From an optimization exercise on the open Yosys and OpenROAD flow, aimed at small area, a short achievable clock period and few clock cycles per item; shortcuts taken in it are not production practice.
Where RTL was checked, it was by simulation tests only, not by an equivalence proof against the original.
Not every run is shown, and edits may drop behaviour that the tests do not exercise.
No functional check of the RTL was part of runs 6, 12 and 13.
No activity file was given, so power comes from the tool's default toggle rates.

==> flow/design.v <==
`timescale 1ns / 1ps
module input_buffer #(
    parameter N = 15
)(
    input              i_clk,
    input      [7:0]   i_mem_pixel,
    output reg [N*8-1:0] o_taps
);
    always @(posedge i_clk) begin
        o_taps <= {o_taps[(N-1)*8-1:0], i_mem_pixel};
    end
endmodule
`timescale 1ns / 1ps
module image_filter #(
    parameter H = 6
)(
    input                i_clk,
    input                i_nrst,
    input      [3:0]     i_mode,           
    input                i_valid,
    input      [(2*H+3)*8-1:0] i_taps,
    output reg           o_wstb,
    output reg [7:0]     o_filtered_pixel
);
    wire ident = i_mode[0];
    wire sharp = i_mode[1];
    wire edged = i_mode[2];
    wire blur  = i_mode[3];
    wire [7:0] p00 = i_taps[(2*H+2)*8 +: 8];
    wire [7:0] p01 = i_taps[(  H+2)*8 +: 8];
    wire [7:0] p02 = i_taps[(    2)*8 +: 8];
    wire [7:0] p10 = i_taps[(2*H+1)*8 +: 8];
    wire [7:0] p11 = i_taps[(  H+1)*8 +: 8];
    wire [7:0] p12 = i_taps[(    1)*8 +: 8];
    wire [7:0] p20 = i_taps[(2*H  )*8 +: 8];
    wire [7:0] p21 = i_taps[(  H  )*8 +: 8];
    wire [7:0] p22 = i_taps[(    0)*8 +: 8];
    reg  [9:0]  x1, d1;
    reg  [7:0]  c1;
    reg         v1;
    reg  [12:0] u2;
    reg  [12:0] m2;
    reg         v2;
    reg  [12:0] s3;
    reg         v3;
    wire [12:0] xs = blur ? {2'b0, x1, 1'b0} : ident ? 13'd0 : {3'b0, x1};
    wire [12:0] dm = (blur | edged) ? {3'b0, d1} : sharp ? -{5'b0, c1} : 13'd0;
    wire [12:0] mm = (blur | edged) ? {2'b0, c1, 3'b0} : sharp ? {3'b0, c1, 2'b0} : {5'b0, c1};
    wire [12:0] uop = blur ? u2 : ~u2;
    wire [3:0]  lo  = {1'b0, m2[2:0]} + {1'b0, uop[2:0]} + {3'b0, ~blur};
    wire [9:0]  hi  = m2[12:3] + uop[12:3] + {9'b0, lo[3] | blur};
    reg  [7:0]  clamped;
    always @(*) begin
        if (blur)
            clamped = s3[12] ? 8'hff : s3[11:4];
        else if (s3[12])
            clamped = 8'h00;
        else if (|s3[11:8])
            clamped = 8'hff;
        else
            clamped = s3[7:0];
    end
    always @(posedge i_clk) begin
        x1 <= p01 + p10 + p12 + p21;
        d1 <= p00 + p02 + p20 + p22;
        c1 <= ident ? p22 : p11;
        u2 <= xs + dm;
        m2 <= mm;
        s3 <= {hi, lo[2:0]};
        o_filtered_pixel <= clamped;
    end
    always @(posedge i_clk or negedge i_nrst) begin
        if (!i_nrst) begin
            v1     <= 1'b0;
            v2     <= 1'b0;
            v3     <= 1'b0;
            o_wstb <= 1'b0;
        end else begin
            v1     <= i_valid;
            v2     <= v1;
            v3     <= v2;
            o_wstb <= v3;
        end
    end
endmodule
`timescale 1ns / 1ps
module gpu_arithmetic #(
    parameter PIXEL_WIDTH           = 8,
    parameter H                     = 6
)(
    input                      i_clk,
    input                      i_nrst,
    input   [PIXEL_WIDTH-1:0]  i_mem_pixel,
    input   [3:0]              i_mode,
    input                      i_valid,
    output                     o_wstb,
    output  [PIXEL_WIDTH-1:0]  o_filtered_pixel
);
    localparam N = 2*H + 3;                  
    wire [N*8-1:0] taps;
    input_buffer #(
        .N                  (N                  )
    ) i_input_buffer (
        .i_clk              (i_clk              ),
        .i_mem_pixel        (i_mem_pixel        ),
        .o_taps             (taps               )
    );
    image_filter #(
        .H                  (H                  )
    ) i_image_filter (
        .i_clk              (i_clk              ),
        .i_nrst             (i_nrst             ),
        .i_mode             (i_mode             ),
        .i_valid            (i_valid            ),
        .i_taps             (taps               ),
        .o_wstb             (o_wstb             ),
        .o_filtered_pixel   (o_filtered_pixel   )
    );
endmodule
`timescale 1ns / 1ps
module gpu_controller #(
    parameter ZP_IMAGE_WIDTH        = 34,
    parameter ZP_IMAGE_HEIGHT       = 34,
    parameter H                     = 6
)(
    input               i_clk,
    input               i_nrst,
    input               i_start_pulse,
    input      [1:0]    i_filter_type,
    output     [17:0]   o_mem_addr,
    output reg [3:0]    o_mode,
    output reg          o_win_valid,
    input               i_wstb,
    output reg          o_finish_pulse,
    output     [17:0]   o_filtered_addr
);
    localparam W    = ZP_IMAGE_WIDTH;
    localparam OW   = ZP_IMAGE_WIDTH - 2;
    localparam OH   = ZP_IMAGE_HEIGHT - 2;
    localparam R    = H - 2;                 
    localparam NS   = OH / R;                
    localparam KB   = 3;
    localparam XB   = 6;
    localparam SB   = 3;
    localparam JB   = 2;
    localparam CB   = 5;
    localparam AB   = 11;
    localparam NB   = SB + CB + JB;          
    reg            start_q;
    reg  [1:0]     ft_q;
    reg            running;
    reg  [KB-1:0]  k;
    reg  [XB-1:0]  x;
    reg  [SB-1:0]  s;
    reg  [AB-1:0]  addr;
    reg  [NB-1:0]  cnt;
    wire ident   = o_mode[0];
    wire k_end   = ident ? (k == R-1)  : (k == H-1);
    wire x_end   = ident ? (x == OW-1) : (x == W-1);
    wire s_end   = (s == NS-1);
    localparam [AB-1:0] STEP_ROW   = W;
    localparam [AB-1:0] STEP_COL_N = 1 - (H-1)*W;
    localparam [AB-1:0] STEP_COL_I = 1 - (R-1)*W;
    localparam [AB-1:0] STEP_STR_N = -W - (W-1);
    localparam [AB-1:0] STEP_STR_I = W - (OW-1);
    reg [AB-1:0] step;
    always @(*) begin
        if (!k_end)      step = STEP_ROW;
        else if (!x_end) step = ident ? STEP_COL_I : STEP_COL_N;
        else             step = ident ? STEP_STR_I : STEP_STR_N;
    end
    assign o_mem_addr      = {{(18-AB){1'b0}}, addr};
    assign o_filtered_addr = {{(18-NB){1'b0}}, cnt[NB-1 -: SB], cnt[JB-1:0], cnt[JB +: CB]};
    always @(posedge i_clk or negedge i_nrst) begin
        if (!i_nrst) begin
            start_q        <= 1'b0;
            running        <= 1'b0;
            o_win_valid    <= 1'b0;
            o_finish_pulse <= 1'b0;
        end else begin
            start_q        <= i_start_pulse;
            if (start_q)
                running    <= 1'b1;
            else if (k_end && x_end && s_end)
                running    <= 1'b0;
            o_win_valid    <= running && (ident || (k >= 2 && x >= 2));
            o_finish_pulse <= i_wstb && (&cnt);
        end
    end
    always @(posedge i_clk) begin
        ft_q <= i_filter_type;
        if (start_q) begin
            o_mode <= 4'b0001 << ft_q;
            k      <= 0;
            x      <= 0;
            s      <= 0;
            addr   <= (ft_q == 2'd0) ? W + 1 : 0;
            cnt    <= 0;
        end else begin
            if (running) begin
                addr <= addr + step;
                if (!k_end) begin
                    k <= k + 1'b1;
                end else begin
                    k <= 0;
                    if (!x_end) begin
                        x <= x + 1'b1;
                    end else begin
                        x <= 0;
                        s <= s + 1'b1;
                    end
                end
            end
            if (i_wstb)
                cnt <= cnt + 1'b1;
        end
    end
endmodule
`timescale 1ns / 1ps
module mini_gpu #(
    parameter PIXEL_WIDTH           = 8,
    parameter ADDR_WIDTH            = 18,
    parameter FILTER_WIDTH          = 2,
    parameter ARRAY_WIDTH           = 4,
    parameter ZP_IMAGE_WIDTH        = 34,
    parameter ZP_IMAGE_HEIGHT       = 34
)(
    input                      i_clk,
    input                      i_nrst,
    input   [PIXEL_WIDTH-1:0]  i_mem_pixel,
    output  [ADDR_WIDTH-1 :0]  o_mem_addr,
    input                      i_start_pulse,
    input   [FILTER_WIDTH-1:0] i_filter_type,
    output                     o_finish_pulse,
    output                     o_filtered_wstb,
    output  [ADDR_WIDTH-1 :0]  o_filtered_addr,
    output  [PIXEL_WIDTH-1:0]  o_filtered_pixel
);
    localparam H = 6;                        
    wire       win_valid;
    wire       last_write;
    wire [3:0] mode;                         
    wire [PIXEL_WIDTH-1:0] pixel;
    gpu_controller #(
        .ZP_IMAGE_WIDTH     (ZP_IMAGE_WIDTH     ),
        .ZP_IMAGE_HEIGHT    (ZP_IMAGE_HEIGHT    ),
        .H                  (H                  )
    ) i_gpu_controller (
        .i_clk              (i_clk              ),
        .i_nrst             (i_nrst             ),
        .i_start_pulse      (i_start_pulse      ),
        .i_filter_type      (i_filter_type      ),
        .o_mem_addr         (o_mem_addr         ),
        .o_mode             (mode               ),
        .o_win_valid        (win_valid          ),
        .i_wstb             (o_filtered_wstb    ),
        .o_finish_pulse     (o_finish_pulse     ),
        .o_filtered_addr    (o_filtered_addr    )
    );
    gpu_arithmetic #(
        .PIXEL_WIDTH        (PIXEL_WIDTH        ),
        .H                  (H                  )
    ) i_gpu_arithmetic (
        .i_clk              (i_clk              ),
        .i_nrst             (i_nrst             ),
        .i_mem_pixel        (i_mem_pixel        ),
        .i_mode             (mode               ),
        .i_valid            (win_valid          ),
        .o_wstb             (o_filtered_wstb    ),
        .o_filtered_pixel   (o_filtered_pixel   )
    );
endmodule
==> flow/run.sh <==
#!/bin/bash
# synth_recipe.tcl (not shown) runs the flow's synth.tcl, then flattens the netlist and writes it again
# the make line also repeats each setting of config.mk as NAME=value (left out here)
make -C /OpenROAD-flow-scripts/flow DESIGN_CONFIG=/design/flow/config.mk WORK_HOME=/design/flow/orfs CLKGATE_MAP_FILE= SYNTH_SCRIPT=/design/flow/synth_recipe.tcl finish
==> flow/config.mk <==
export PLATFORM = sky130hd
export DESIGN_NAME = mini_gpu
export DESIGN_NICKNAME = mini_gpu
export VERILOG_FILES = /design/flow/design.v
export SDC_FILE = /design/flow/constraint.sdc
export NUM_CORES = 4
export LEC_CHECK = 0
export CAP_MARGIN = 20
export CORE_MARGIN = 2
export CORE_UTILIZATION = 25
export SLEW_MARGIN = 20
==> flow/constraint.sdc <==
create_clock -name core_clock -period 20.0 [get_ports {i_clk}]
set_input_delay 4.0000 -clock core_clock [delete_from_list [all_inputs] [get_ports {i_clk}]]
set_output_delay 4.0000 -clock core_clock [all_outputs]
set_load 0.01 [all_outputs]
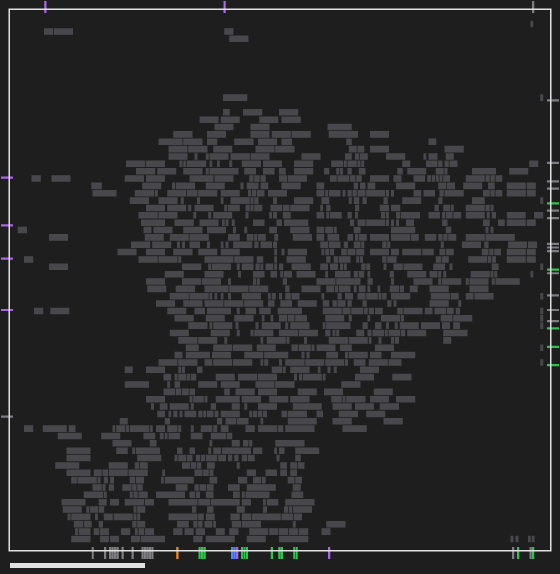
*Pin map, run 1*
The bar under the picture is 50 um long. Pins as bars across the die edge, other pins in gray.
[i_mem_pixel] purple | pins: 8 | direction: input | edge: 4 west, 2 south, 2 north
[o_mem_addr] green | pins: 18 | direction: output | edge: 13 south, 5 east
[i_filter_type] blue | pins: 2 | direction: input | edge: south
[o_finish_pulse] orange | pins: 1 | direction: output | edge: south

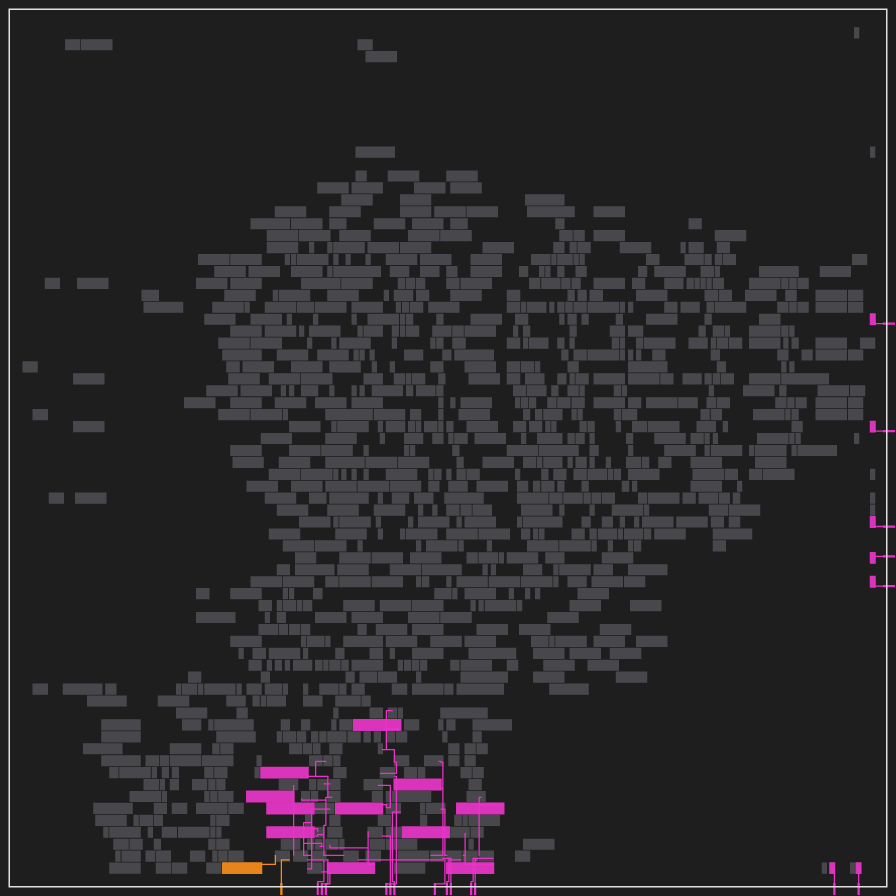
*Wires at chosen ports, followed through buffers, run 1*
[o_mem_addr] magenta | bits: 18 | direction: output | end cells: 18 | wire: 390 um
[o_finish_pulse] orange | bits: 1 | direction: output | end cells: 1 | wire: 12.7 um

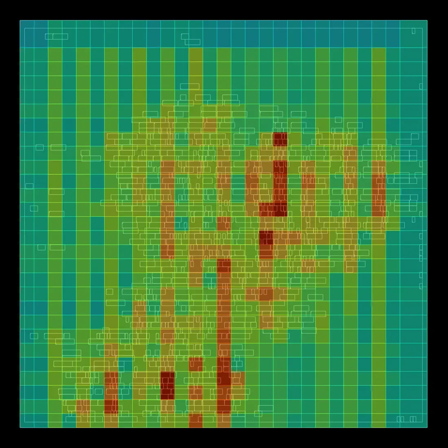
*Congestion heat map, run 1*
busiest grt layer: met2
final core utilization: 0.304
Total GRT Usage: 0.0840
grt met3 use: 0.0160
Avg WL per Cell: 11.1 um

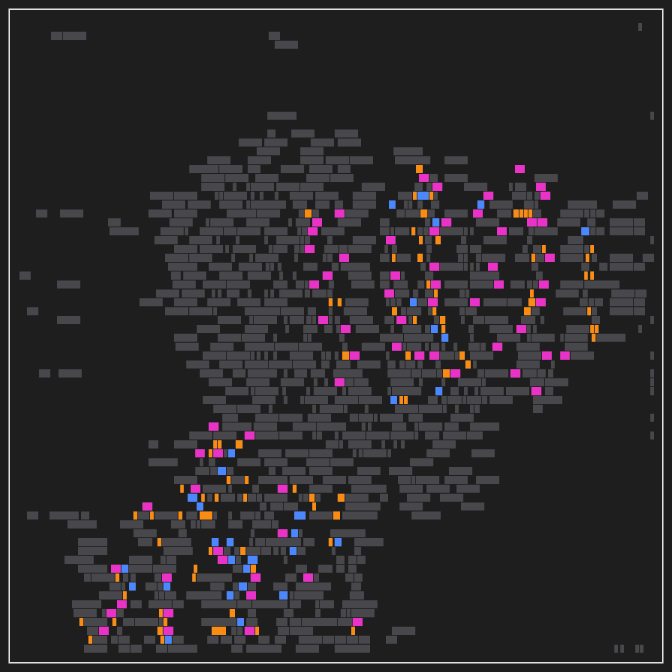
*Selected gate families, run 1*
[xor and xnor cells] magenta | cells: 68 | most used: xnor2_1
[and/or cells] blue | cells: 31 | most used: and2_1
[nor cells] orange | cells: 82 | most used: nor2_1

==> metrics.cfg, run 1 <==
[clock_tree]
postCtsResizedCells = 0
cts_setup_buffers = 0

[sta]
finalClockSkew_ps = 19.6
tightestPinTransition_ps = 804
slew_headroom = 0.464

[worst_hold_path]
worstHoldEndpoint = i_gpu_arithmetic.i_input_buffer.o_taps[85]

[global_route]
overflow = 0
grt_pass1_wl_um = 27300

[logic_synthesis]
syn_avg_cell_area_um2 = 11.0
synth_compound_area_frac = 0.0907
synthMuxAreaShare = 0.0199
synthSimpleGateAreaFrac = 0.0942
synth_fa_ha_area_frac = 0.150
syn_area_mm2 = 0.00957
synth_most_common_cell = dfxtp_1
synth_top_area_frac = 0.454
synth_cell_types = 63

[cells_and_area]
final_cell_mix = dfxtp_1, inv_1, nor2_1, ha_1, o21ai_0
area_delta_synth_final_pct = 19.5
seq-cell-share = 0.437
buffers_excl_clock = 45
largestClassByArea = registers

[drt]
avgViaCountPerCell = 3.87
top_layer = met4
dr_wl_met2_um = 7270
ant_nets = 0
drc = 0

[pwr]
swShare = 0.283
seq-power_mw = 0.604
power_combinational_mw = 0.334

[critical_path]
path_class = reg -> out
arrival_ps = 1660
ff2ff_path_depth = 13
critPathBufInv = 1
slowest_delay_ps = 620

[status]
status = finished clean

Testbench counts for the RTL of run 1, summed over its fixed seeds: cycles 35,712, frames 24.
### Cell area per tile, run 1

20 x 20 tiles, from dark purple (low) to yellow (high), 0 to 100% covered.
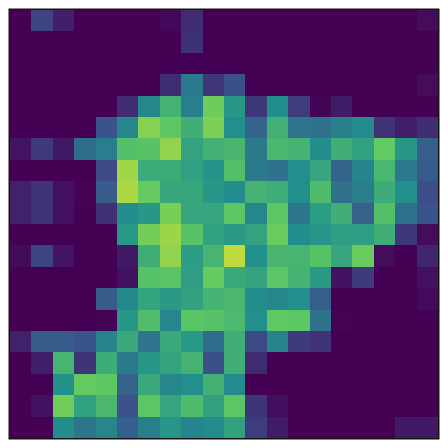

## Run 2: what changed since run 1
--- a/flow/config.mk
+++ b/flow/config.mk
@@ -7,5 +7,6 @@
 export LEC_CHECK = 0
 export CAP_MARGIN = 20
 export CORE_MARGIN = 2
-export CORE_UTILIZATION = 25
+export CORE_UTILIZATION = 50
+export CTS_BUF_LIST = sky130_fd_sc_hd__clkbuf_8
 export SLEW_MARGIN = 20
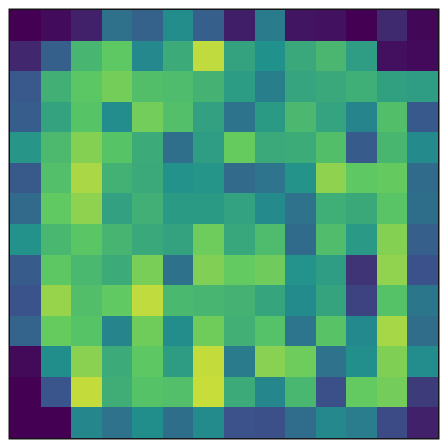
*Cell area per tile, run 2*
14 x 14 tiles, from dark purple (low) to yellow (high), 0 to 100% covered.
emptiest ninth of the die: north-east
tiles over 75% full: 17%
mean over tiles: 53%
fullest tile: 92%
nearly empty tiles: 3.1%

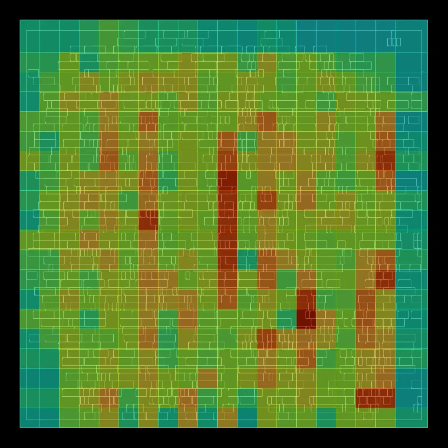
*Congestion heat map, run 2*
grt met3 use: 0.0353
GR met2 Demand/Resource: 0.282

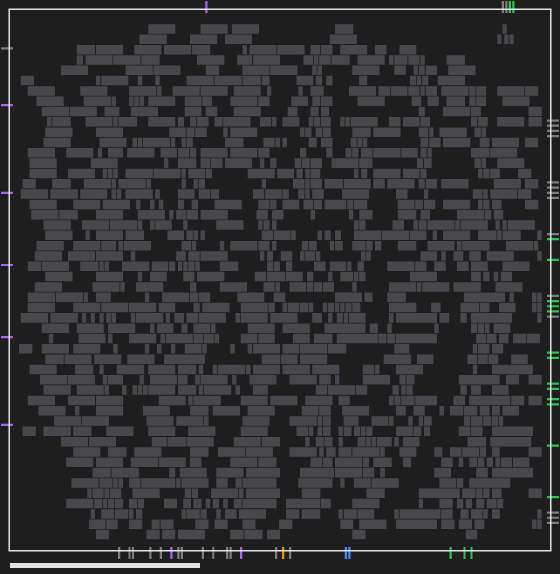
*Pin map, run 2*
The bar under the picture is 50 um long. Pins as bars across the die edge, other pins in gray.
[i_mem_pixel] purple | pins: 8 | direction: input | edge: 5 west, 2 south, 1 north
[o_finish_pulse] orange | pins: 1 | direction: output | edge: south
[o_mem_addr] green | pins: 18 | direction: output | edge: 13 east, 3 south, 2 north
[i_filter_type] blue | pins: 2 | direction: input | edge: south
all pins by edge: 27 east, 21 south, 6 west, 5 north

==> metrics.cfg, run 2 <==
[worst_hold_path]
worstHoldEndpoint = i_gpu_arithmetic.i_input_buffer.o_taps[102]  ; was i_gpu_arithmetic.i_input_buffer.o_taps[85]

[clock_tree]
cts_setup_buffers = 0  ; unchanged

[logic_synthesis]
synth_most_common_cell = dfxtp_1  ; unchanged
syn_avg_cell_area_um2 = 11.0  ; unchanged
synth_cell_types = 63  ; unchanged
synth_top_area_frac = 0.454  ; unchanged
synth_compound_area_frac = 0.0907  ; unchanged
synthMuxAreaShare = 0.0199  ; unchanged
syn_area_mm2 = 0.00957  ; unchanged

[cells_and_area]
utilization = 0.586  ; was 0.304
area_delta_synth_final_pct = 14.8  ; was 19.5%
seq-cell-share = 0.454  ; was 0.437
final_cell_mix = dfxtp_1, inv_1, nor2_1, ha_1, clkbuf_8  ; was dfxtp_1, inv_1, nor2_1, ha_1, o21ai_0
buffers_excl_clock = 46  ; was 45

[pwr]
power_combinational_mw = 0.338  ; was 0.334 mW
swShare = 0.287  ; was 0.283
comb_power_share = 0.246  ; was 0.230

[global_route]
grt.total_usage = 0.165  ; was 0.0840
grtUsageMet1 = 0.205  ; was 0.109
grt.busiest_layer = met2  ; unchanged
overflow = 0  ; unchanged
grt_pass1_wl_um = 27100  ; was 27300 um

[drt]
route.detailed.wl_per_inst_um = 13.2  ; was 11.1 um
avgViaCountPerCell = 4.84  ; was 3.87
dr_wl_met2_um = 7570  ; was 7270 um
top_layer = met4  ; unchanged
drc = 0  ; unchanged
ant_nets = 0  ; unchanged

[critical_path]
slowest_delay_ps = 590  ; was 620 ps
crit_cells = 1  ; unchanged
path_class = reg -> out  ; unchanged
ff2ff_path_depth = 13  ; unchanged
critPathBufInv = 1  ; unchanged
arrival_ps = 1630  ; was 1660 ps

[status]
status = finished clean  ; unchanged

[sta]
slew_headroom = 0.571  ; was 0.464
finalClockSkew_ps = 23.1  ; was 19.6 ps

### Wires at chosen ports, followed through buffers, run 2

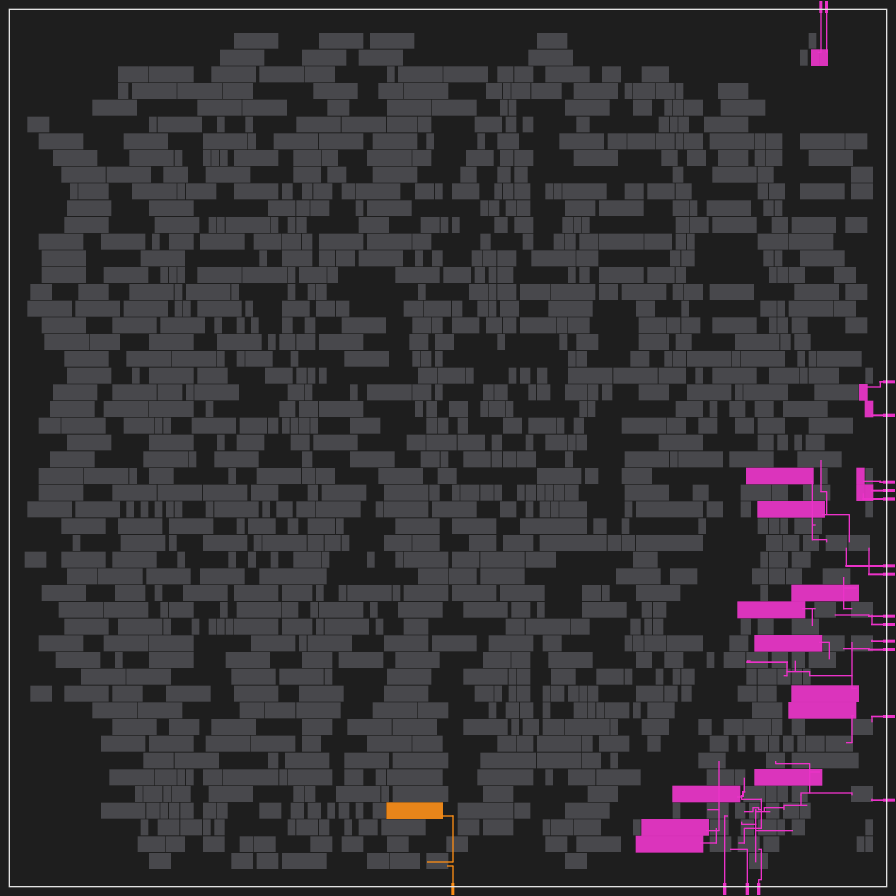

## Run 3: what changed since run 2
==> flow/flow/run.sh (new file) <==
#!/bin/bash
# Standard layout, with plain buffers on the ports and a lighter clock tree.
set -euo pipefail
bash standard.sh \
  "BUFFER_PORTS_ARGS=-buffer_cell sky130_fd_sc_hd__buf_1" \
  "CTS_ARGS=-sink_clustering_enable -repair_clock_nets -dont_use_dummy_load -buf_list sky130_fd_sc_hd__clkbuf_8 -sink_clustering_size 24" \
  finish > standard.log 2>&1
==> flow/standard.sh (new file) <==
#!/bin/bash
# synth_recipe.tcl (not shown) runs the flow's synth.tcl, then flattens the netlist and writes it again
# the make line also repeats each setting of config.mk as NAME=value (left out here)
make -C /OpenROAD-flow-scripts/flow DESIGN_CONFIG=/design/flow/config.mk WORK_HOME=/design/flow/orfs CLKGATE_MAP_FILE= SYNTH_SCRIPT=/design/flow/synth_recipe.tcl "${@:-finish}"
--- a/flow/config.mk
+++ b/flow/config.mk
@@ -8,5 +8,4 @@
 export CAP_MARGIN = 20
 export CORE_MARGIN = 2
 export CORE_UTILIZATION = 50
-export CTS_BUF_LIST = sky130_fd_sc_hd__clkbuf_8
 export SLEW_MARGIN = 20
removed: flow/run.sh
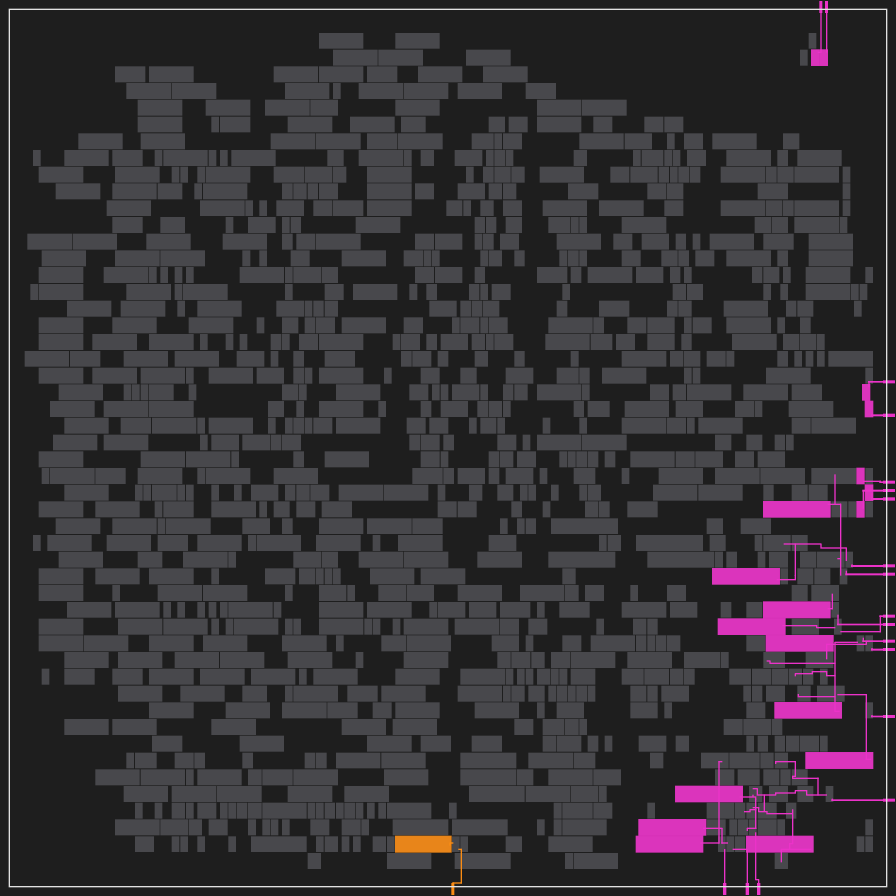
*Wires at chosen ports, followed through buffers, run 3*
[o_mem_addr] magenta | bits: 18 | direction: output | end cells: 18 | wire: 308 um
[o_finish_pulse] orange | bits: 1 | direction: output | end cells: 1 | wire: 8.20 um
I/O pin cnt: 59
I/O Buffers: 43

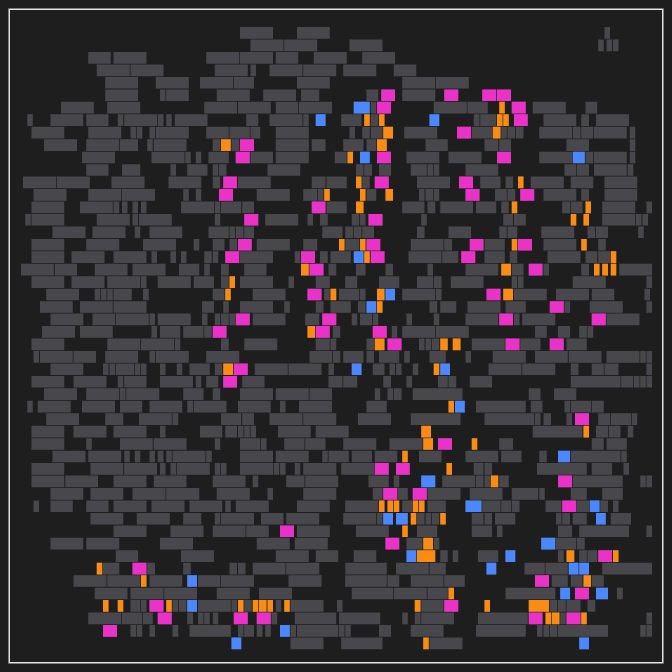
*Selected gate families, run 3*
[nor cells] orange | cells: 82 | most used: nor2_1
[and/or cells] blue | cells: 31 | most used: and2_1
[xor and xnor cells] magenta | cells: 68 | most used: xnor2_1
multi-input logic portion of the cell area: 0.388
commonest non-fill, non-tap cell in the layout: dfxtp_1
Finished Layout Cells: 1170

==> metrics.cfg, run 3 <==
[pwr]
clock_power_mw = 0.329  ; was 0.431 mW
swShare = 0.291  ; was 0.287
power_combinational_mw = 0.323  ; was 0.338 mW
seq-power_mw = 0.604  ; was 0.603 mW
comb_power_share = 0.257  ; was 0.246

[cells_and_area]
area_delta_synth_final_pct = 9.01  ; was 14.8%
seq-cell-share = 0.479  ; was 0.454
multi_input_cells = 511  ; unchanged
utilization = 0.556  ; was 0.586
buffers_excl_clock = 46  ; unchanged
final_cell_mix = dfxtp_1, inv_1, nor2_1, ha_1, o21ai_0  ; was dfxtp_1, inv_1, nor2_1, ha_1, clkbuf_8
n_all_inverters = 100  ; unchanged

[global_route]
grt.total_usage = 0.168  ; was 0.165
grtUsageMet1 = 0.213  ; was 0.205
grt_use_met3 = 0.0343  ; was 0.0353
grt_util_met2 = 0.286  ; was 0.282
grt.busiest_layer = met2  ; unchanged
grt_pass1_wl_um = 27600  ; was 27100 um
overflow = 0  ; unchanged

[drt]
dr_wl_met2_um = 7670  ; was 7570 um
drc = 0  ; unchanged
avgViaCountPerCell = 4.97  ; was 4.84
ant_nets = 0  ; unchanged
route.detailed.wl_per_inst_um = 13.6  ; was 13.2 um

[sta]
finalCriticalPeriod_ps = 5200  ; was 5630 ps
finalClockSkew_ps = 41.0  ; was 23.1 ps
tightestPinTransition_ps = 656  ; was 640 ps
slew_headroom = 0.561  ; was 0.571

[critical_path]
crit_cells = 1  ; unchanged
ff2ff_path_depth = 13  ; unchanged
crit_slowest_cell = edfxtp_1  ; was clkdlybuf4s50_1
slowest_delay_ps = 510  ; was 590 ps
critPathBufInv = 1  ; unchanged
path_class = reg -> out  ; unchanged

[clock_tree]
cts_setup_buffers = 0  ; unchanged
postCtsResizedCells = 0  ; unchanged

[run]
max_cap_viol_count = 0  ; unchanged

[logic_synthesis]
synth_cell_types = 63  ; unchanged
synth_top_area_frac = 0.454  ; unchanged
synthCells = 873  ; unchanged
synth.largest_area_cell = dfxtp_1  ; unchanged
syn_area_mm2 = 0.00957  ; unchanged
synth_most_common_cell = dfxtp_1  ; unchanged
synthSimpleGateAreaFrac = 0.0942  ; unchanged
synthMuxAreaShare = 0.0199  ; unchanged
syn_avg_cell_area_um2 = 11.0  ; unchanged
synth_compound_area_frac = 0.0907  ; unchanged

[worst_hold_path]
worstHoldEndpoint = i_gpu_arithmetic.i_input_buffer.o_taps[49]  ; was i_gpu_arithmetic.i_input_buffer.o_taps[102]

[floorplan]
taps = 234  ; unchanged

[status]
status = finished clean  ; unchanged

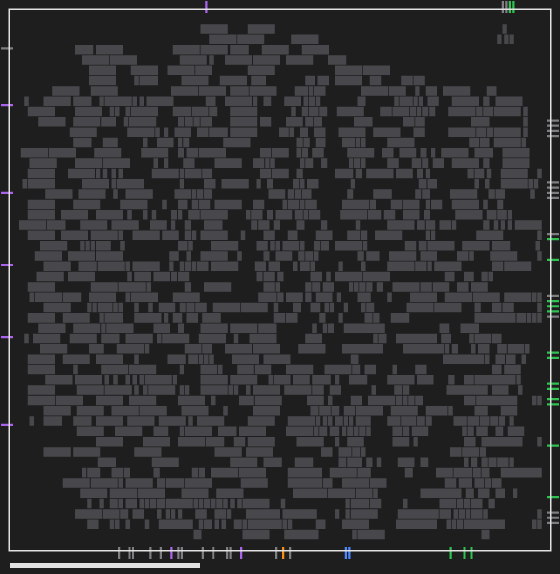
*Pin map, run 3*
The bar under the picture is 50 um long. Pins as bars across the die edge, other pins in gray.
[o_mem_addr] green | pins: 18 | direction: output | edge: 13 east, 3 south, 2 north
[o_finish_pulse] orange | pins: 1 | direction: output | edge: south
[i_filter_type] blue | pins: 2 | direction: input | edge: south
[i_mem_pixel] purple | pins: 8 | direction: input | edge: 5 west, 2 south, 1 north
all pins by edge: 27 east, 21 south, 6 west, 5 north
die width: 142 um
Die Ht: 142 um

### Congestion heat map, run 3

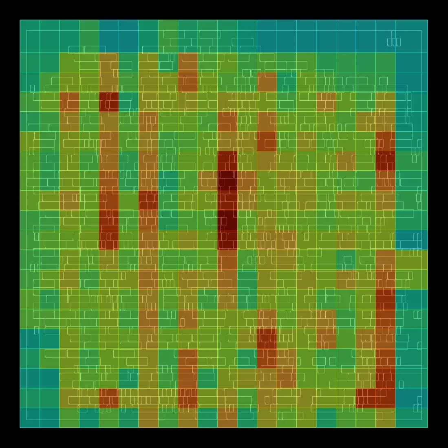

## Run 4: what changed since run 3
==> flow/flow/run.sh (replaced) <==
#!/bin/bash
# Standard layout, with plain buffers on the ports and a lighter clock tree.
set -euo pipefail
bash standard.sh \
  "BUFFER_PORTS_ARGS=-buffer_cell sky130_fd_sc_hd__buf_1" \
  "CTS_ARGS=-sink_clustering_enable -repair_clock_nets -dont_use_dummy_load -buf_list {sky130_fd_sc_hd__clkbuf_4 sky130_fd_sc_hd__clkbuf_8} -sink_clustering_size 20 -sink_clustering_max_diameter 150" \
  finish > standard.log 2>&1
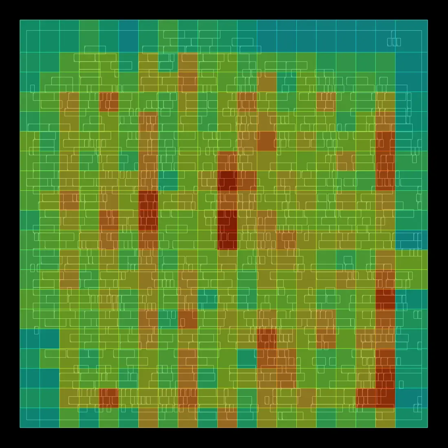
*Congestion heat map, run 4*
GR met2 Demand/Resource: 0.283
grt met3 use: 0.0246

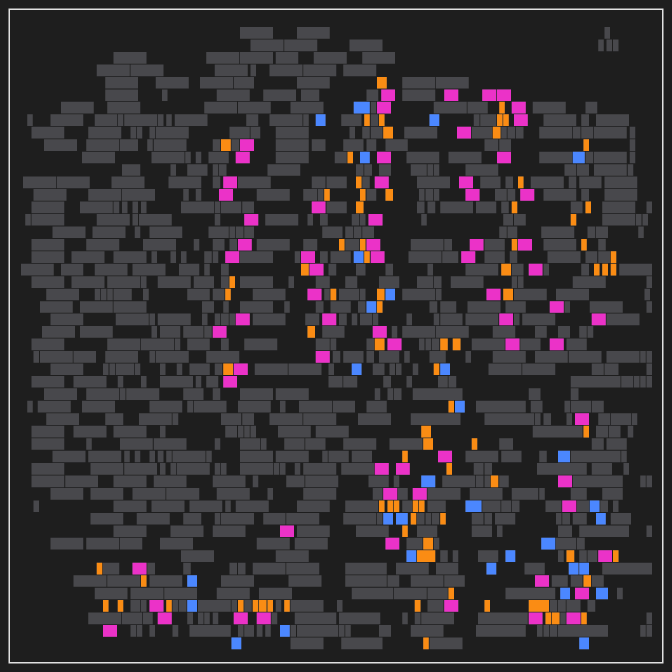
*Selected gate families, run 4*
[and/or cells] blue | cells: 31 | most used: and2_1
[nor cells] orange | cells: 82 | most used: nor2_1
[xor and xnor cells] magenta | cells: 68 | most used: xnor2_1

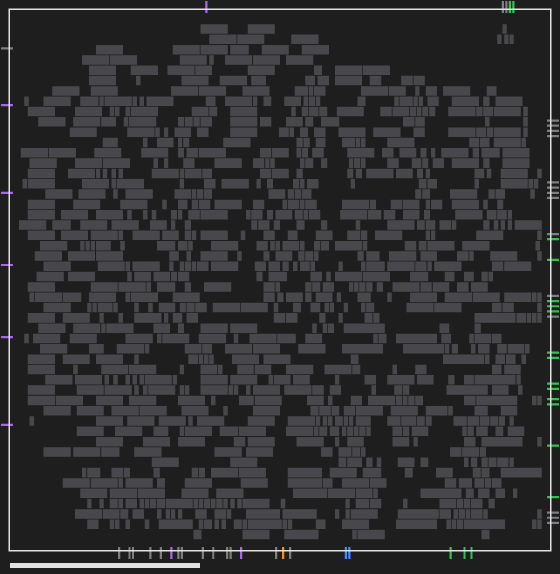
*Pin map, run 4*
The bar under the picture is 50 um long. Pins as bars across the die edge, other pins in gray.
[o_finish_pulse] orange | pins: 1 | direction: output | edge: south
[i_filter_type] blue | pins: 2 | direction: input | edge: south
[o_mem_addr] green | pins: 18 | direction: output | edge: 13 east, 3 south, 2 north
[i_mem_pixel] purple | pins: 8 | direction: input | edge: 5 west, 2 south, 1 north
all pins by edge: 27 east, 21 south, 6 west, 5 north

==> metrics.cfg, run 4 <==
[status]
status = finished clean  ; unchanged

[cells_and_area]
largestClassByArea = registers  ; unchanged
multi_input_cells = 511  ; unchanged
n_all_inverters = 100  ; unchanged
final_cell_mix = dfxtp_1, inv_1, nor2_1, ha_1, o21ai_0  ; unchanged
final_cells = 1146  ; was 1170
layout_commonest_cell = dfxtp_1  ; unchanged
utilization = 0.538  ; was 0.556
area_delta_synth_final_pct = 5.55  ; was 9.01%

[logic_synthesis]
synth_top_area_frac = 0.454  ; unchanged
synth_cell_types = 63  ; unchanged
synth_most_common_cell = dfxtp_1  ; unchanged
synth_fa_ha_area_frac = 0.150  ; unchanged
synthSimpleGateAreaFrac = 0.0942  ; unchanged
synth.largest_area_cell = dfxtp_1  ; unchanged

[critical_path]
slowest_delay_ps = 530  ; was 510 ps
crit_slowest_cell = edfxtp_1  ; unchanged
critPathBufInv = 1  ; unchanged
crit_cells = 1  ; unchanged

[pwr]
seq-power_mw = 0.602  ; was 0.604 mW
clock_power_mw = 0.204  ; was 0.329 mW
swShare = 0.305  ; was 0.291
power_combinational_mw = 0.324  ; was 0.323 mW

[drt]
route.detailed.wl_per_inst_um = 13.6  ; about the same
dr_wl_met2_um = 7430  ; was 7670 um
top_layer = met4  ; unchanged
drc = 0  ; unchanged
avgViaCountPerCell = 4.94  ; was 4.97

[clock_tree]
cts_setup_buffers = 0  ; unchanged

[global_route]
grt_pass1_wl_um = 26900  ; was 27600 um

[floorplan]
io_pins = 59  ; unchanged
die_h_um = 142  ; unchanged

[sta]
tightestPinTransition_ps = 646  ; was 656 ps

## Run 5: what changed since run 4
==> flow/flow/run.sh (replaced) <==
#!/bin/bash
# Standard layout, with plain buffers on the ports and a lighter clock tree.
set -euo pipefail
bash standard.sh \
  "BUFFER_PORTS_ARGS=-buffer_cell sky130_fd_sc_hd__buf_1" \
  "CTS_ARGS=-sink_clustering_enable -repair_clock_nets -dont_use_dummy_load -buf_list sky130_fd_sc_hd__clkbuf_8 -sink_clustering_size 20 -sink_clustering_max_diameter 150" \
  finish > standard.log 2>&1
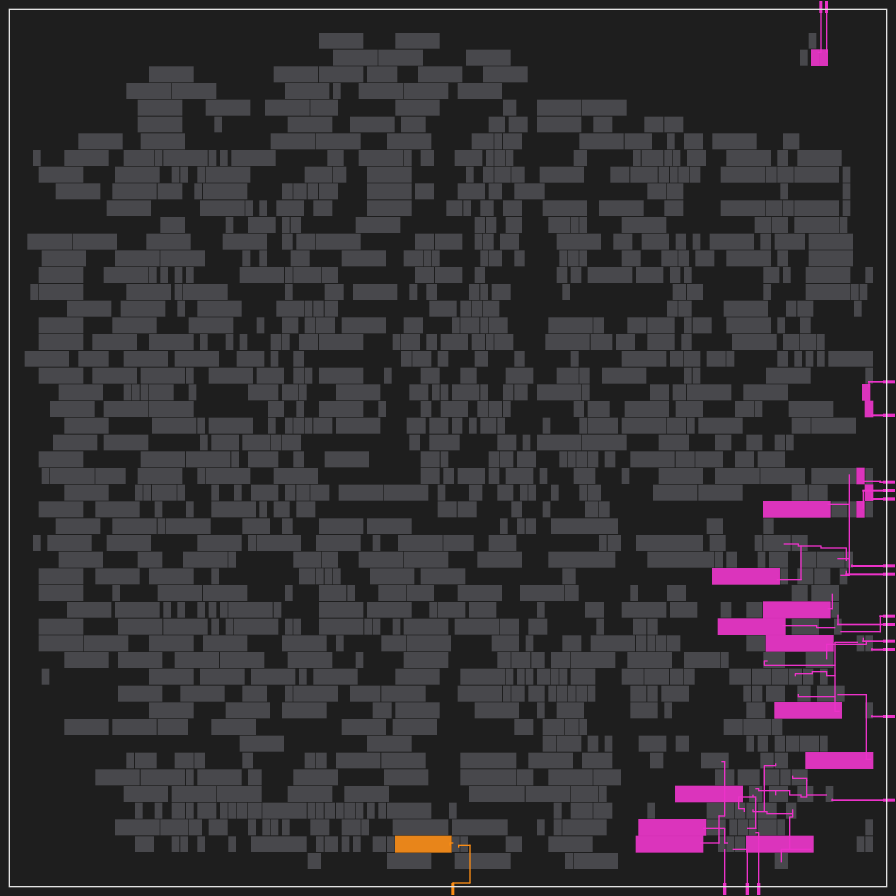
*Wires at chosen ports, followed through buffers, run 5*
[o_mem_addr] magenta | bits: 18 | direction: output | end cells: 18 | wire: 314 um
[o_finish_pulse] orange | bits: 1 | direction: output | end cells: 1 | wire: 12.0 um

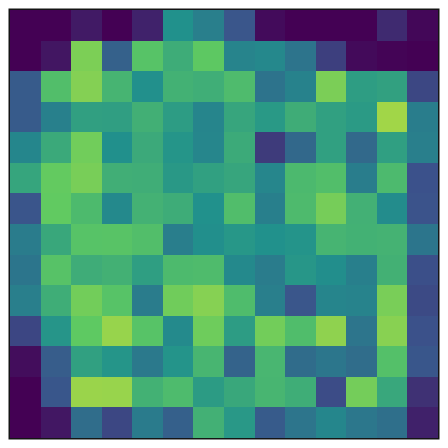
*Cell area per tile, run 5*
14 x 14 tiles, from dark purple (low) to yellow (high), 0 to 100% covered.
mean over tiles: 48%
tiles over 75% full: 11%
nearly empty tiles: 6.1%
emptiest ninth of the die: north-east
fullest tile: 86%
final core utilization: 0.538
core area: 0.0188 mm^2
Initial Util: 0.510

==> metrics.cfg, run 5 <==
[status]
status = finished clean  ; unchanged

[drt]
drc = 0  ; unchanged
top_layer = met4  ; unchanged
avgViaCountPerCell = 4.94  ; unchanged
dr_wl_met2_um = 7430  ; unchanged
ant_nets = 0  ; unchanged

[floorplan]
io_pins = 59  ; unchanged
die_h_um = 142  ; unchanged
die_w_um = 142  ; unchanged

[global_route]
overflow = 0  ; unchanged
grt_use_met3 = 0.0246  ; unchanged
grtUsageMet1 = 0.211  ; unchanged
grt.busiest_layer = met2  ; unchanged
grt_util_met2 = 0.283  ; unchanged

[pwr]
comb_power_share = 0.286  ; about the same
seq-power_mw = 0.602  ; about the same
power_combinational_mw = 0.324  ; about the same
swShare = 0.305  ; unchanged

[logic_synthesis]
synth_cell_types = 63  ; unchanged
synth_top_area_frac = 0.454  ; unchanged
synth_compound_area_frac = 0.0907  ; unchanged
synth.largest_area_cell = dfxtp_1  ; unchanged
syn_avg_cell_area_um2 = 11.0  ; unchanged
synthCells = 873  ; unchanged
synth_most_common_cell = dfxtp_1  ; unchanged
synthSimpleGateAreaFrac = 0.0942  ; unchanged

[cells_and_area]
buffers_excl_clock = 46  ; unchanged
largestClassByArea = registers  ; unchanged
multi_input_area_share = 0.401  ; unchanged
n_all_inverters = 100  ; unchanged
multi_input_cells = 511  ; unchanged
seq-cell-share = 0.494  ; unchanged

[critical_path]
path_class = reg -> out  ; unchanged
critPathBufInv = 1  ; unchanged
crit_slowest_cell = edfxtp_1  ; unchanged
arrival_ps = 1220  ; about the same

[sta]
finalClockSkew_ps = 29.2  ; unchanged
slew_headroom = 0.568  ; unchanged
tightestPinTransition_ps = 646  ; unchanged

[run]
max_cap_viol_count = 0  ; unchanged

[clock_tree]
cts_setup_buffers = 0  ; unchanged
postCtsResizedCells = 0  ; unchanged

## Run 6: what changed since run 5
--- a/flow/design.v
+++ b/flow/design.v
@@ -38,48 +38,45 @@
     reg  [9:0]  x1, d1;
     reg  [7:0]  c1;
     reg         v1;
-    reg  [12:0] u2;
-    reg  [12:0] m2;
+    reg  [12:0] s2;
     reg         v2;
-    reg  [12:0] s3;
-    reg         v3;
-    wire [12:0] xs = blur ? {2'b0, x1, 1'b0} : ident ? 13'd0 : {3'b0, x1};
-    wire [12:0] dm = (blur | edged) ? {3'b0, d1} : sharp ? -{5'b0, c1} : 13'd0;
-    wire [12:0] mm = (blur | edged) ? {2'b0, c1, 3'b0} : sharp ? {3'b0, c1, 2'b0} : {5'b0, c1};
-    wire [12:0] uop = blur ? u2 : ~u2;
-    wire [3:0]  lo  = {1'b0, m2[2:0]} + {1'b0, uop[2:0]} + {3'b0, ~blur};
-    wire [9:0]  hi  = m2[12:3] + uop[12:3] + {9'b0, lo[3] | blur};
+    wire [12:0] opa = blur  ? {2'b0, c1, 3'b111} :
+                      edged ? {2'b0, c1, 3'b010} :
+                      sharp ? {3'b0, c1, 2'b01}  : {5'b0, c1};
+    wire [12:0] opb = blur  ? {2'b0, x1, 1'b0} :
+                      ident ? 13'd0 : ~{3'b0, x1};
+    wire [12:0] ope = blur  ? {3'b0, d1} :
+                      edged ? ~{3'b0, d1} :
+                      sharp ? {5'b0, c1} : 13'd0;
+    wire [12:0] css = opa ^ opb ^ ope;
+    wire [12:0] csc = {(opa[11:0] & opb[11:0]) | (opa[11:0] & ope[11:0]) | (opb[11:0] & ope[11:0]), blur};
     reg  [7:0]  clamped;
     always @(*) begin
         if (blur)
-            clamped = s3[12] ? 8'hff : s3[11:4];
-        else if (s3[12])
+            clamped = s2[12] ? 8'hff : s2[11:4];
+        else if (s2[12])
             clamped = 8'h00;
-        else if (|s3[11:8])
+        else if (|s2[11:8])
             clamped = 8'hff;
         else
-            clamped = s3[7:0];
+            clamped = s2[7:0];
     end
     always @(posedge i_clk) begin
         x1 <= p01 + p10 + p12 + p21;
         d1 <= p00 + p02 + p20 + p22;
         c1 <= ident ? p22 : p11;
-        u2 <= xs + dm;
-        m2 <= mm;
-        s3 <= {hi, lo[2:0]};
+        s2 <= css + csc;
         o_filtered_pixel <= clamped;
     end
     always @(posedge i_clk or negedge i_nrst) begin
         if (!i_nrst) begin
             v1     <= 1'b0;
             v2     <= 1'b0;
-            v3     <= 1'b0;
             o_wstb <= 1'b0;
         end else begin
             v1     <= i_valid;
             v2     <= v1;
-            v3     <= v2;
-            o_wstb <= v3;
+            o_wstb <= v2;
         end
     end
 endmodule
@@ -197,18 +194,16 @@
             addr   <= (ft_q == 2'd0) ? W + 1 : 0;
             cnt    <= 0;
         end else begin
-            if (running) begin
-                addr <= addr + step;
-                if (!k_end) begin
-                    k <= k + 1'b1;
+            addr <= addr + step;
+            if (!k_end) begin
+                k <= k + 1'b1;
+            end else begin
+                k <= 0;
+                if (!x_end) begin
+                    x <= x + 1'b1;
                 end else begin
-                    k <= 0;
-                    if (!x_end) begin
-                        x <= x + 1'b1;
-                    end else begin
-                        x <= 0;
-                        s <= s + 1'b1;
-                    end
+                    x <= 0;
+                    s <= s + 1'b1;
                 end
             end
             if (i_wstb)
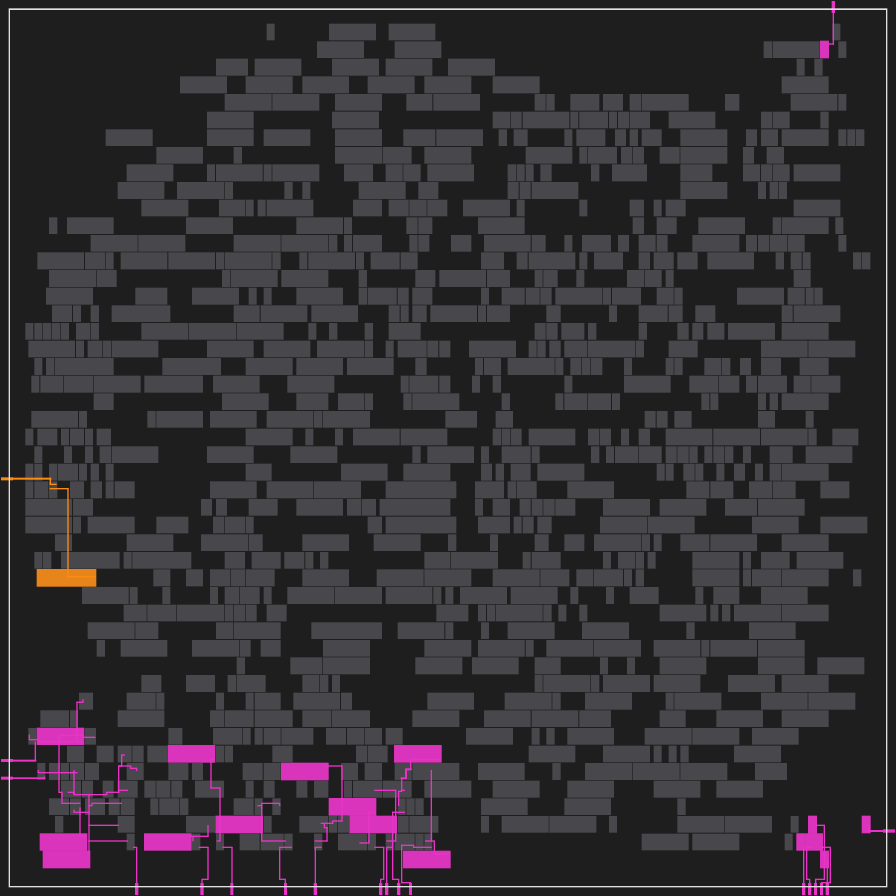
*Wires at chosen ports, followed through buffers, run 6*
[o_mem_addr] magenta | bits: 18 | direction: output | end cells: 18 | wire: 335 um
[o_finish_pulse] orange | bits: 1 | direction: output | end cells: 1 | wire: 28.0 um

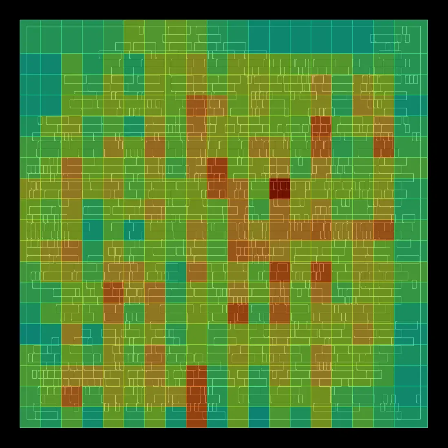
*Congestion heat map, run 6*
GR Util met1: 0.204
GR met2 Demand/Resource: 0.285
grt met3 use: 0.0284
final core utilization: 0.537

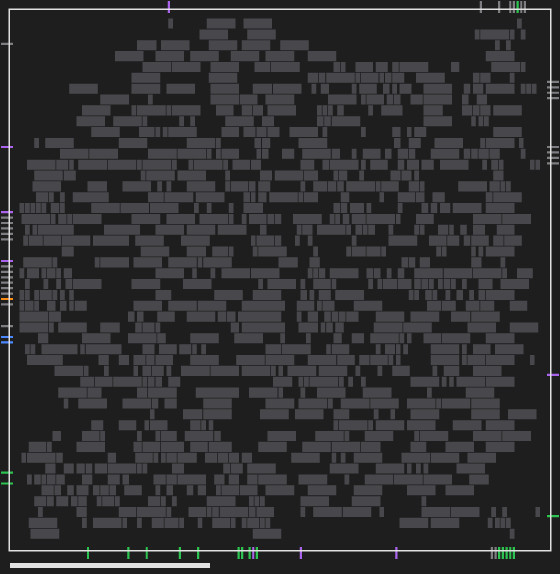
*Pin map, run 6*
The bar under the picture is 50 um long. Pins as bars across the die edge, other pins in gray.
[o_finish_pulse] orange | pins: 1 | direction: output | edge: west
[i_mem_pixel] purple | pins: 8 | direction: input | edge: 3 south, 3 west, 1 east, 1 north
[i_filter_type] blue | pins: 2 | direction: input | edge: west
[o_mem_addr] green | pins: 18 | direction: output | edge: 14 south, 2 west, 1 north, 1 east
all pins by edge: 22 west, 19 south, 10 east, 8 north
die width: 135 um
Die Ht: 135 um

==> metrics.cfg, run 6 <==
[floorplan]
taps = 225  ; was 234
core_area_mm2 = 0.0171  ; was 0.0188 mm^2
io_pins = 59  ; unchanged
start_util = 0.506  ; was 0.510

[logic_synthesis]
syn_area_mm2 = 0.00862  ; was 0.00957 mm^2
synthMuxAreaShare = 0.0327  ; was 0.0199
synthSimpleGateAreaFrac = 0.0863  ; was 0.0942
synth_common_cells = dfxtp_1, inv_1, nor2_1  ; unchanged
synth_cell_types = 57  ; was 63
synthCells = 788  ; was 873
synth_most_common_cell = dfxtp_1  ; unchanged
synth_top_area_frac = 0.474  ; was 0.454
synth.largest_area_cell = dfxtp_1  ; unchanged
synth_fa_ha_area_frac = 0.174  ; was 0.150
syn_avg_cell_area_um2 = 10.9  ; was 11.0 um^2

[cells_and_area]
seq-cell-share = 0.478  ; was 0.494
multi_input_cells = 444  ; was 511
layout_commonest_cell = dfxtp_1  ; unchanged
final_cells = 1055  ; was 1146
multi_input_area_share = 0.405  ; was 0.401
regMostFlops = i_gpu_arithmetic.i_input_buffer.o_taps  ; unchanged
area_delta_synth_final_pct = 6.15  ; was 5.55%
n_all_inverters = 112  ; was 100
final_cell_mix = dfxtp_1, inv_1, nor2_1, ha_1, fa_1  ; was dfxtp_1, inv_1, nor2_1, ha_1, o21ai_0
buffers_excl_clock = 45  ; was 46

[worst_hold_path]
worstHoldEndpoint = i_gpu_arithmetic.i_input_buffer.o_taps[47]  ; was i_gpu_arithmetic.i_input_buffer.o_taps[45]

[clock_tree]
postCtsResizedCells = 0  ; unchanged
cts_buffers = 14  ; was 15
cts_setup_buffers = 0  ; unchanged

[sta]
finalClockSkew_ps = 21.6  ; was 29.2 ps
slew_headroom = 0.470  ; was 0.568
setup_viol = 0  ; unchanged
tightestPinTransition_ps = 792  ; was 646 ps

[drt]
route.detailed.wl_per_inst_um = 13.1  ; was 13.6 um
dr.pass1.iters = 4  ; unchanged
top_layer = met4  ; unchanged
avgViaCountPerCell = 4.87  ; was 4.94
dr_wl_met2_um = 6790  ; was 7430 um
ant_nets = 0  ; unchanged
drc = 0  ; unchanged
detailroute.via_count = 5137  ; was 5661

[pwr]
seq-power_mw = 0.531  ; was 0.602 mW
comb_power_share = 0.320  ; was 0.286
power_combinational_mw = 0.337  ; was 0.324 mW
swShare = 0.321  ; was 0.305
clock_power_mw = 0.186  ; was 0.204 mW

[global_route]
grt.busiest_layer = met2  ; unchanged
grt.total_usage = 0.160  ; was 0.162
grt_pass1_wl_um = 24200  ; was 26900 um
overflow = 0  ; unchanged

[run]
max_cap_viol_count = 0  ; unchanged

[place]
port-buffer-count = 43  ; unchanged

[critical_path]
slowest_delay_ps = 520  ; was 530 ps
crit_slowest_cell = dfxtp_1  ; was edfxtp_1
crit_cells = 1  ; unchanged
critPathBufInv = 1  ; unchanged
ff2ff_path_depth = 12  ; was 13
arrival_ps = 1190  ; was 1220 ps

[status]
status = finished clean  ; unchanged

### Selected gate families, run 6

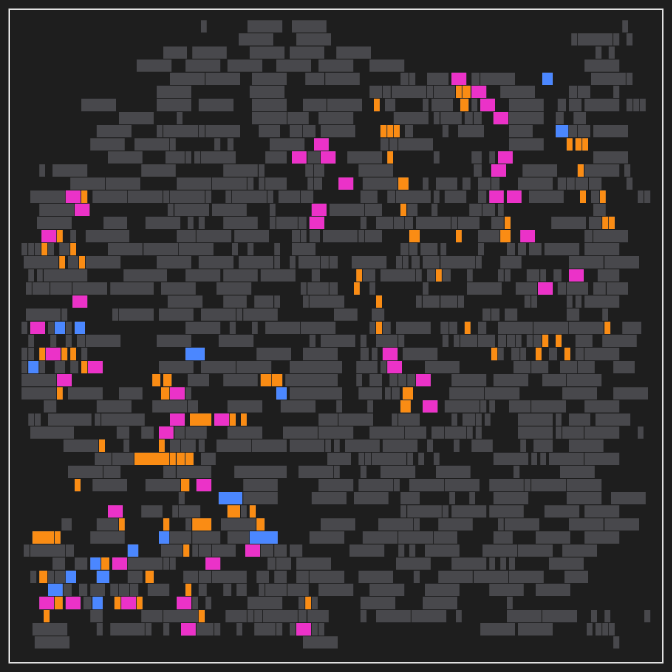

## Run 7: what changed since run 6
--- a/flow/design.v
+++ b/flow/design.v
@@ -38,8 +38,7 @@
     reg  [9:0]  x1, d1;
     reg  [7:0]  c1;
     reg         v1;
-    reg  [12:0] s2;
-    reg         v2;
+    wire [12:0] s2;
     wire [12:0] opa = blur  ? {2'b0, c1, 3'b111} :
                       edged ? {2'b0, c1, 3'b010} :
                       sharp ? {3'b0, c1, 2'b01}  : {5'b0, c1};
@@ -50,6 +49,7 @@
                       sharp ? {5'b0, c1} : 13'd0;
     wire [12:0] css = opa ^ opb ^ ope;
     wire [12:0] csc = {(opa[11:0] & opb[11:0]) | (opa[11:0] & ope[11:0]) | (opb[11:0] & ope[11:0]), blur};
+    assign s2 = css + csc;
     reg  [7:0]  clamped;
     always @(*) begin
         if (blur)
@@ -65,18 +65,15 @@
         x1 <= p01 + p10 + p12 + p21;
         d1 <= p00 + p02 + p20 + p22;
         c1 <= ident ? p22 : p11;
-        s2 <= css + csc;
         o_filtered_pixel <= clamped;
     end
     always @(posedge i_clk or negedge i_nrst) begin
         if (!i_nrst) begin
             v1     <= 1'b0;
-            v2     <= 1'b0;
             o_wstb <= 1'b0;
         end else begin
             v1     <= i_valid;
-            v2     <= v1;
-            o_wstb <= v2;
+            o_wstb <= v1;
         end
     end
 endmodule
==> flow/flow/run.sh (replaced) <==
#!/bin/bash
# Standard layout, with plain buffers on the ports and a lighter clock tree.
set -euo pipefail
bash standard.sh \
  "BUFFER_PORTS_ARGS=-buffer_cell sky130_fd_sc_hd__buf_1" \
  "CTS_ARGS=-sink_clustering_enable -repair_clock_nets -dont_use_dummy_load -buf_list sky130_fd_sc_hd__clkbuf_16 -sink_clustering_size 24 -sink_clustering_max_diameter 150" \
  finish > standard.log 2>&1
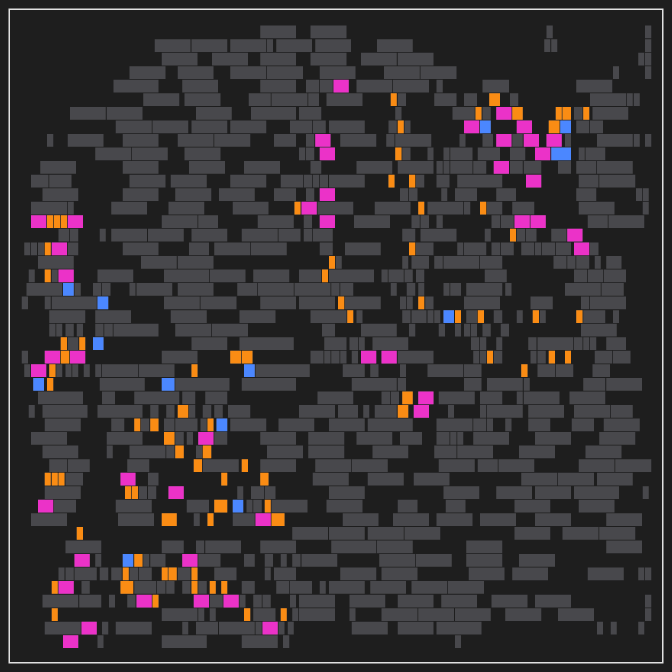
*Selected gate families, run 7*
[nor cells] orange | cells: 81 | most used: nor2_1 | where: widely spread
[xor and xnor cells] magenta | cells: 44 | most used: xnor2_1 | where: widely spread
[and/or cells] blue | cells: 13 | most used: and3_1

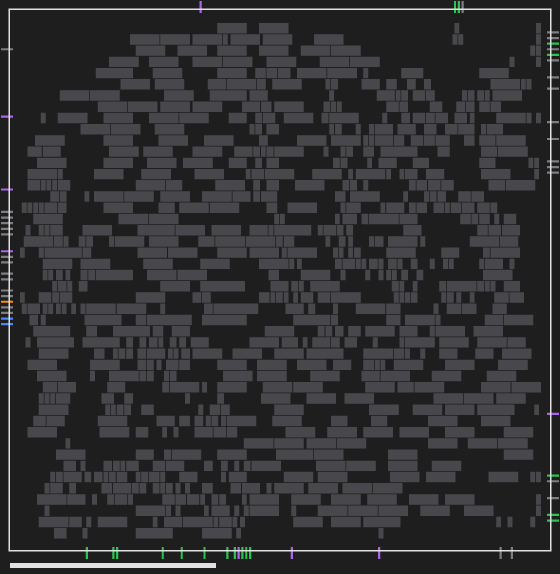
*Pin map, run 7*
The bar under the picture is 50 um long. Pins as bars across the die edge, other pins in gray.
[i_filter_type] blue | pins: 2 | direction: input | edge: west
[i_mem_pixel] purple | pins: 8 | direction: input | edge: 3 south, 3 west, 1 east, 1 north
[o_mem_addr] green | pins: 18 | direction: output | edge: 11 south, 5 east, 2 north
[o_finish_pulse] orange | pins: 1 | direction: output | edge: west
all pins by edge: 20 west, 19 east, 16 south, 4 north

==> metrics.cfg, run 7 <==
[critical_path]
arrival_ps = 1120  ; was 1190 ps
path_class = reg -> out  ; unchanged
crit_cells = 1  ; unchanged
slowest_delay_ps = 500  ; was 520 ps

[worst_hold_path]
worstHoldEndpoint = i_gpu_arithmetic.i_input_buffer.o_taps[38]  ; was i_gpu_arithmetic.i_input_buffer.o_taps[47]

[logic_synthesis]
synth_common_cells = dfxtp_1, nor2_1, ha_1  ; was dfxtp_1, inv_1, nor2_1
synth_most_common_cell = dfxtp_1  ; unchanged
synth_cell_types = 57  ; unchanged
syn_area_mm2 = 0.00805  ; was 0.00862 mm^2
synth_top_area_frac = 0.475  ; was 0.474
syn_avg_cell_area_um2 = 11.4  ; was 10.9 um^2
synth.largest_area_cell = dfxtp_1  ; unchanged
synth_compound_area_frac = 0.0968  ; was 0.0853
synthSimpleGateAreaFrac = 0.0873  ; was 0.0863

[clock_tree]
cts_buffers = 12  ; was 14
postCtsResizedCells = 0  ; unchanged
cts_setup_buffers = 0  ; unchanged

[global_route]
overflow = 0  ; unchanged
grtUsageMet1 = 0.218  ; was 0.204
grt.total_usage = 0.165  ; was 0.160
grt_util_met2 = 0.282  ; was 0.285

[pwr]
clock_power_mw = 0.228  ; was 0.186 mW
swShare = 0.337  ; was 0.321
seq-power_mw = 0.477  ; was 0.531 mW
power_combinational_mw = 0.421  ; was 0.337 mW

[sta]
tightestPinTransition_ps = 628  ; was 792 ps
finalCriticalPeriod_ps = 5120  ; was 5190 ps
finalClockSkew_ps = 27.8  ; was 21.6 ps

[cells_and_area]
layout_commonest_cell = dfxtp_1  ; unchanged
n_all_inverters = 41  ; was 112
area_delta_synth_final_pct = 7.65  ; was 6.15%
buffers_excl_clock = 45  ; unchanged
final_cells = 963  ; was 1055
seq-cell-share = 0.472  ; was 0.478
multi_input_area_share = 0.424  ; was 0.405
final_cell_mix = dfxtp_1, nor2_1, ha_1, a21oi_1, fa_1  ; was dfxtp_1, inv_1, nor2_1, ha_1, fa_1

[floorplan]
taps = 216  ; was 225
io_pins = 59  ; unchanged

[drt]
dr_wl_met2_um = 6330  ; was 6790 um
detailroute.via_count = 4739  ; was 5137
drc = 0  ; unchanged
avgViaCountPerCell = 4.92  ; was 4.87
dr.pass1.iters = 4  ; unchanged
route.detailed.wl_per_inst_um = 13.9  ; was 13.1 um

[place]
port-buffer-count = 43  ; unchanged

[status]
status = finished clean  ; unchanged

Testbench counts for the RTL of run 7, summed over its fixed seeds: cycles 35,664, frames 24.
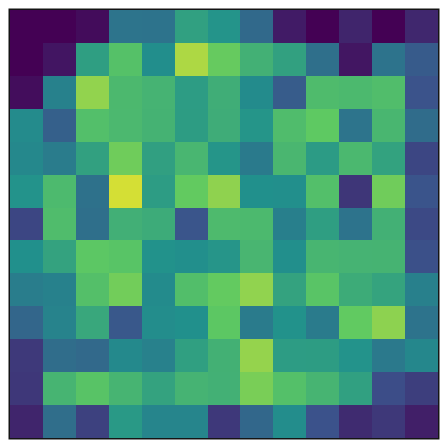
*Cell area per tile, run 7*
13 x 13 tiles, from dark purple (low) to yellow (high), 0 to 100% covered.
nearly empty tiles: 3.0%
fullest tile: 94%
tiles over 75% full: 8.9%
mean over tiles: 49%
Initial Util: 0.509
core area: 0.0158 mm^2
final core utilization: 0.548

### Congestion heat map, run 7

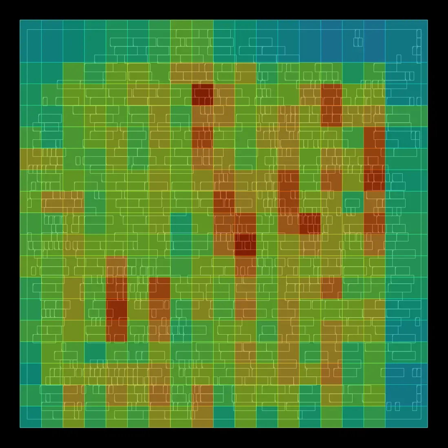

## Run 8: what changed since run 7
==> flow/flow/run.sh (replaced) <==
#!/bin/bash
# Standard layout, with plain buffers on the ports and a lighter clock tree.
set -euo pipefail
bash standard.sh \
  "BUFFER_PORTS_ARGS=-buffer_cell sky130_fd_sc_hd__buf_1" \
  "CTS_ARGS=-sink_clustering_enable -repair_clock_nets -dont_use_dummy_load -buf_list sky130_fd_sc_hd__clkbuf_8 -sink_clustering_size 16 -sink_clustering_max_diameter 150" \
  SETUP_SLACK_MARGIN=15.2 \
  finish > standard.log 2>&1
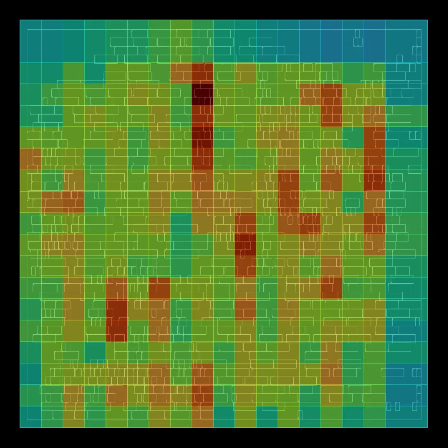
*Congestion heat map, run 8*
Total GRT Usage: 0.170
GR met2 Demand/Resource: 0.294

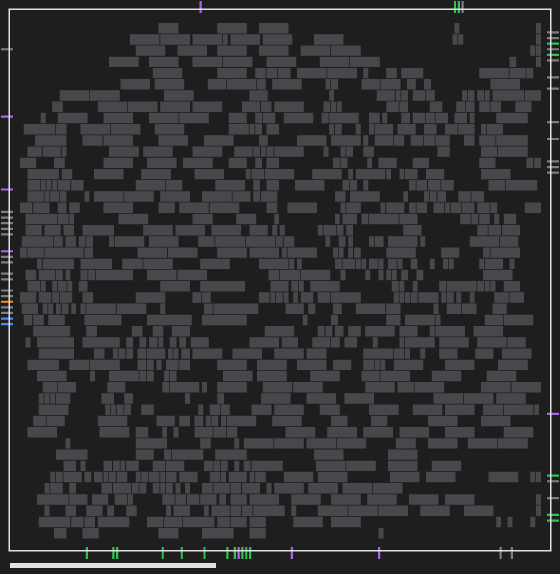
*Pin map, run 8*
The bar under the picture is 50 um long. Pins as bars across the die edge, other pins in gray.
[o_finish_pulse] orange | pins: 1 | direction: output | edge: west
[i_filter_type] blue | pins: 2 | direction: input | edge: west
[i_mem_pixel] purple | pins: 8 | direction: input | edge: 3 south, 3 west, 1 east, 1 north
[o_mem_addr] green | pins: 18 | direction: output | edge: 11 south, 5 east, 2 north
die width: 131 um
Die Ht: 131 um

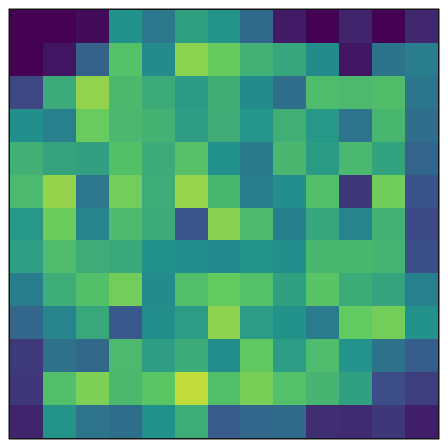
*Cell area per tile, run 8*
13 x 13 tiles, from dark purple (low) to yellow (high), 0 to 100% covered.
nearly empty tiles: 3.0%
tiles over 75% full: 11%
mean over tiles: 51%
fullest tile: 91%

==> metrics.cfg, run 8 <==
[global_route]
grt_pass1_vias = 5003  ; was 4863
grt.busiest_layer = met2  ; unchanged
grtUsageMet1 = 0.219  ; was 0.218
overflow = 0  ; unchanged
grt_use_met3 = 0.0358  ; was 0.0289

[logic_synthesis]
synth_fa_ha_area_frac = 0.190  ; unchanged
syn_area_mm2 = 0.00805  ; unchanged
synth_common_cells = dfxtp_1, nor2_1, ha_1  ; unchanged
synthMuxAreaShare = 0.0275  ; unchanged
syn_avg_cell_area_um2 = 11.4  ; unchanged
synth_cell_types = 57  ; unchanged
synth.largest_area_cell = dfxtp_1  ; unchanged
synthSimpleGateAreaFrac = 0.0873  ; unchanged
synth_compound_area_frac = 0.0968  ; unchanged
synthCells = 706  ; unchanged
synth_most_common_cell = dfxtp_1  ; unchanged

[clock_tree]
cts_setup_buffers = 16  ; was 0
cts_buffers = 16  ; was 12

[floorplan]
start_util = 0.509  ; unchanged
taps = 216  ; unchanged
die-area_mm2 = 0.0171  ; unchanged

[drt]
ant_nets = 0  ; unchanged
dr.pass1.iters = 4  ; unchanged
drc = 0  ; unchanged
top_layer = met4  ; unchanged
avgViaCountPerCell = 4.95  ; was 4.92
m1WireLength_um = 6430  ; was 6360 um

[cells_and_area]
final_cells = 987  ; was 963
n_all_inverters = 41  ; unchanged
layout_commonest_cell = dfxtp_1  ; unchanged
largestClassByArea = registers  ; unchanged
seq-cell-share = 0.460  ; was 0.472
utilization = 0.567  ; was 0.548
final_cell_mix = dfxtp_1, nor2_1, ha_1, a21oi_1, fa_1  ; unchanged
area_delta_synth_final_pct = 11.5  ; was 7.65%
buffers_excl_clock = 65  ; was 45
multi_input_cells = 448  ; unchanged
multi_input_area_share = 0.410  ; was 0.424
regMostFlops = i_gpu_arithmetic.i_input_buffer.o_taps  ; unchanged

[critical_path]
crit_cells = 1  ; unchanged
arrival_ps = 1000  ; was 1120 ps
crit_slowest_cell = dfrtp_2  ; was dfrtp_1
ff2ff_path_depth = 13  ; unchanged
critPathBufInv = 1  ; unchanged
slowest_delay_ps = 410  ; was 500 ps
path_class = reg -> out  ; unchanged

[pwr]
seq-power_mw = 0.478  ; was 0.477 mW
comb_power_share = 0.397  ; was 0.374
clock_power_mw = 0.189  ; was 0.228 mW

[run]
max_cap_viol_count = 0  ; unchanged

[worst_hold_path]
worstHoldEndpoint = i_gpu_arithmetic.i_input_buffer.o_taps[42]  ; was i_gpu_arithmetic.i_input_buffer.o_taps[38]

[place]
port-buffer-count = 43  ; unchanged

[sta]
finalCriticalPeriod_ps = 5000  ; was 5120 ps
finalClockSkew_ps = 33.3  ; was 27.8 ps
setup_viol = 0  ; unchanged
slew_headroom = 0.566  ; was 0.581

[status]
status = finished clean  ; unchanged

### Selected gate families, run 8

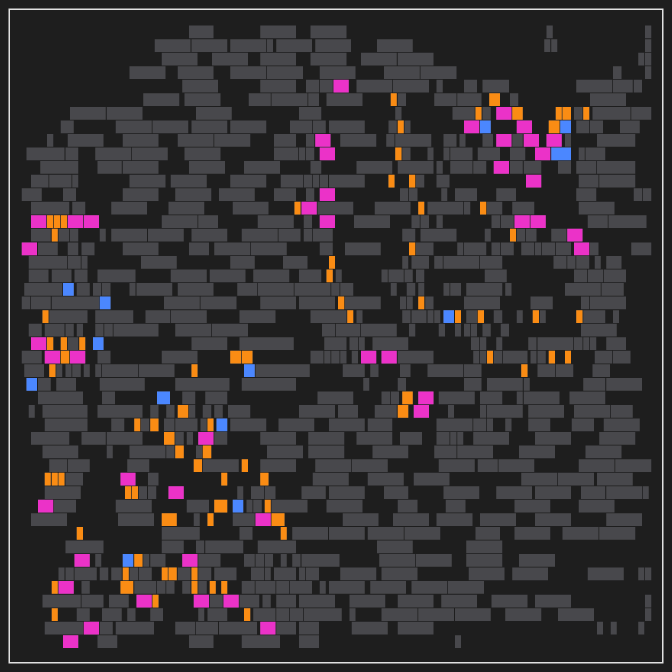

## Run 9: what changed since run 8
--- a/flow/flow/run.sh
+++ b/flow/flow/run.sh
@@ -4,5 +4,4 @@
 bash standard.sh \
   "BUFFER_PORTS_ARGS=-buffer_cell sky130_fd_sc_hd__buf_1" \
   "CTS_ARGS=-sink_clustering_enable -repair_clock_nets -dont_use_dummy_load -buf_list sky130_fd_sc_hd__clkbuf_8 -sink_clustering_size 16 -sink_clustering_max_diameter 150" \
-  SETUP_SLACK_MARGIN=15.2 \
   finish > standard.log 2>&1
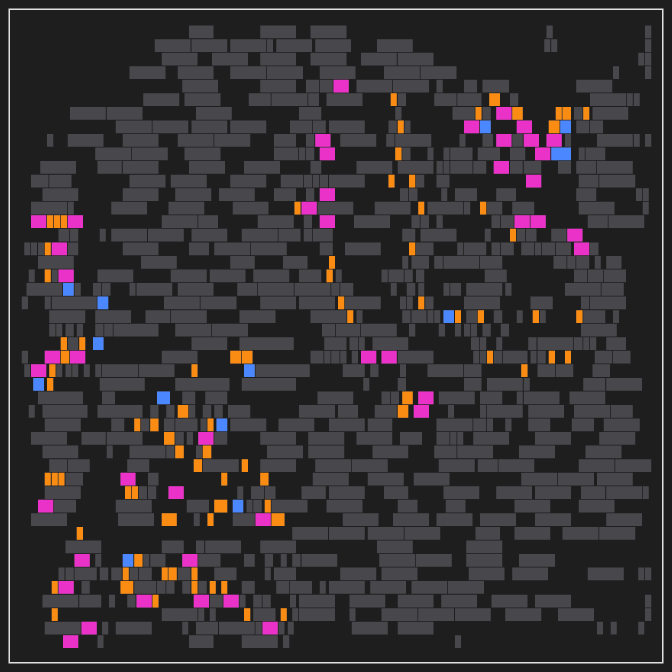
*Selected gate families, run 9*
[nor cells] orange | cells: 81 | most used: nor2_1 | where: widely spread
[xor and xnor cells] magenta | cells: 44 | most used: xnor2_1 | where: widely spread
[and/or cells] blue | cells: 13 | most used: and3_1
multi-input logic portion of the cell area: 0.428
Finished Layout Cells: 967

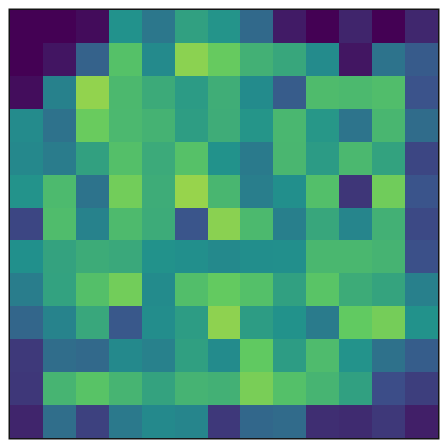
*Cell area per tile, run 9*
13 x 13 tiles, from dark purple (low) to yellow (high), 0 to 100% covered.
mean over tiles: 49%
nearly empty tiles: 3.0%
tiles over 75% full: 8.9%
final core utilization: 0.543

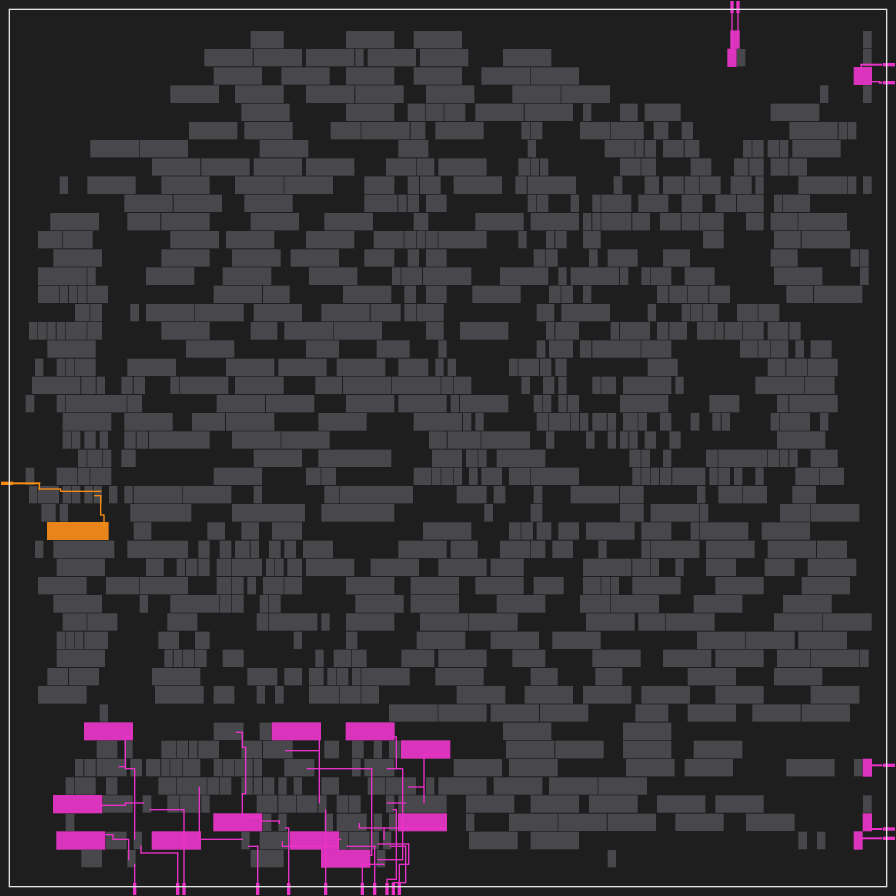
*Wires at chosen ports, followed through buffers, run 9*
[o_finish_pulse] orange | bits: 1 | direction: output | end cells: 1 | wire: 20.6 um
[o_mem_addr] magenta | bits: 18 | direction: output | end cells: 18 | wire: 305 um

==> metrics.cfg, run 9 <==
[logic_synthesis]
synthSimpleGateAreaFrac = 0.0873  ; unchanged
synth_common_cells = dfxtp_1, nor2_1, ha_1  ; unchanged
synth_fa_ha_area_frac = 0.190  ; unchanged
syn_area_mm2 = 0.00805  ; unchanged
synth.largest_area_cell = dfxtp_1  ; unchanged
synth_compound_area_frac = 0.0968  ; unchanged
synth_most_common_cell = dfxtp_1  ; unchanged
synthMuxAreaShare = 0.0275  ; unchanged
synth_cell_types = 57  ; unchanged
syn_avg_cell_area_um2 = 11.4  ; unchanged

[global_route]
grt_pass1_vias = 4852  ; was 5003
overflow = 0  ; unchanged
grt.busiest_layer = met2  ; unchanged
grt_util_met2 = 0.282  ; was 0.294

[run]
max_cap_viol_count = 0  ; unchanged

[drt]
dr.pass1.iters = 4  ; unchanged
ant_nets = 0  ; unchanged
route.detailed.wl_per_inst_um = 13.8  ; was 14.1 um
avgViaCountPerCell = 4.95  ; about the same
drc = 0  ; unchanged
top_layer = met4  ; unchanged

[cells_and_area]
multi_input_cells = 448  ; unchanged
area_delta_synth_final_pct = 6.65  ; was 11.5%
seq-cell-share = 0.477  ; was 0.460
buffers_excl_clock = 45  ; was 65
regMostFlops = i_gpu_arithmetic.i_input_buffer.o_taps  ; unchanged
final_cell_mix = dfxtp_1, nor2_1, ha_1, a21oi_1, fa_1  ; unchanged

[critical_path]
crit_slowest_cell = dfrtp_1  ; was dfrtp_2
critPathBufInv = 1  ; unchanged
crit_cells = 1  ; unchanged
ff2ff_path_depth = 13  ; unchanged
slowest_delay_ps = 500  ; was 410 ps

[sta]
tightestPinTransition_ps = 658  ; was 651 ps
finalClockSkew_ps = 33.5  ; was 33.3 ps
finalCriticalPeriod_ps = 5150  ; was 5000 ps
slew_headroom = 0.562  ; was 0.566

[floorplan]
die-area_mm2 = 0.0171  ; unchanged
core_area_mm2 = 0.0158  ; unchanged
die_w_um = 131  ; unchanged
taps = 216  ; unchanged

[status]
status = finished clean  ; unchanged

[pwr]
comb_power_share = 0.388  ; was 0.397

### Congestion heat map, run 9

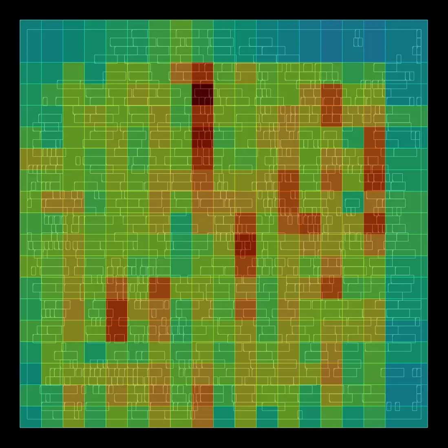

## Run 10: what changed since run 9
--- a/flow/config.mk
+++ b/flow/config.mk
@@ -7,5 +7,5 @@
 export LEC_CHECK = 0
 export CAP_MARGIN = 20
 export CORE_MARGIN = 2
-export CORE_UTILIZATION = 50
+export CORE_UTILIZATION = 65
 export SLEW_MARGIN = 20
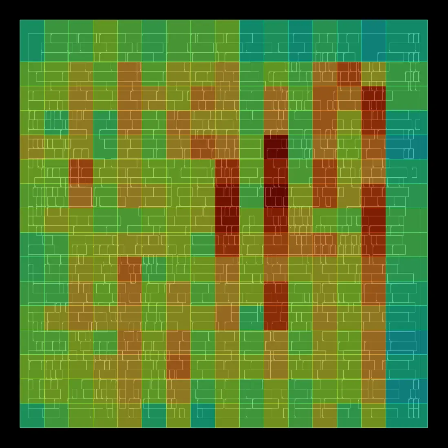
*Congestion heat map, run 10*
grt met3 use: 0.0311
GR met2 Demand/Resource: 0.371

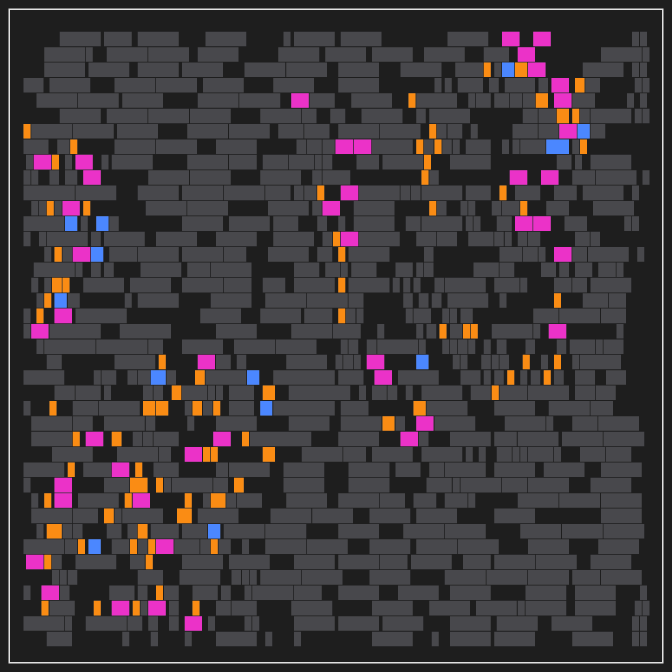
*Selected gate families, run 10*
[and/or cells] blue | cells: 13 | most used: and3_1
[xor and xnor cells] magenta | cells: 44 | most used: xnor2_1 | where: widely spread
[nor cells] orange | cells: 81 | most used: nor2_1 | where: widely spread
multi-input logic portion of the cell area: 0.431
Finished Layout Cells: 919

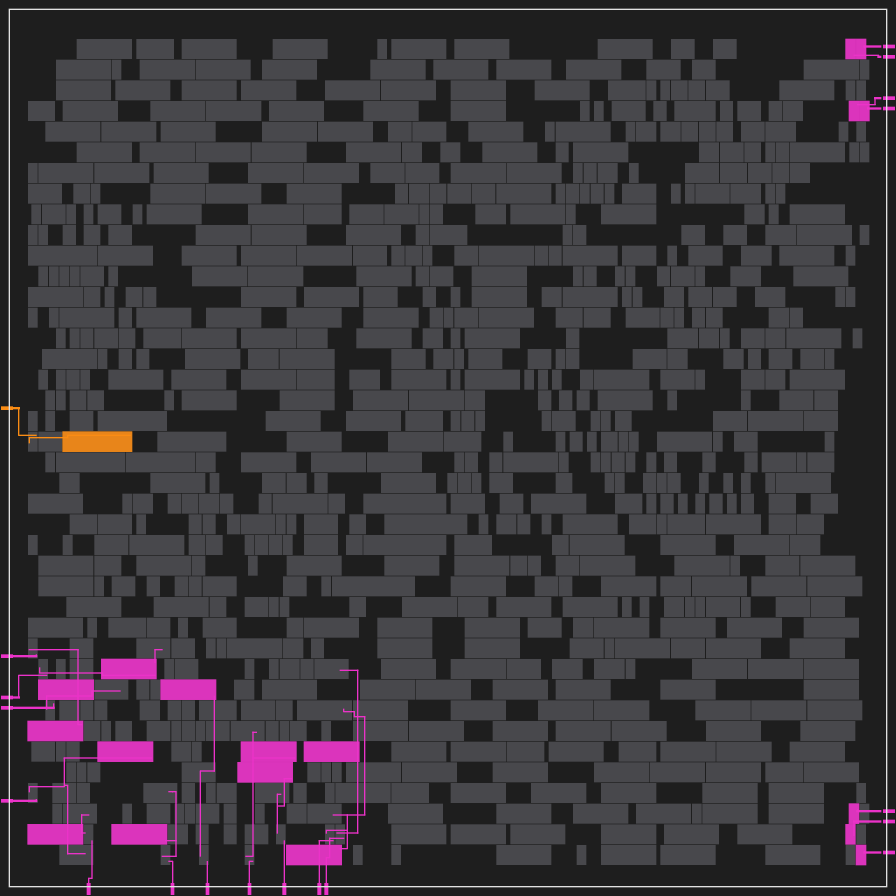
*Wires at chosen ports, followed through buffers, run 10*
[o_mem_addr] magenta | bits: 18 | direction: output | end cells: 18 | wire: 288 um
[o_finish_pulse] orange | bits: 1 | direction: output | end cells: 1 | wire: 20.9 um

==> metrics.cfg, run 10 <==
[global_route]
grt.total_usage = 0.209  ; was 0.165
overflow = 0  ; unchanged
grt.busiest_layer = met2  ; unchanged

[worst_hold_path]
worstHoldEndpoint = i_gpu_arithmetic.i_input_buffer.o_taps[99]  ; was i_gpu_arithmetic.i_input_buffer.o_taps[42]

[pwr]
comb_power_share = 0.390  ; was 0.388
power_combinational_mw = 0.423  ; was 0.422 mW
clock_power_mw = 0.185  ; was 0.189 mW
swShare = 0.344  ; was 0.345

[drt]
detailroute.via_count = 4887  ; was 4784
dr_wl_met2_um = 6500  ; was 6330 um
route.detailed.wl_per_inst_um = 14.2  ; was 13.8 um
avgViaCountPerCell = 5.32  ; was 4.95
drc = 0  ; unchanged
m1WireLength_um = 5840  ; was 6260 um
top_layer = met4  ; unchanged
ant_nets = 0  ; unchanged

[logic_synthesis]
synth_top_area_frac = 0.475  ; unchanged
synth.largest_area_cell = dfxtp_1  ; unchanged
synth_common_cells = dfxtp_1, nor2_1, ha_1  ; unchanged
synthCells = 706  ; unchanged
syn_area_mm2 = 0.00805  ; unchanged
synthMuxAreaShare = 0.0275  ; unchanged
synth_cell_types = 57  ; unchanged
synth_most_common_cell = dfxtp_1  ; unchanged
syn_avg_cell_area_um2 = 11.4  ; unchanged

[cells_and_area]
n_all_inverters = 41  ; unchanged
utilization = 0.707  ; was 0.543
buffers_excl_clock = 45  ; unchanged
area_delta_synth_final_pct = 5.91  ; was 6.65%
layout_commonest_cell = dfxtp_1  ; unchanged
regMostFlops = i_gpu_arithmetic.i_input_buffer.o_taps  ; unchanged
final_cell_mix = dfxtp_1, nor2_1, ha_1, a21oi_1, fa_1  ; unchanged
largestClassByArea = registers  ; unchanged

[floorplan]
die_h_um = 115  ; was 131 um
die-area_mm2 = 0.0133  ; was 0.0171 mm^2
die_w_um = 115  ; was 131 um
start_util = 0.668  ; was 0.509
core_area_mm2 = 0.0121  ; was 0.0158 mm^2
io_pins = 59  ; unchanged

[critical_path]
arrival_ps = 1130  ; was 1150 ps
critPathBufInv = 1  ; unchanged
crit_cells = 1  ; unchanged
ff2ff_path_depth = 13  ; unchanged
crit_slowest_cell = dfrtp_1  ; unchanged
slowest_delay_ps = 490  ; was 500 ps

[place]
port-buffer-count = 43  ; unchanged

[clock_tree]
cts_setup_buffers = 0  ; unchanged
cts_buffers = 16  ; unchanged

[sta]
setup_viol = 0  ; unchanged
slew_headroom = 0.579  ; was 0.562
finalClockSkew_ps = 23.8  ; was 33.5 ps
tightestPinTransition_ps = 632  ; was 658 ps

[status]
status = finished clean  ; unchanged

### Pin map, run 10

The bar under the picture is 20 um long. Pins as bars across the die edge, other pins in gray.
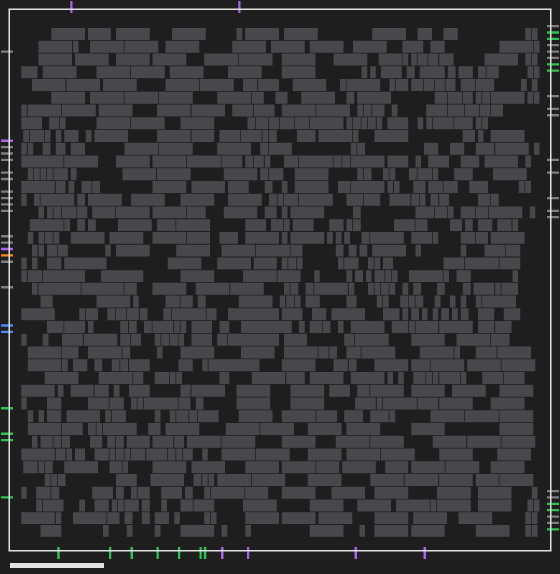

## Run 11: what changed since run 10
==> flow/flow/run.sh (replaced) <==
#!/bin/bash
# Standard layout, with plain buffers on the ports, a lighter clock tree, and
# stronger cells on the output paths (flow/pre_dpl.tcl, before detailed
# placement).
set -euo pipefail
bash standard.sh \
  "BUFFER_PORTS_ARGS=-buffer_cell sky130_fd_sc_hd__buf_1" \
  "CTS_ARGS=-sink_clustering_enable -repair_clock_nets -dont_use_dummy_load -buf_list sky130_fd_sc_hd__clkbuf_8 -sink_clustering_size 16 -sink_clustering_max_diameter 150" \
  "PRE_DETAIL_PLACE_TCL=$PWD/flow/pre_dpl.tcl" \
  finish > standard.log 2>&1
==> flow/flow/pre_dpl.tcl (new file) <==
# Before detailed placement: give the output ports stronger port buffers and
# stronger flip-flops to drive them (same cells, higher drive strength).
set up {
  sky130_fd_sc_hd__buf_1   sky130_fd_sc_hd__buf_2
  sky130_fd_sc_hd__dfxtp_1 sky130_fd_sc_hd__dfxtp_2
  sky130_fd_sc_hd__dfrtp_1 sky130_fd_sc_hd__dfrtp_2
}
proc driver_of {net} {
  foreach pin [get_pins -quiet -of_objects $net] {
    if {[get_property $pin direction] == "output"} { return [get_cells -of_objects $pin] }
  }
  return ""
}
set n 0
foreach port [get_ports *] {
  if {[get_property $port direction] != "output"} continue
  set buf [driver_of [get_nets [get_full_name $port]]]
  if {$buf == ""} continue
  set ref [get_property $buf ref_name]
  if {![dict exists $up $ref]} continue
  replace_cell [get_full_name $buf] [dict get $up $ref]
  incr n
  set ff [driver_of [get_nets -of_objects [get_pins [get_full_name $buf]/A]]]
  if {$ff == ""} continue
  set fref [get_property $ff ref_name]
  if {[dict exists $up $fref]} {
    replace_cell [get_full_name $ff] [dict get $up $fref]
    incr n
  }
}
puts "pre_dpl: resized $n cells"
--- a/flow/config.mk
+++ b/flow/config.mk
@@ -7,5 +7,5 @@
 export LEC_CHECK = 0
 export CAP_MARGIN = 20
 export CORE_MARGIN = 2
-export CORE_UTILIZATION = 65
+export CORE_UTILIZATION = 50
 export SLEW_MARGIN = 20
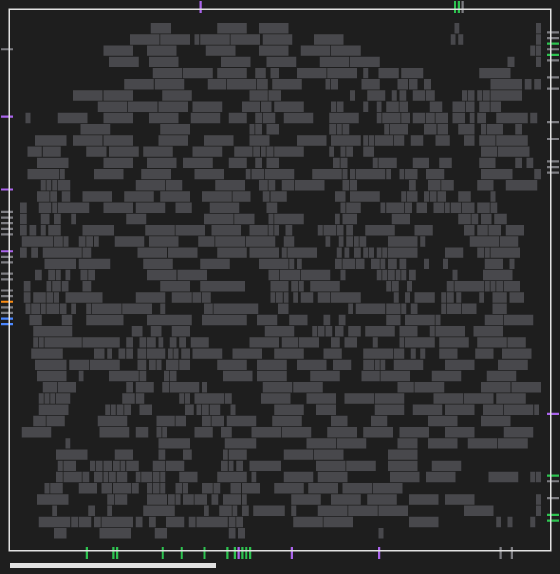
*Pin map, run 11*
The bar under the picture is 50 um long. Pins as bars across the die edge, other pins in gray.
[o_finish_pulse] orange | pins: 1 | direction: output | edge: west
[o_mem_addr] green | pins: 18 | direction: output | edge: 11 south, 5 east, 2 north
[i_filter_type] blue | pins: 2 | direction: input | edge: west
[i_mem_pixel] purple | pins: 8 | direction: input | edge: 3 south, 3 west, 1 east, 1 north
all pins by edge: 20 west, 19 east, 16 south, 4 north

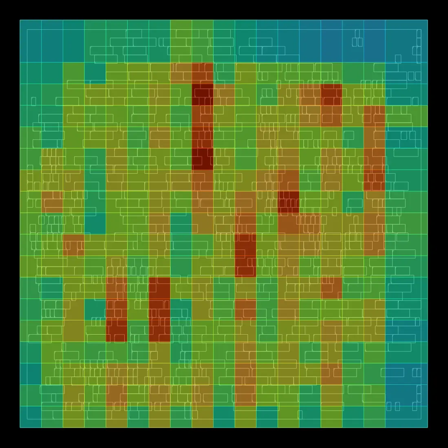
*Congestion heat map, run 11*
final core utilization: 0.547
grt met3 use: 0.0309
GR met2 Demand/Resource: 0.284

==> metrics.cfg, run 11 <==
[global_route]
grt_pass1_wl_um = 22600  ; was 22500 um
grt.busiest_layer = met2  ; unchanged
grt_pass1_vias = 4870  ; was 5009

[cells_and_area]
buffers_excl_clock = 45  ; unchanged
seq-cell-share = 0.477  ; was 0.480
multi_input_area_share = 0.424  ; was 0.431
largestClassByArea = registers  ; unchanged
area_delta_synth_final_pct = 7.61  ; was 5.91%

[drt]
avgViaCountPerCell = 4.98  ; was 5.32
top_layer = met4  ; unchanged
dr.pass1.iters = 4  ; unchanged
m1WireLength_um = 6370  ; was 5840 um
route.detailed.wl_per_inst_um = 14.0  ; was 14.2 um

[pwr]
clock_power_mw = 0.192  ; was 0.185 mW
comb_power_share = 0.388  ; was 0.390
power_combinational_mw = 0.425  ; was 0.423 mW
seq-power_mw = 0.479  ; was 0.477 mW
swShare = 0.346  ; was 0.344

[floorplan]
core_area_mm2 = 0.0158  ; was 0.0121 mm^2
die_w_um = 131  ; was 115 um
taps = 216  ; was 168
start_util = 0.509  ; was 0.668
die_h_um = 131  ; was 115 um
io_pins = 59  ; unchanged

[sta]
slew_headroom = 0.575  ; was 0.579
finalCriticalPeriod_ps = 5110  ; was 5140 ps
setup_viol = 0  ; unchanged
tightestPinTransition_ps = 638  ; was 632 ps
finalClockSkew_ps = 32.3  ; was 23.8 ps

[critical_path]
ff2ff_path_depth = 13  ; unchanged
slowest_delay_ps = 470  ; was 490 ps
arrival_ps = 1110  ; was 1130 ps
crit_cells = 1  ; unchanged
critPathBufInv = 1  ; unchanged

[logic_synthesis]
synth_top_area_frac = 0.475  ; unchanged
synth_fa_ha_area_frac = 0.190  ; unchanged
synth_common_cells = dfxtp_1, nor2_1, ha_1  ; unchanged
synth_most_common_cell = dfxtp_1  ; unchanged
synthMuxAreaShare = 0.0275  ; unchanged
synthSimpleGateAreaFrac = 0.0873  ; unchanged
synthCells = 706  ; unchanged
syn_avg_cell_area_um2 = 11.4  ; unchanged
synth_compound_area_frac = 0.0968  ; unchanged

[clock_tree]
postCtsResizedCells = 0  ; unchanged
cts_buffers = 16  ; unchanged

[status]
status = finished clean  ; unchanged

[worst_hold_path]
worstHoldEndpoint = i_gpu_arithmetic.i_input_buffer.o_taps[103]  ; was i_gpu_arithmetic.i_input_buffer.o_taps[99]

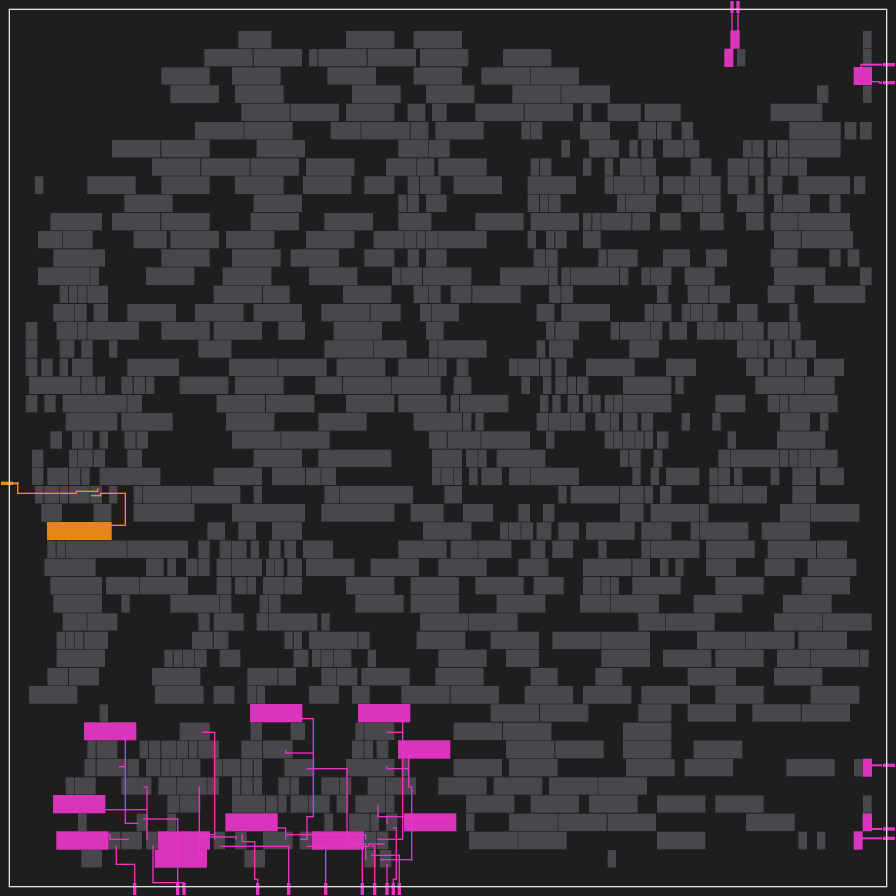
*Wires at chosen ports, followed through buffers, run 11*
[o_mem_addr] magenta | bits: 18 | direction: output | end cells: 18 | wire: 332 um
[o_finish_pulse] orange | bits: 1 | direction: output | end cells: 1 | wire: 27.8 um

### Cell area per tile, run 11

13 x 13 tiles, from dark purple (low) to yellow (high), 0 to 100% covered.
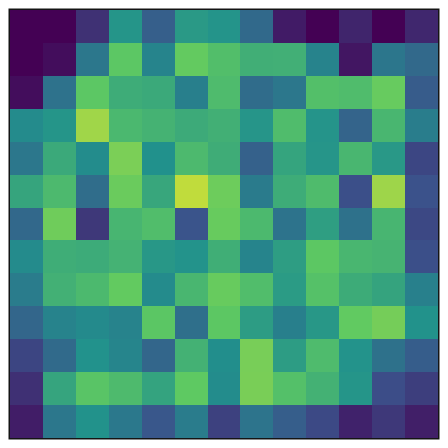

## Run 12: what changed since run 11
--- a/flow/design.v
+++ b/flow/design.v
@@ -20,6 +20,7 @@
     input                i_valid,
     input      [(2*H+3)*8-1:0] i_taps,
     output reg           o_wstb,
+    output reg           o_wstb_int,       
     output reg [7:0]     o_filtered_pixel
 );
     wire ident = i_mode[0];
@@ -69,11 +70,13 @@
     end
     always @(posedge i_clk or negedge i_nrst) begin
         if (!i_nrst) begin
-            v1     <= 1'b0;
-            o_wstb <= 1'b0;
+            v1         <= 1'b0;
+            o_wstb     <= 1'b0;
+            o_wstb_int <= 1'b0;
         end else begin
-            v1     <= i_valid;
-            o_wstb <= v1;
+            v1         <= i_valid;
+            o_wstb     <= v1;
+            o_wstb_int <= v1;
         end
     end
 endmodule
@@ -88,6 +91,7 @@
     input   [3:0]              i_mode,
     input                      i_valid,
     output                     o_wstb,
+    output                     o_wstb_int,
     output  [PIXEL_WIDTH-1:0]  o_filtered_pixel
 );
     localparam N = 2*H + 3;                  
@@ -108,6 +112,7 @@
         .i_valid            (i_valid            ),
         .i_taps             (taps               ),
         .o_wstb             (o_wstb             ),
+        .o_wstb_int         (o_wstb_int         ),
         .o_filtered_pixel   (o_filtered_pixel   )
     );
 endmodule
@@ -122,7 +127,7 @@
     input               i_start_pulse,
     input      [1:0]    i_filter_type,
     output     [17:0]   o_mem_addr,
-    output reg [3:0]    o_mode,
+    output reg [3:0]    o_mode,      
     output reg          o_win_valid,
     input               i_wstb,
     output reg          o_finish_pulse,
@@ -141,7 +146,6 @@
     localparam AB   = 11;
     localparam NB   = SB + CB + JB;          
     reg            start_q;
-    reg  [1:0]     ft_q;
     reg            running;
     reg  [KB-1:0]  k;
     reg  [XB-1:0]  x;
@@ -149,9 +153,11 @@
     reg  [AB-1:0]  addr;
     reg  [NB-1:0]  cnt;
     wire ident   = o_mode[0];
-    wire k_end   = ident ? (k == R-1)  : (k == H-1);
-    wire x_end   = ident ? (x == OW-1) : (x == W-1);
+    wire k_end   = (k == H-1);
+    wire x_end   = (x == W-1);
     wire s_end   = (s == NS-1);
+    wire [KB-1:0] k_first = ident ? 2 : 0;
+    wire [XB-1:0] x_first = ident ? 2 : 0;
     localparam [AB-1:0] STEP_ROW   = W;
     localparam [AB-1:0] STEP_COL_N = 1 - (H-1)*W;
     localparam [AB-1:0] STEP_COL_I = 1 - (R-1)*W;
@@ -177,34 +183,33 @@
                 running    <= 1'b1;
             else if (k_end && x_end && s_end)
                 running    <= 1'b0;
-            o_win_valid    <= running && (ident || (k >= 2 && x >= 2));
+            o_win_valid    <= running && (k >= 2 && x >= 2);
             o_finish_pulse <= i_wstb && (&cnt);
         end
     end
     always @(posedge i_clk) begin
-        ft_q <= i_filter_type;
+        if (i_start_pulse)
+            o_mode <= 4'b0001 << i_filter_type;
         if (start_q) begin
-            o_mode <= 4'b0001 << ft_q;
-            k      <= 0;
-            x      <= 0;
+            k      <= k_first;
+            x      <= x_first;
             s      <= 0;
-            addr   <= (ft_q == 2'd0) ? W + 1 : 0;
+            addr   <= ident ? W + 1 : 0;
             cnt    <= 0;
         end else begin
             addr <= addr + step;
             if (!k_end) begin
                 k <= k + 1'b1;
             end else begin
-                k <= 0;
+                k <= k_first;
                 if (!x_end) begin
                     x <= x + 1'b1;
                 end else begin
-                    x <= 0;
+                    x <= x_first;
                     s <= s + 1'b1;
                 end
             end
-            if (i_wstb)
-                cnt <= cnt + 1'b1;
+            cnt <= cnt + i_wstb;
         end
     end
 endmodule
@@ -230,6 +235,7 @@
 );
     localparam H = 6;                        
     wire       win_valid;
+    wire       wstb_int;
     wire       last_write;
     wire [3:0] mode;                         
     wire [PIXEL_WIDTH-1:0] pixel;
@@ -245,7 +251,7 @@
         .o_mem_addr         (o_mem_addr         ),
         .o_mode             (mode               ),
         .o_win_valid        (win_valid          ),
-        .i_wstb             (o_filtered_wstb    ),
+        .i_wstb             (wstb_int           ),
         .o_finish_pulse     (o_finish_pulse     ),
         .o_filtered_addr    (o_filtered_addr    )
     );
@@ -259,6 +265,7 @@
         .i_mode             (mode               ),
         .i_valid            (win_valid          ),
         .o_wstb             (o_filtered_wstb    ),
+        .o_wstb_int         (wstb_int           ),
         .o_filtered_pixel   (o_filtered_pixel   )
     );
 endmodule
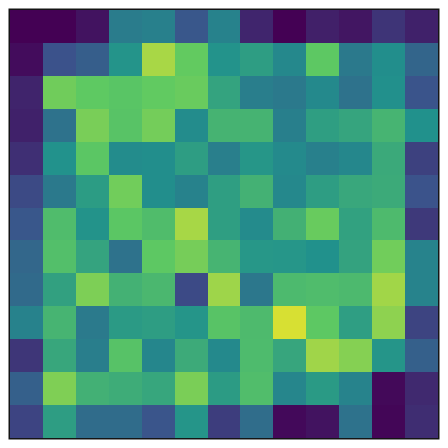
*Cell area per tile, run 12*
13 x 13 tiles, from dark purple (low) to yellow (high), 0 to 100% covered.
fullest tile: 94%
nearly empty tiles: 2.4%
tiles over 75% full: 13%
mean over tiles: 49%
core area: 0.0158 mm^2
Initial Util: 0.508
final core utilization: 0.549

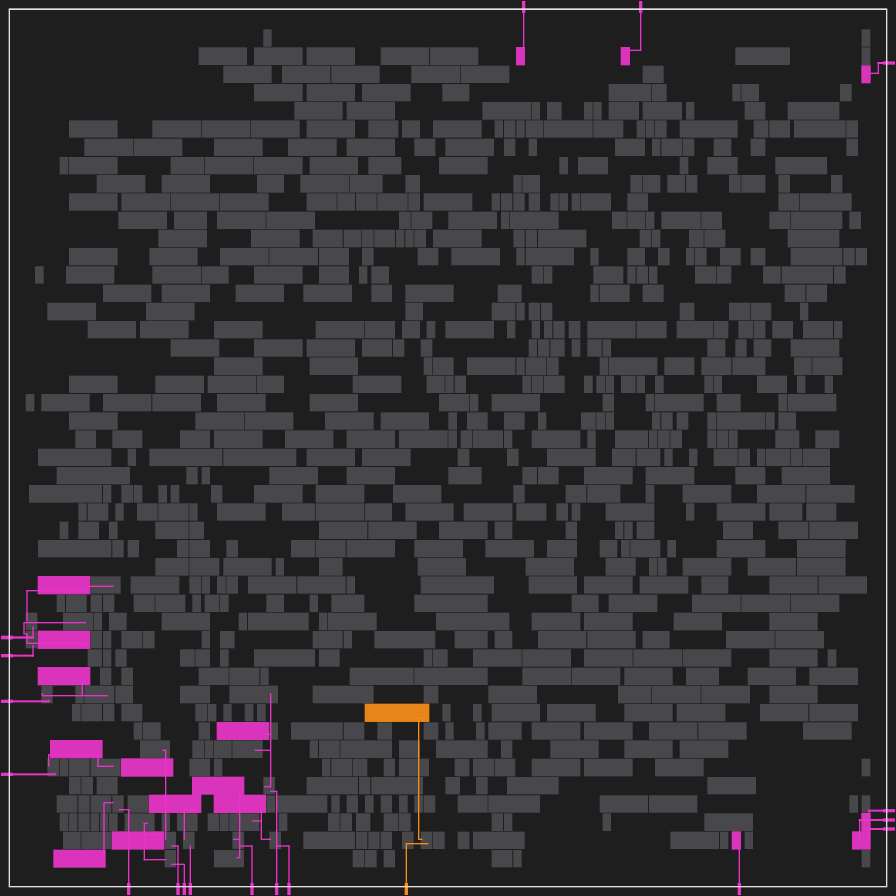
*Wires at chosen ports, followed through buffers, run 12*
[o_mem_addr] magenta | bits: 18 | direction: output | end cells: 18 | wire: 259 um
[o_finish_pulse] orange | bits: 1 | direction: output | end cells: 1 | wire: 28.6 um

==> metrics.cfg, run 12 <==
[floorplan]
die_w_um = 131  ; about the same

[clock_tree]
postCtsResizedCells = 0  ; unchanged

[pwr]
seq-power_mw = 0.480  ; was 0.479 mW
power_combinational_mw = 0.417  ; was 0.425 mW
comb_power_share = 0.384  ; was 0.388

[drt]
ant_nets = 0  ; unchanged
avgViaCountPerCell = 4.88  ; was 4.98
dr.pass1.iters = 4  ; unchanged
top_layer = met5  ; was met4
route.detailed.wl_per_inst_um = 13.7  ; was 14.0 um
dr_wl_met2_um = 6200  ; was 6270 um

[logic_synthesis]
syn_area_mm2 = 0.00802  ; was 0.00805 mm^2
synthSimpleGateAreaFrac = 0.0827  ; was 0.0873
synth.largest_area_cell = dfxtp_1  ; unchanged
synthCells = 689  ; was 706
synth_cell_types = 52  ; was 57

[global_route]
grt_util_met2 = 0.285  ; was 0.284

[critical_path]
critPathBufInv = 1  ; unchanged
slowest_delay_ps = 420  ; was 470 ps
path_class = reg -> out  ; unchanged
arrival_ps = 990  ; was 1110 ps

[status]
status = finished clean  ; unchanged

[cells_and_area]
multi_input_cells = 436  ; was 448
regMostFlops = i_gpu_arithmetic.i_input_buffer.o_taps  ; unchanged
multi_input_area_share = 0.420  ; was 0.424
n_all_inverters = 41  ; unchanged
buffers_excl_clock = 45  ; unchanged

[sta]
slew_headroom = 0.350  ; was 0.575
finalCriticalPeriod_ps = 4990  ; was 5110 ps

[place]
port-buffer-count = 43  ; unchanged

[run]
max_cap_viol_count = 0  ; unchanged

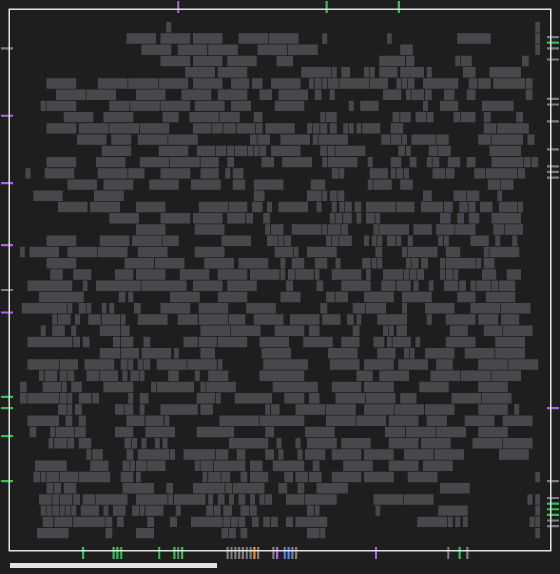
*Pin map, run 12*
The bar under the picture is 50 um long. Pins as bars across the die edge, other pins in gray.
[i_filter_type] blue | pins: 2 | direction: input | edge: south
[o_finish_pulse] orange | pins: 1 | direction: output | edge: south
[i_mem_pixel] purple | pins: 8 | direction: input | edge: 4 west, 2 south, 1 east, 1 north
[o_mem_addr] green | pins: 18 | direction: output | edge: 8 south, 4 east, 4 west, 2 north
all pins by edge: 27 south, 19 east, 10 west, 3 north

### Congestion heat map, run 12

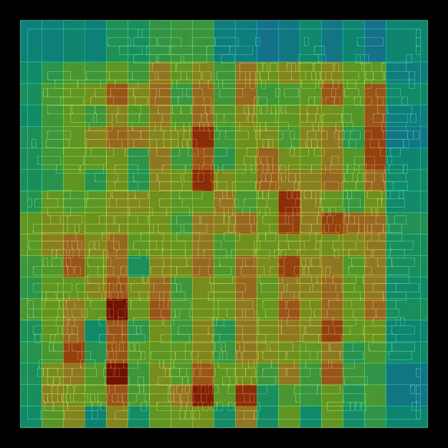

## Run 13: what changed since run 12
--- a/flow/design.v
+++ b/flow/design.v
@@ -72,12 +72,13 @@
         if (!i_nrst) begin
             v1         <= 1'b0;
             o_wstb     <= 1'b0;
-            o_wstb_int <= 1'b0;
         end else begin
             v1         <= i_valid;
             o_wstb     <= v1;
-            o_wstb_int <= v1;
         end
+    end
+    always @(posedge i_clk) begin
+        o_wstb_int <= v1;
     end
 endmodule
 `timescale 1ns / 1ps
@@ -129,7 +130,8 @@
     output     [17:0]   o_mem_addr,
     output reg [3:0]    o_mode,      
     output reg          o_win_valid,
-    input               i_wstb,
+    input               i_wstb,          
+    input               i_wstb_int,      
     output reg          o_finish_pulse,
     output     [17:0]   o_filtered_addr
 );
@@ -209,7 +211,7 @@
                     s <= s + 1'b1;
                 end
             end
-            cnt <= cnt + i_wstb;
+            cnt <= cnt + i_wstb_int;
         end
     end
 endmodule
@@ -251,7 +253,8 @@
         .o_mem_addr         (o_mem_addr         ),
         .o_mode             (mode               ),
         .o_win_valid        (win_valid          ),
-        .i_wstb             (wstb_int           ),
+        .i_wstb             (o_filtered_wstb    ),
+        .i_wstb_int         (wstb_int           ),
         .o_finish_pulse     (o_finish_pulse     ),
         .o_filtered_addr    (o_filtered_addr    )
     );
==> flow/flow/run.sh (replaced) <==
#!/bin/bash
# Standard layout, with plain buffers on the ports, a lighter clock tree, and
# stronger cells on the output paths (flow/pre_dpl.tcl, before detailed
# placement).
set -euo pipefail
bash standard.sh \
  "BUFFER_PORTS_ARGS=-buffer_cell sky130_fd_sc_hd__buf_1" \
  "CTS_ARGS=-sink_clustering_enable -repair_clock_nets -dont_use_dummy_load -buf_list sky130_fd_sc_hd__clkbuf_8 -root_buf sky130_fd_sc_hd__clkbuf_16 -sink_clustering_size 16 -sink_clustering_max_diameter 150" \
  "PRE_DETAIL_PLACE_TCL=$PWD/flow/pre_dpl.tcl" \
  finish > standard.log 2>&1
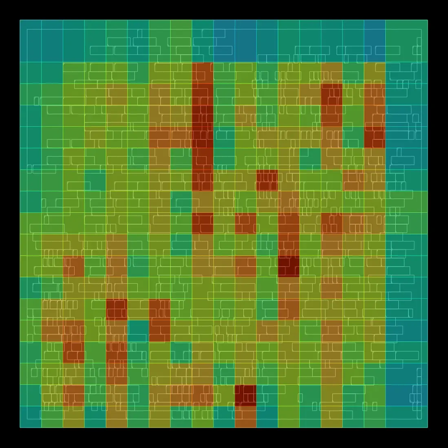
*Congestion heat map, run 13*
grt met3 use: 0.0460
Avg WL per Cell: 13.8 um
Total GRT Usage: 0.170
final core utilization: 0.549
GR met2 Demand/Resource: 0.288

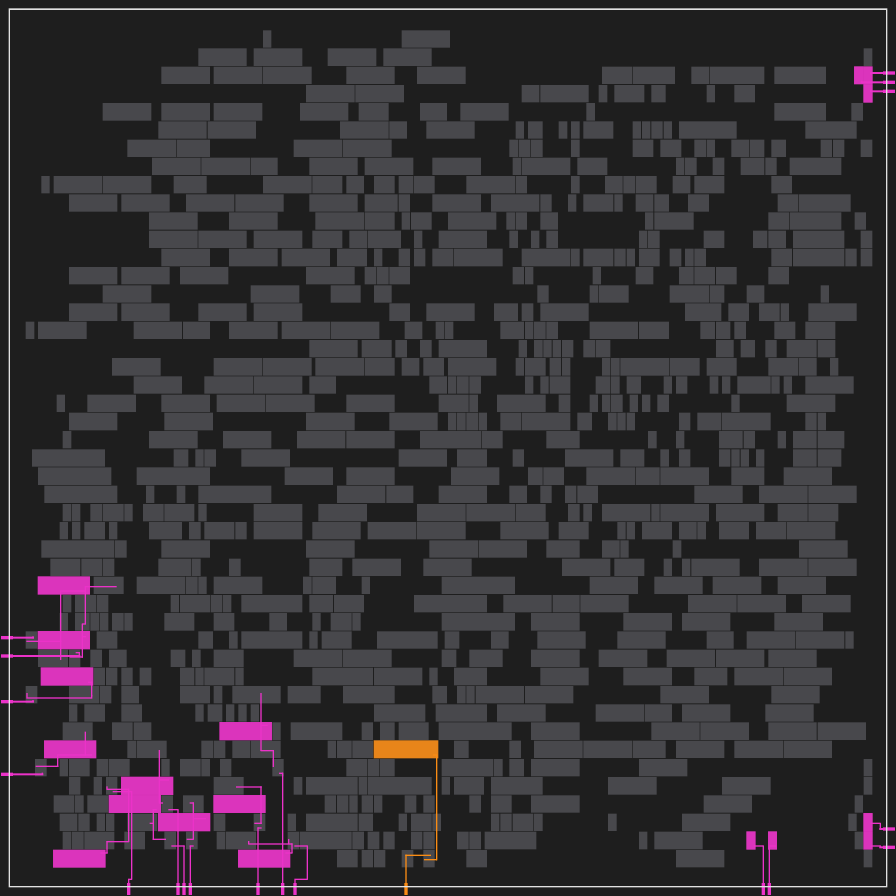
*Wires at chosen ports, followed through buffers, run 13*
[o_mem_addr] magenta | bits: 18 | direction: output | end cells: 18 | wire: 264 um
[o_finish_pulse] orange | bits: 1 | direction: output | end cells: 1 | wire: 25.9 um

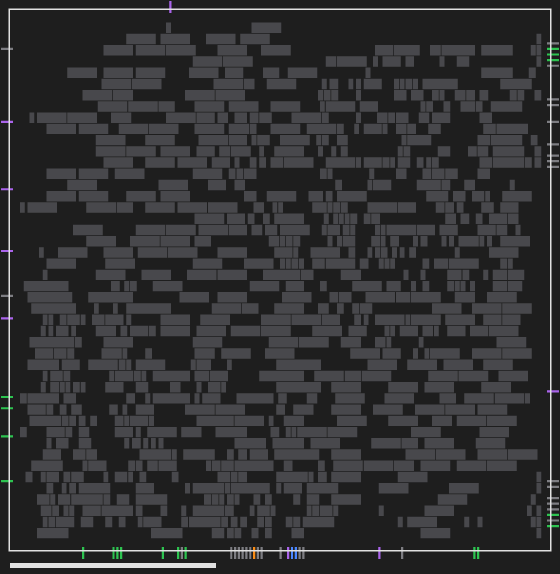
*Pin map, run 13*
The bar under the picture is 50 um long. Pins as bars across the die edge, other pins in gray.
[i_mem_pixel] purple | pins: 8 | direction: input | edge: 4 west, 2 south, 1 east, 1 north
[o_finish_pulse] orange | pins: 1 | direction: output | edge: south
[o_mem_addr] green | pins: 18 | direction: output | edge: 9 south, 5 east, 4 west
[i_filter_type] blue | pins: 2 | direction: input | edge: south
die width: 131 um
Die Ht: 131 um

==> metrics.cfg, run 13 <==
[global_route]
grtUsageMet1 = 0.211  ; about the same
overflow = 0  ; unchanged

[critical_path]
crit_cells = 1  ; unchanged
path_class = reg -> out  ; unchanged
arrival_ps = 900  ; was 990 ps
ff2ff_path_depth = 13  ; unchanged

[status]
status = finished clean  ; unchanged

[drt]
top_layer = met4  ; was met5
detailroute.via_count = 4749  ; was 4655
dr.pass1.iters = 4  ; unchanged
m1WireLength_um = 6050  ; was 6220 um

[cells_and_area]
multi_input_cells = 436  ; unchanged
layout_commonest_cell = dfxtp_1  ; unchanged
multi_input_area_share = 0.418  ; was 0.420
area_delta_synth_final_pct = 8.19  ; was 8.04%
final_cells = 956  ; was 954
n_all_inverters = 41  ; unchanged
final_cell_mix = dfxtp_1, nor2_1, ha_1, fa_1, a21oi_1  ; unchanged
buffers_excl_clock = 45  ; unchanged

[pwr]
swShare = 0.343  ; about the same
clock_power_mw = 0.195  ; was 0.188 mW

[logic_synthesis]
syn_avg_cell_area_um2 = 11.7  ; was 11.6 um^2
synth_most_common_cell = dfxtp_1  ; unchanged
synthSimpleGateAreaFrac = 0.0825  ; was 0.0827
synth_common_cells = dfxtp_1, nor2_1, ha_1  ; unchanged

[sta]
slew_headroom = 0.340  ; was 0.350
setup_viol = 0  ; unchanged
finalClockSkew_ps = 34.9  ; was 37.0 ps

[floorplan]
io_pins = 59  ; unchanged
die-area_mm2 = 0.0171  ; about the same

[clock_tree]
cts_setup_buffers = 0  ; unchanged


==> gallery <==
Cell area per tile.
panel A
14 x 14 tiles, from dark purple (low) to yellow (high), 0 to 100% covered.
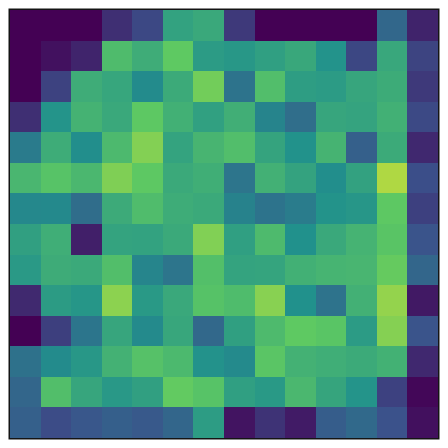
panel B
12 x 12 tiles, from dark purple (low) to yellow (high), 0 to 100% covered.
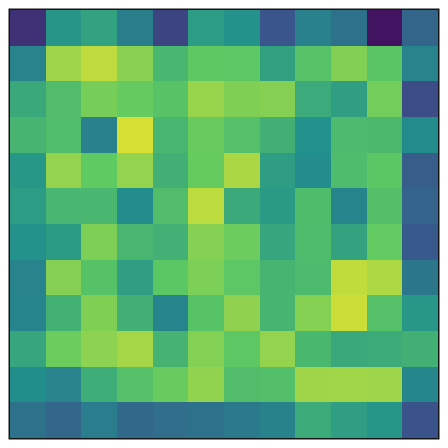
panel C
13 x 13 tiles, from dark purple (low) to yellow (high), 0 to 100% covered.
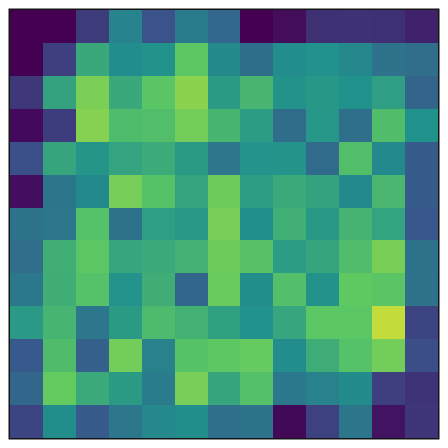
panel D
14 x 14 tiles, from dark purple (low) to yellow (high), 0 to 100% covered.
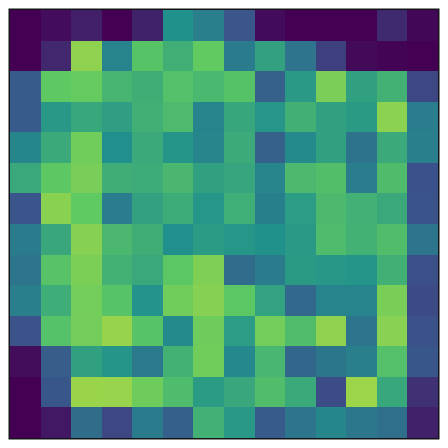
The one with the highest utilization is panel B.
| from | picture |
|---|---|
| run 13 | panel C |
| run 6 | panel A |
| run 3 | panel D |
| run 10 | panel B |


==> layout pictures side by side <==
Selected gate families.
picture 1
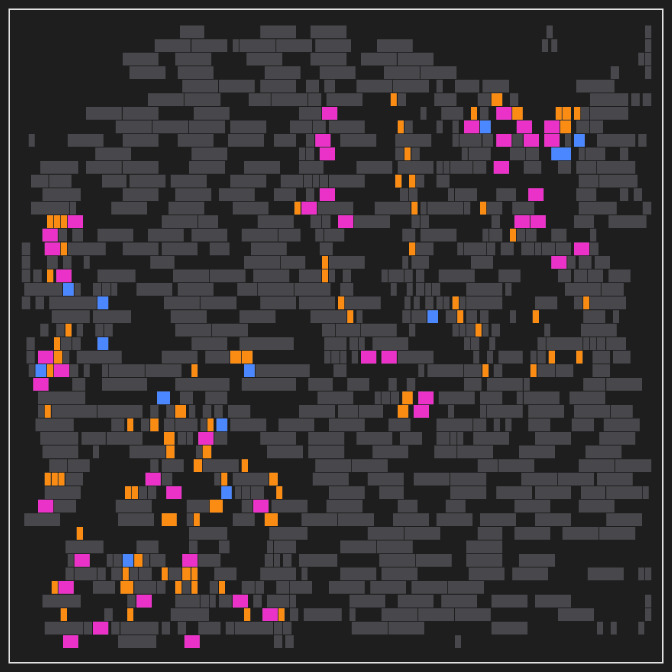
picture 2
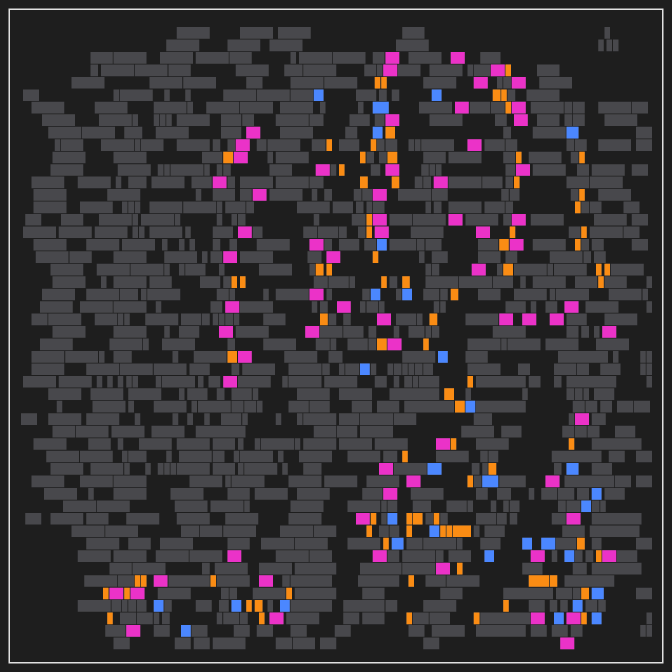
picture 3
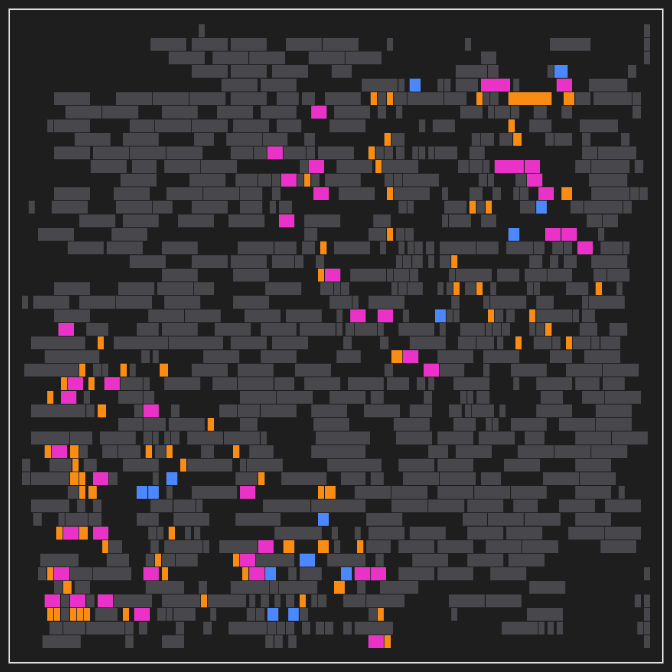
Run 11 is picture 1.
Run 12 is picture 3.
Run 2 is picture 2.
The one with the most cells is picture 2.

[afterwards: timing with drivers on the ports]
In the flow no input, the clock included, has a driving cell. The finished layouts below were timed again as built, in two steps.
Step 1 (the two cells are an assumption about what drives the block):
set clk [get_ports {i_clk}]
set_driving_cell -lib_cell sky130_fd_sc_hd__clkbuf_16 $clk
set_driving_cell -lib_cell sky130_fd_sc_hd__buf_2 [delete_from_list [all_inputs] $clk]
Step 2 moves the port delays by t, midway between the first and last clock arrival at a register: inputs arrive t later, outputs are due t later. That takes back most of the time a late clock gives input paths.
Slacks: ideal / step 1 / step 2; pairs: ideal / step 1.
| run | t (ns) | setup WS [ns] | worst setup path after step 2 | worst register clock-pin slew, ns |
|---|---|---|---|---|
| run 1 | 0.577 | 14.337 / 14.289 / 14.865 | register to output | 0.07 / 0.07 |
| run 2 | 0.558 | 14.374 / 14.335 / 14.893 | register to output | 0.06 / 0.06 |
| run 3 | 0.530 | 14.796 / 14.757 / 15.287 | register to output | 0.06 / 0.06 |
| run 4 | 0.545 | 14.776 / 14.739 / 15.285 | register to output | 0.12 / 0.12 |
| run 5 | 0.545 | 14.776 / 14.739 / 15.285 | register to output | 0.12 / 0.12 |
| run 6 | 0.516 | 14.807 / 14.770 / 15.286 | register to output | 0.12 / 0.12 |
| run 7 | 0.490 | 14.880 / 14.836 / 15.294 | register to register | 0.10 / 0.10 |
| run 8 | 0.520 | 14.995 / 14.956 / 15.476 | register to output | 0.11 / 0.11 |
| run 9 | 0.519 | 14.854 / 14.815 / 15.319 | register to register | 0.11 / 0.11 |
| run 10 | 0.494 | 14.865 / 14.828 / 15.310 | register to register | 0.10 / 0.10 |
| run 11 | 0.526 | 14.891 / 14.852 / 15.308 | register to register | 0.11 / 0.11 |
| run 12 | 0.470 | 15.007 / 14.970 / 15.402 | input to register | 0.11 / 0.11 |
| run 13 | 0.417 | 15.097 / 15.055 / 15.379 | input to register | 0.12 / 0.12 |
After both steps setup and hold are still met in every run listed.
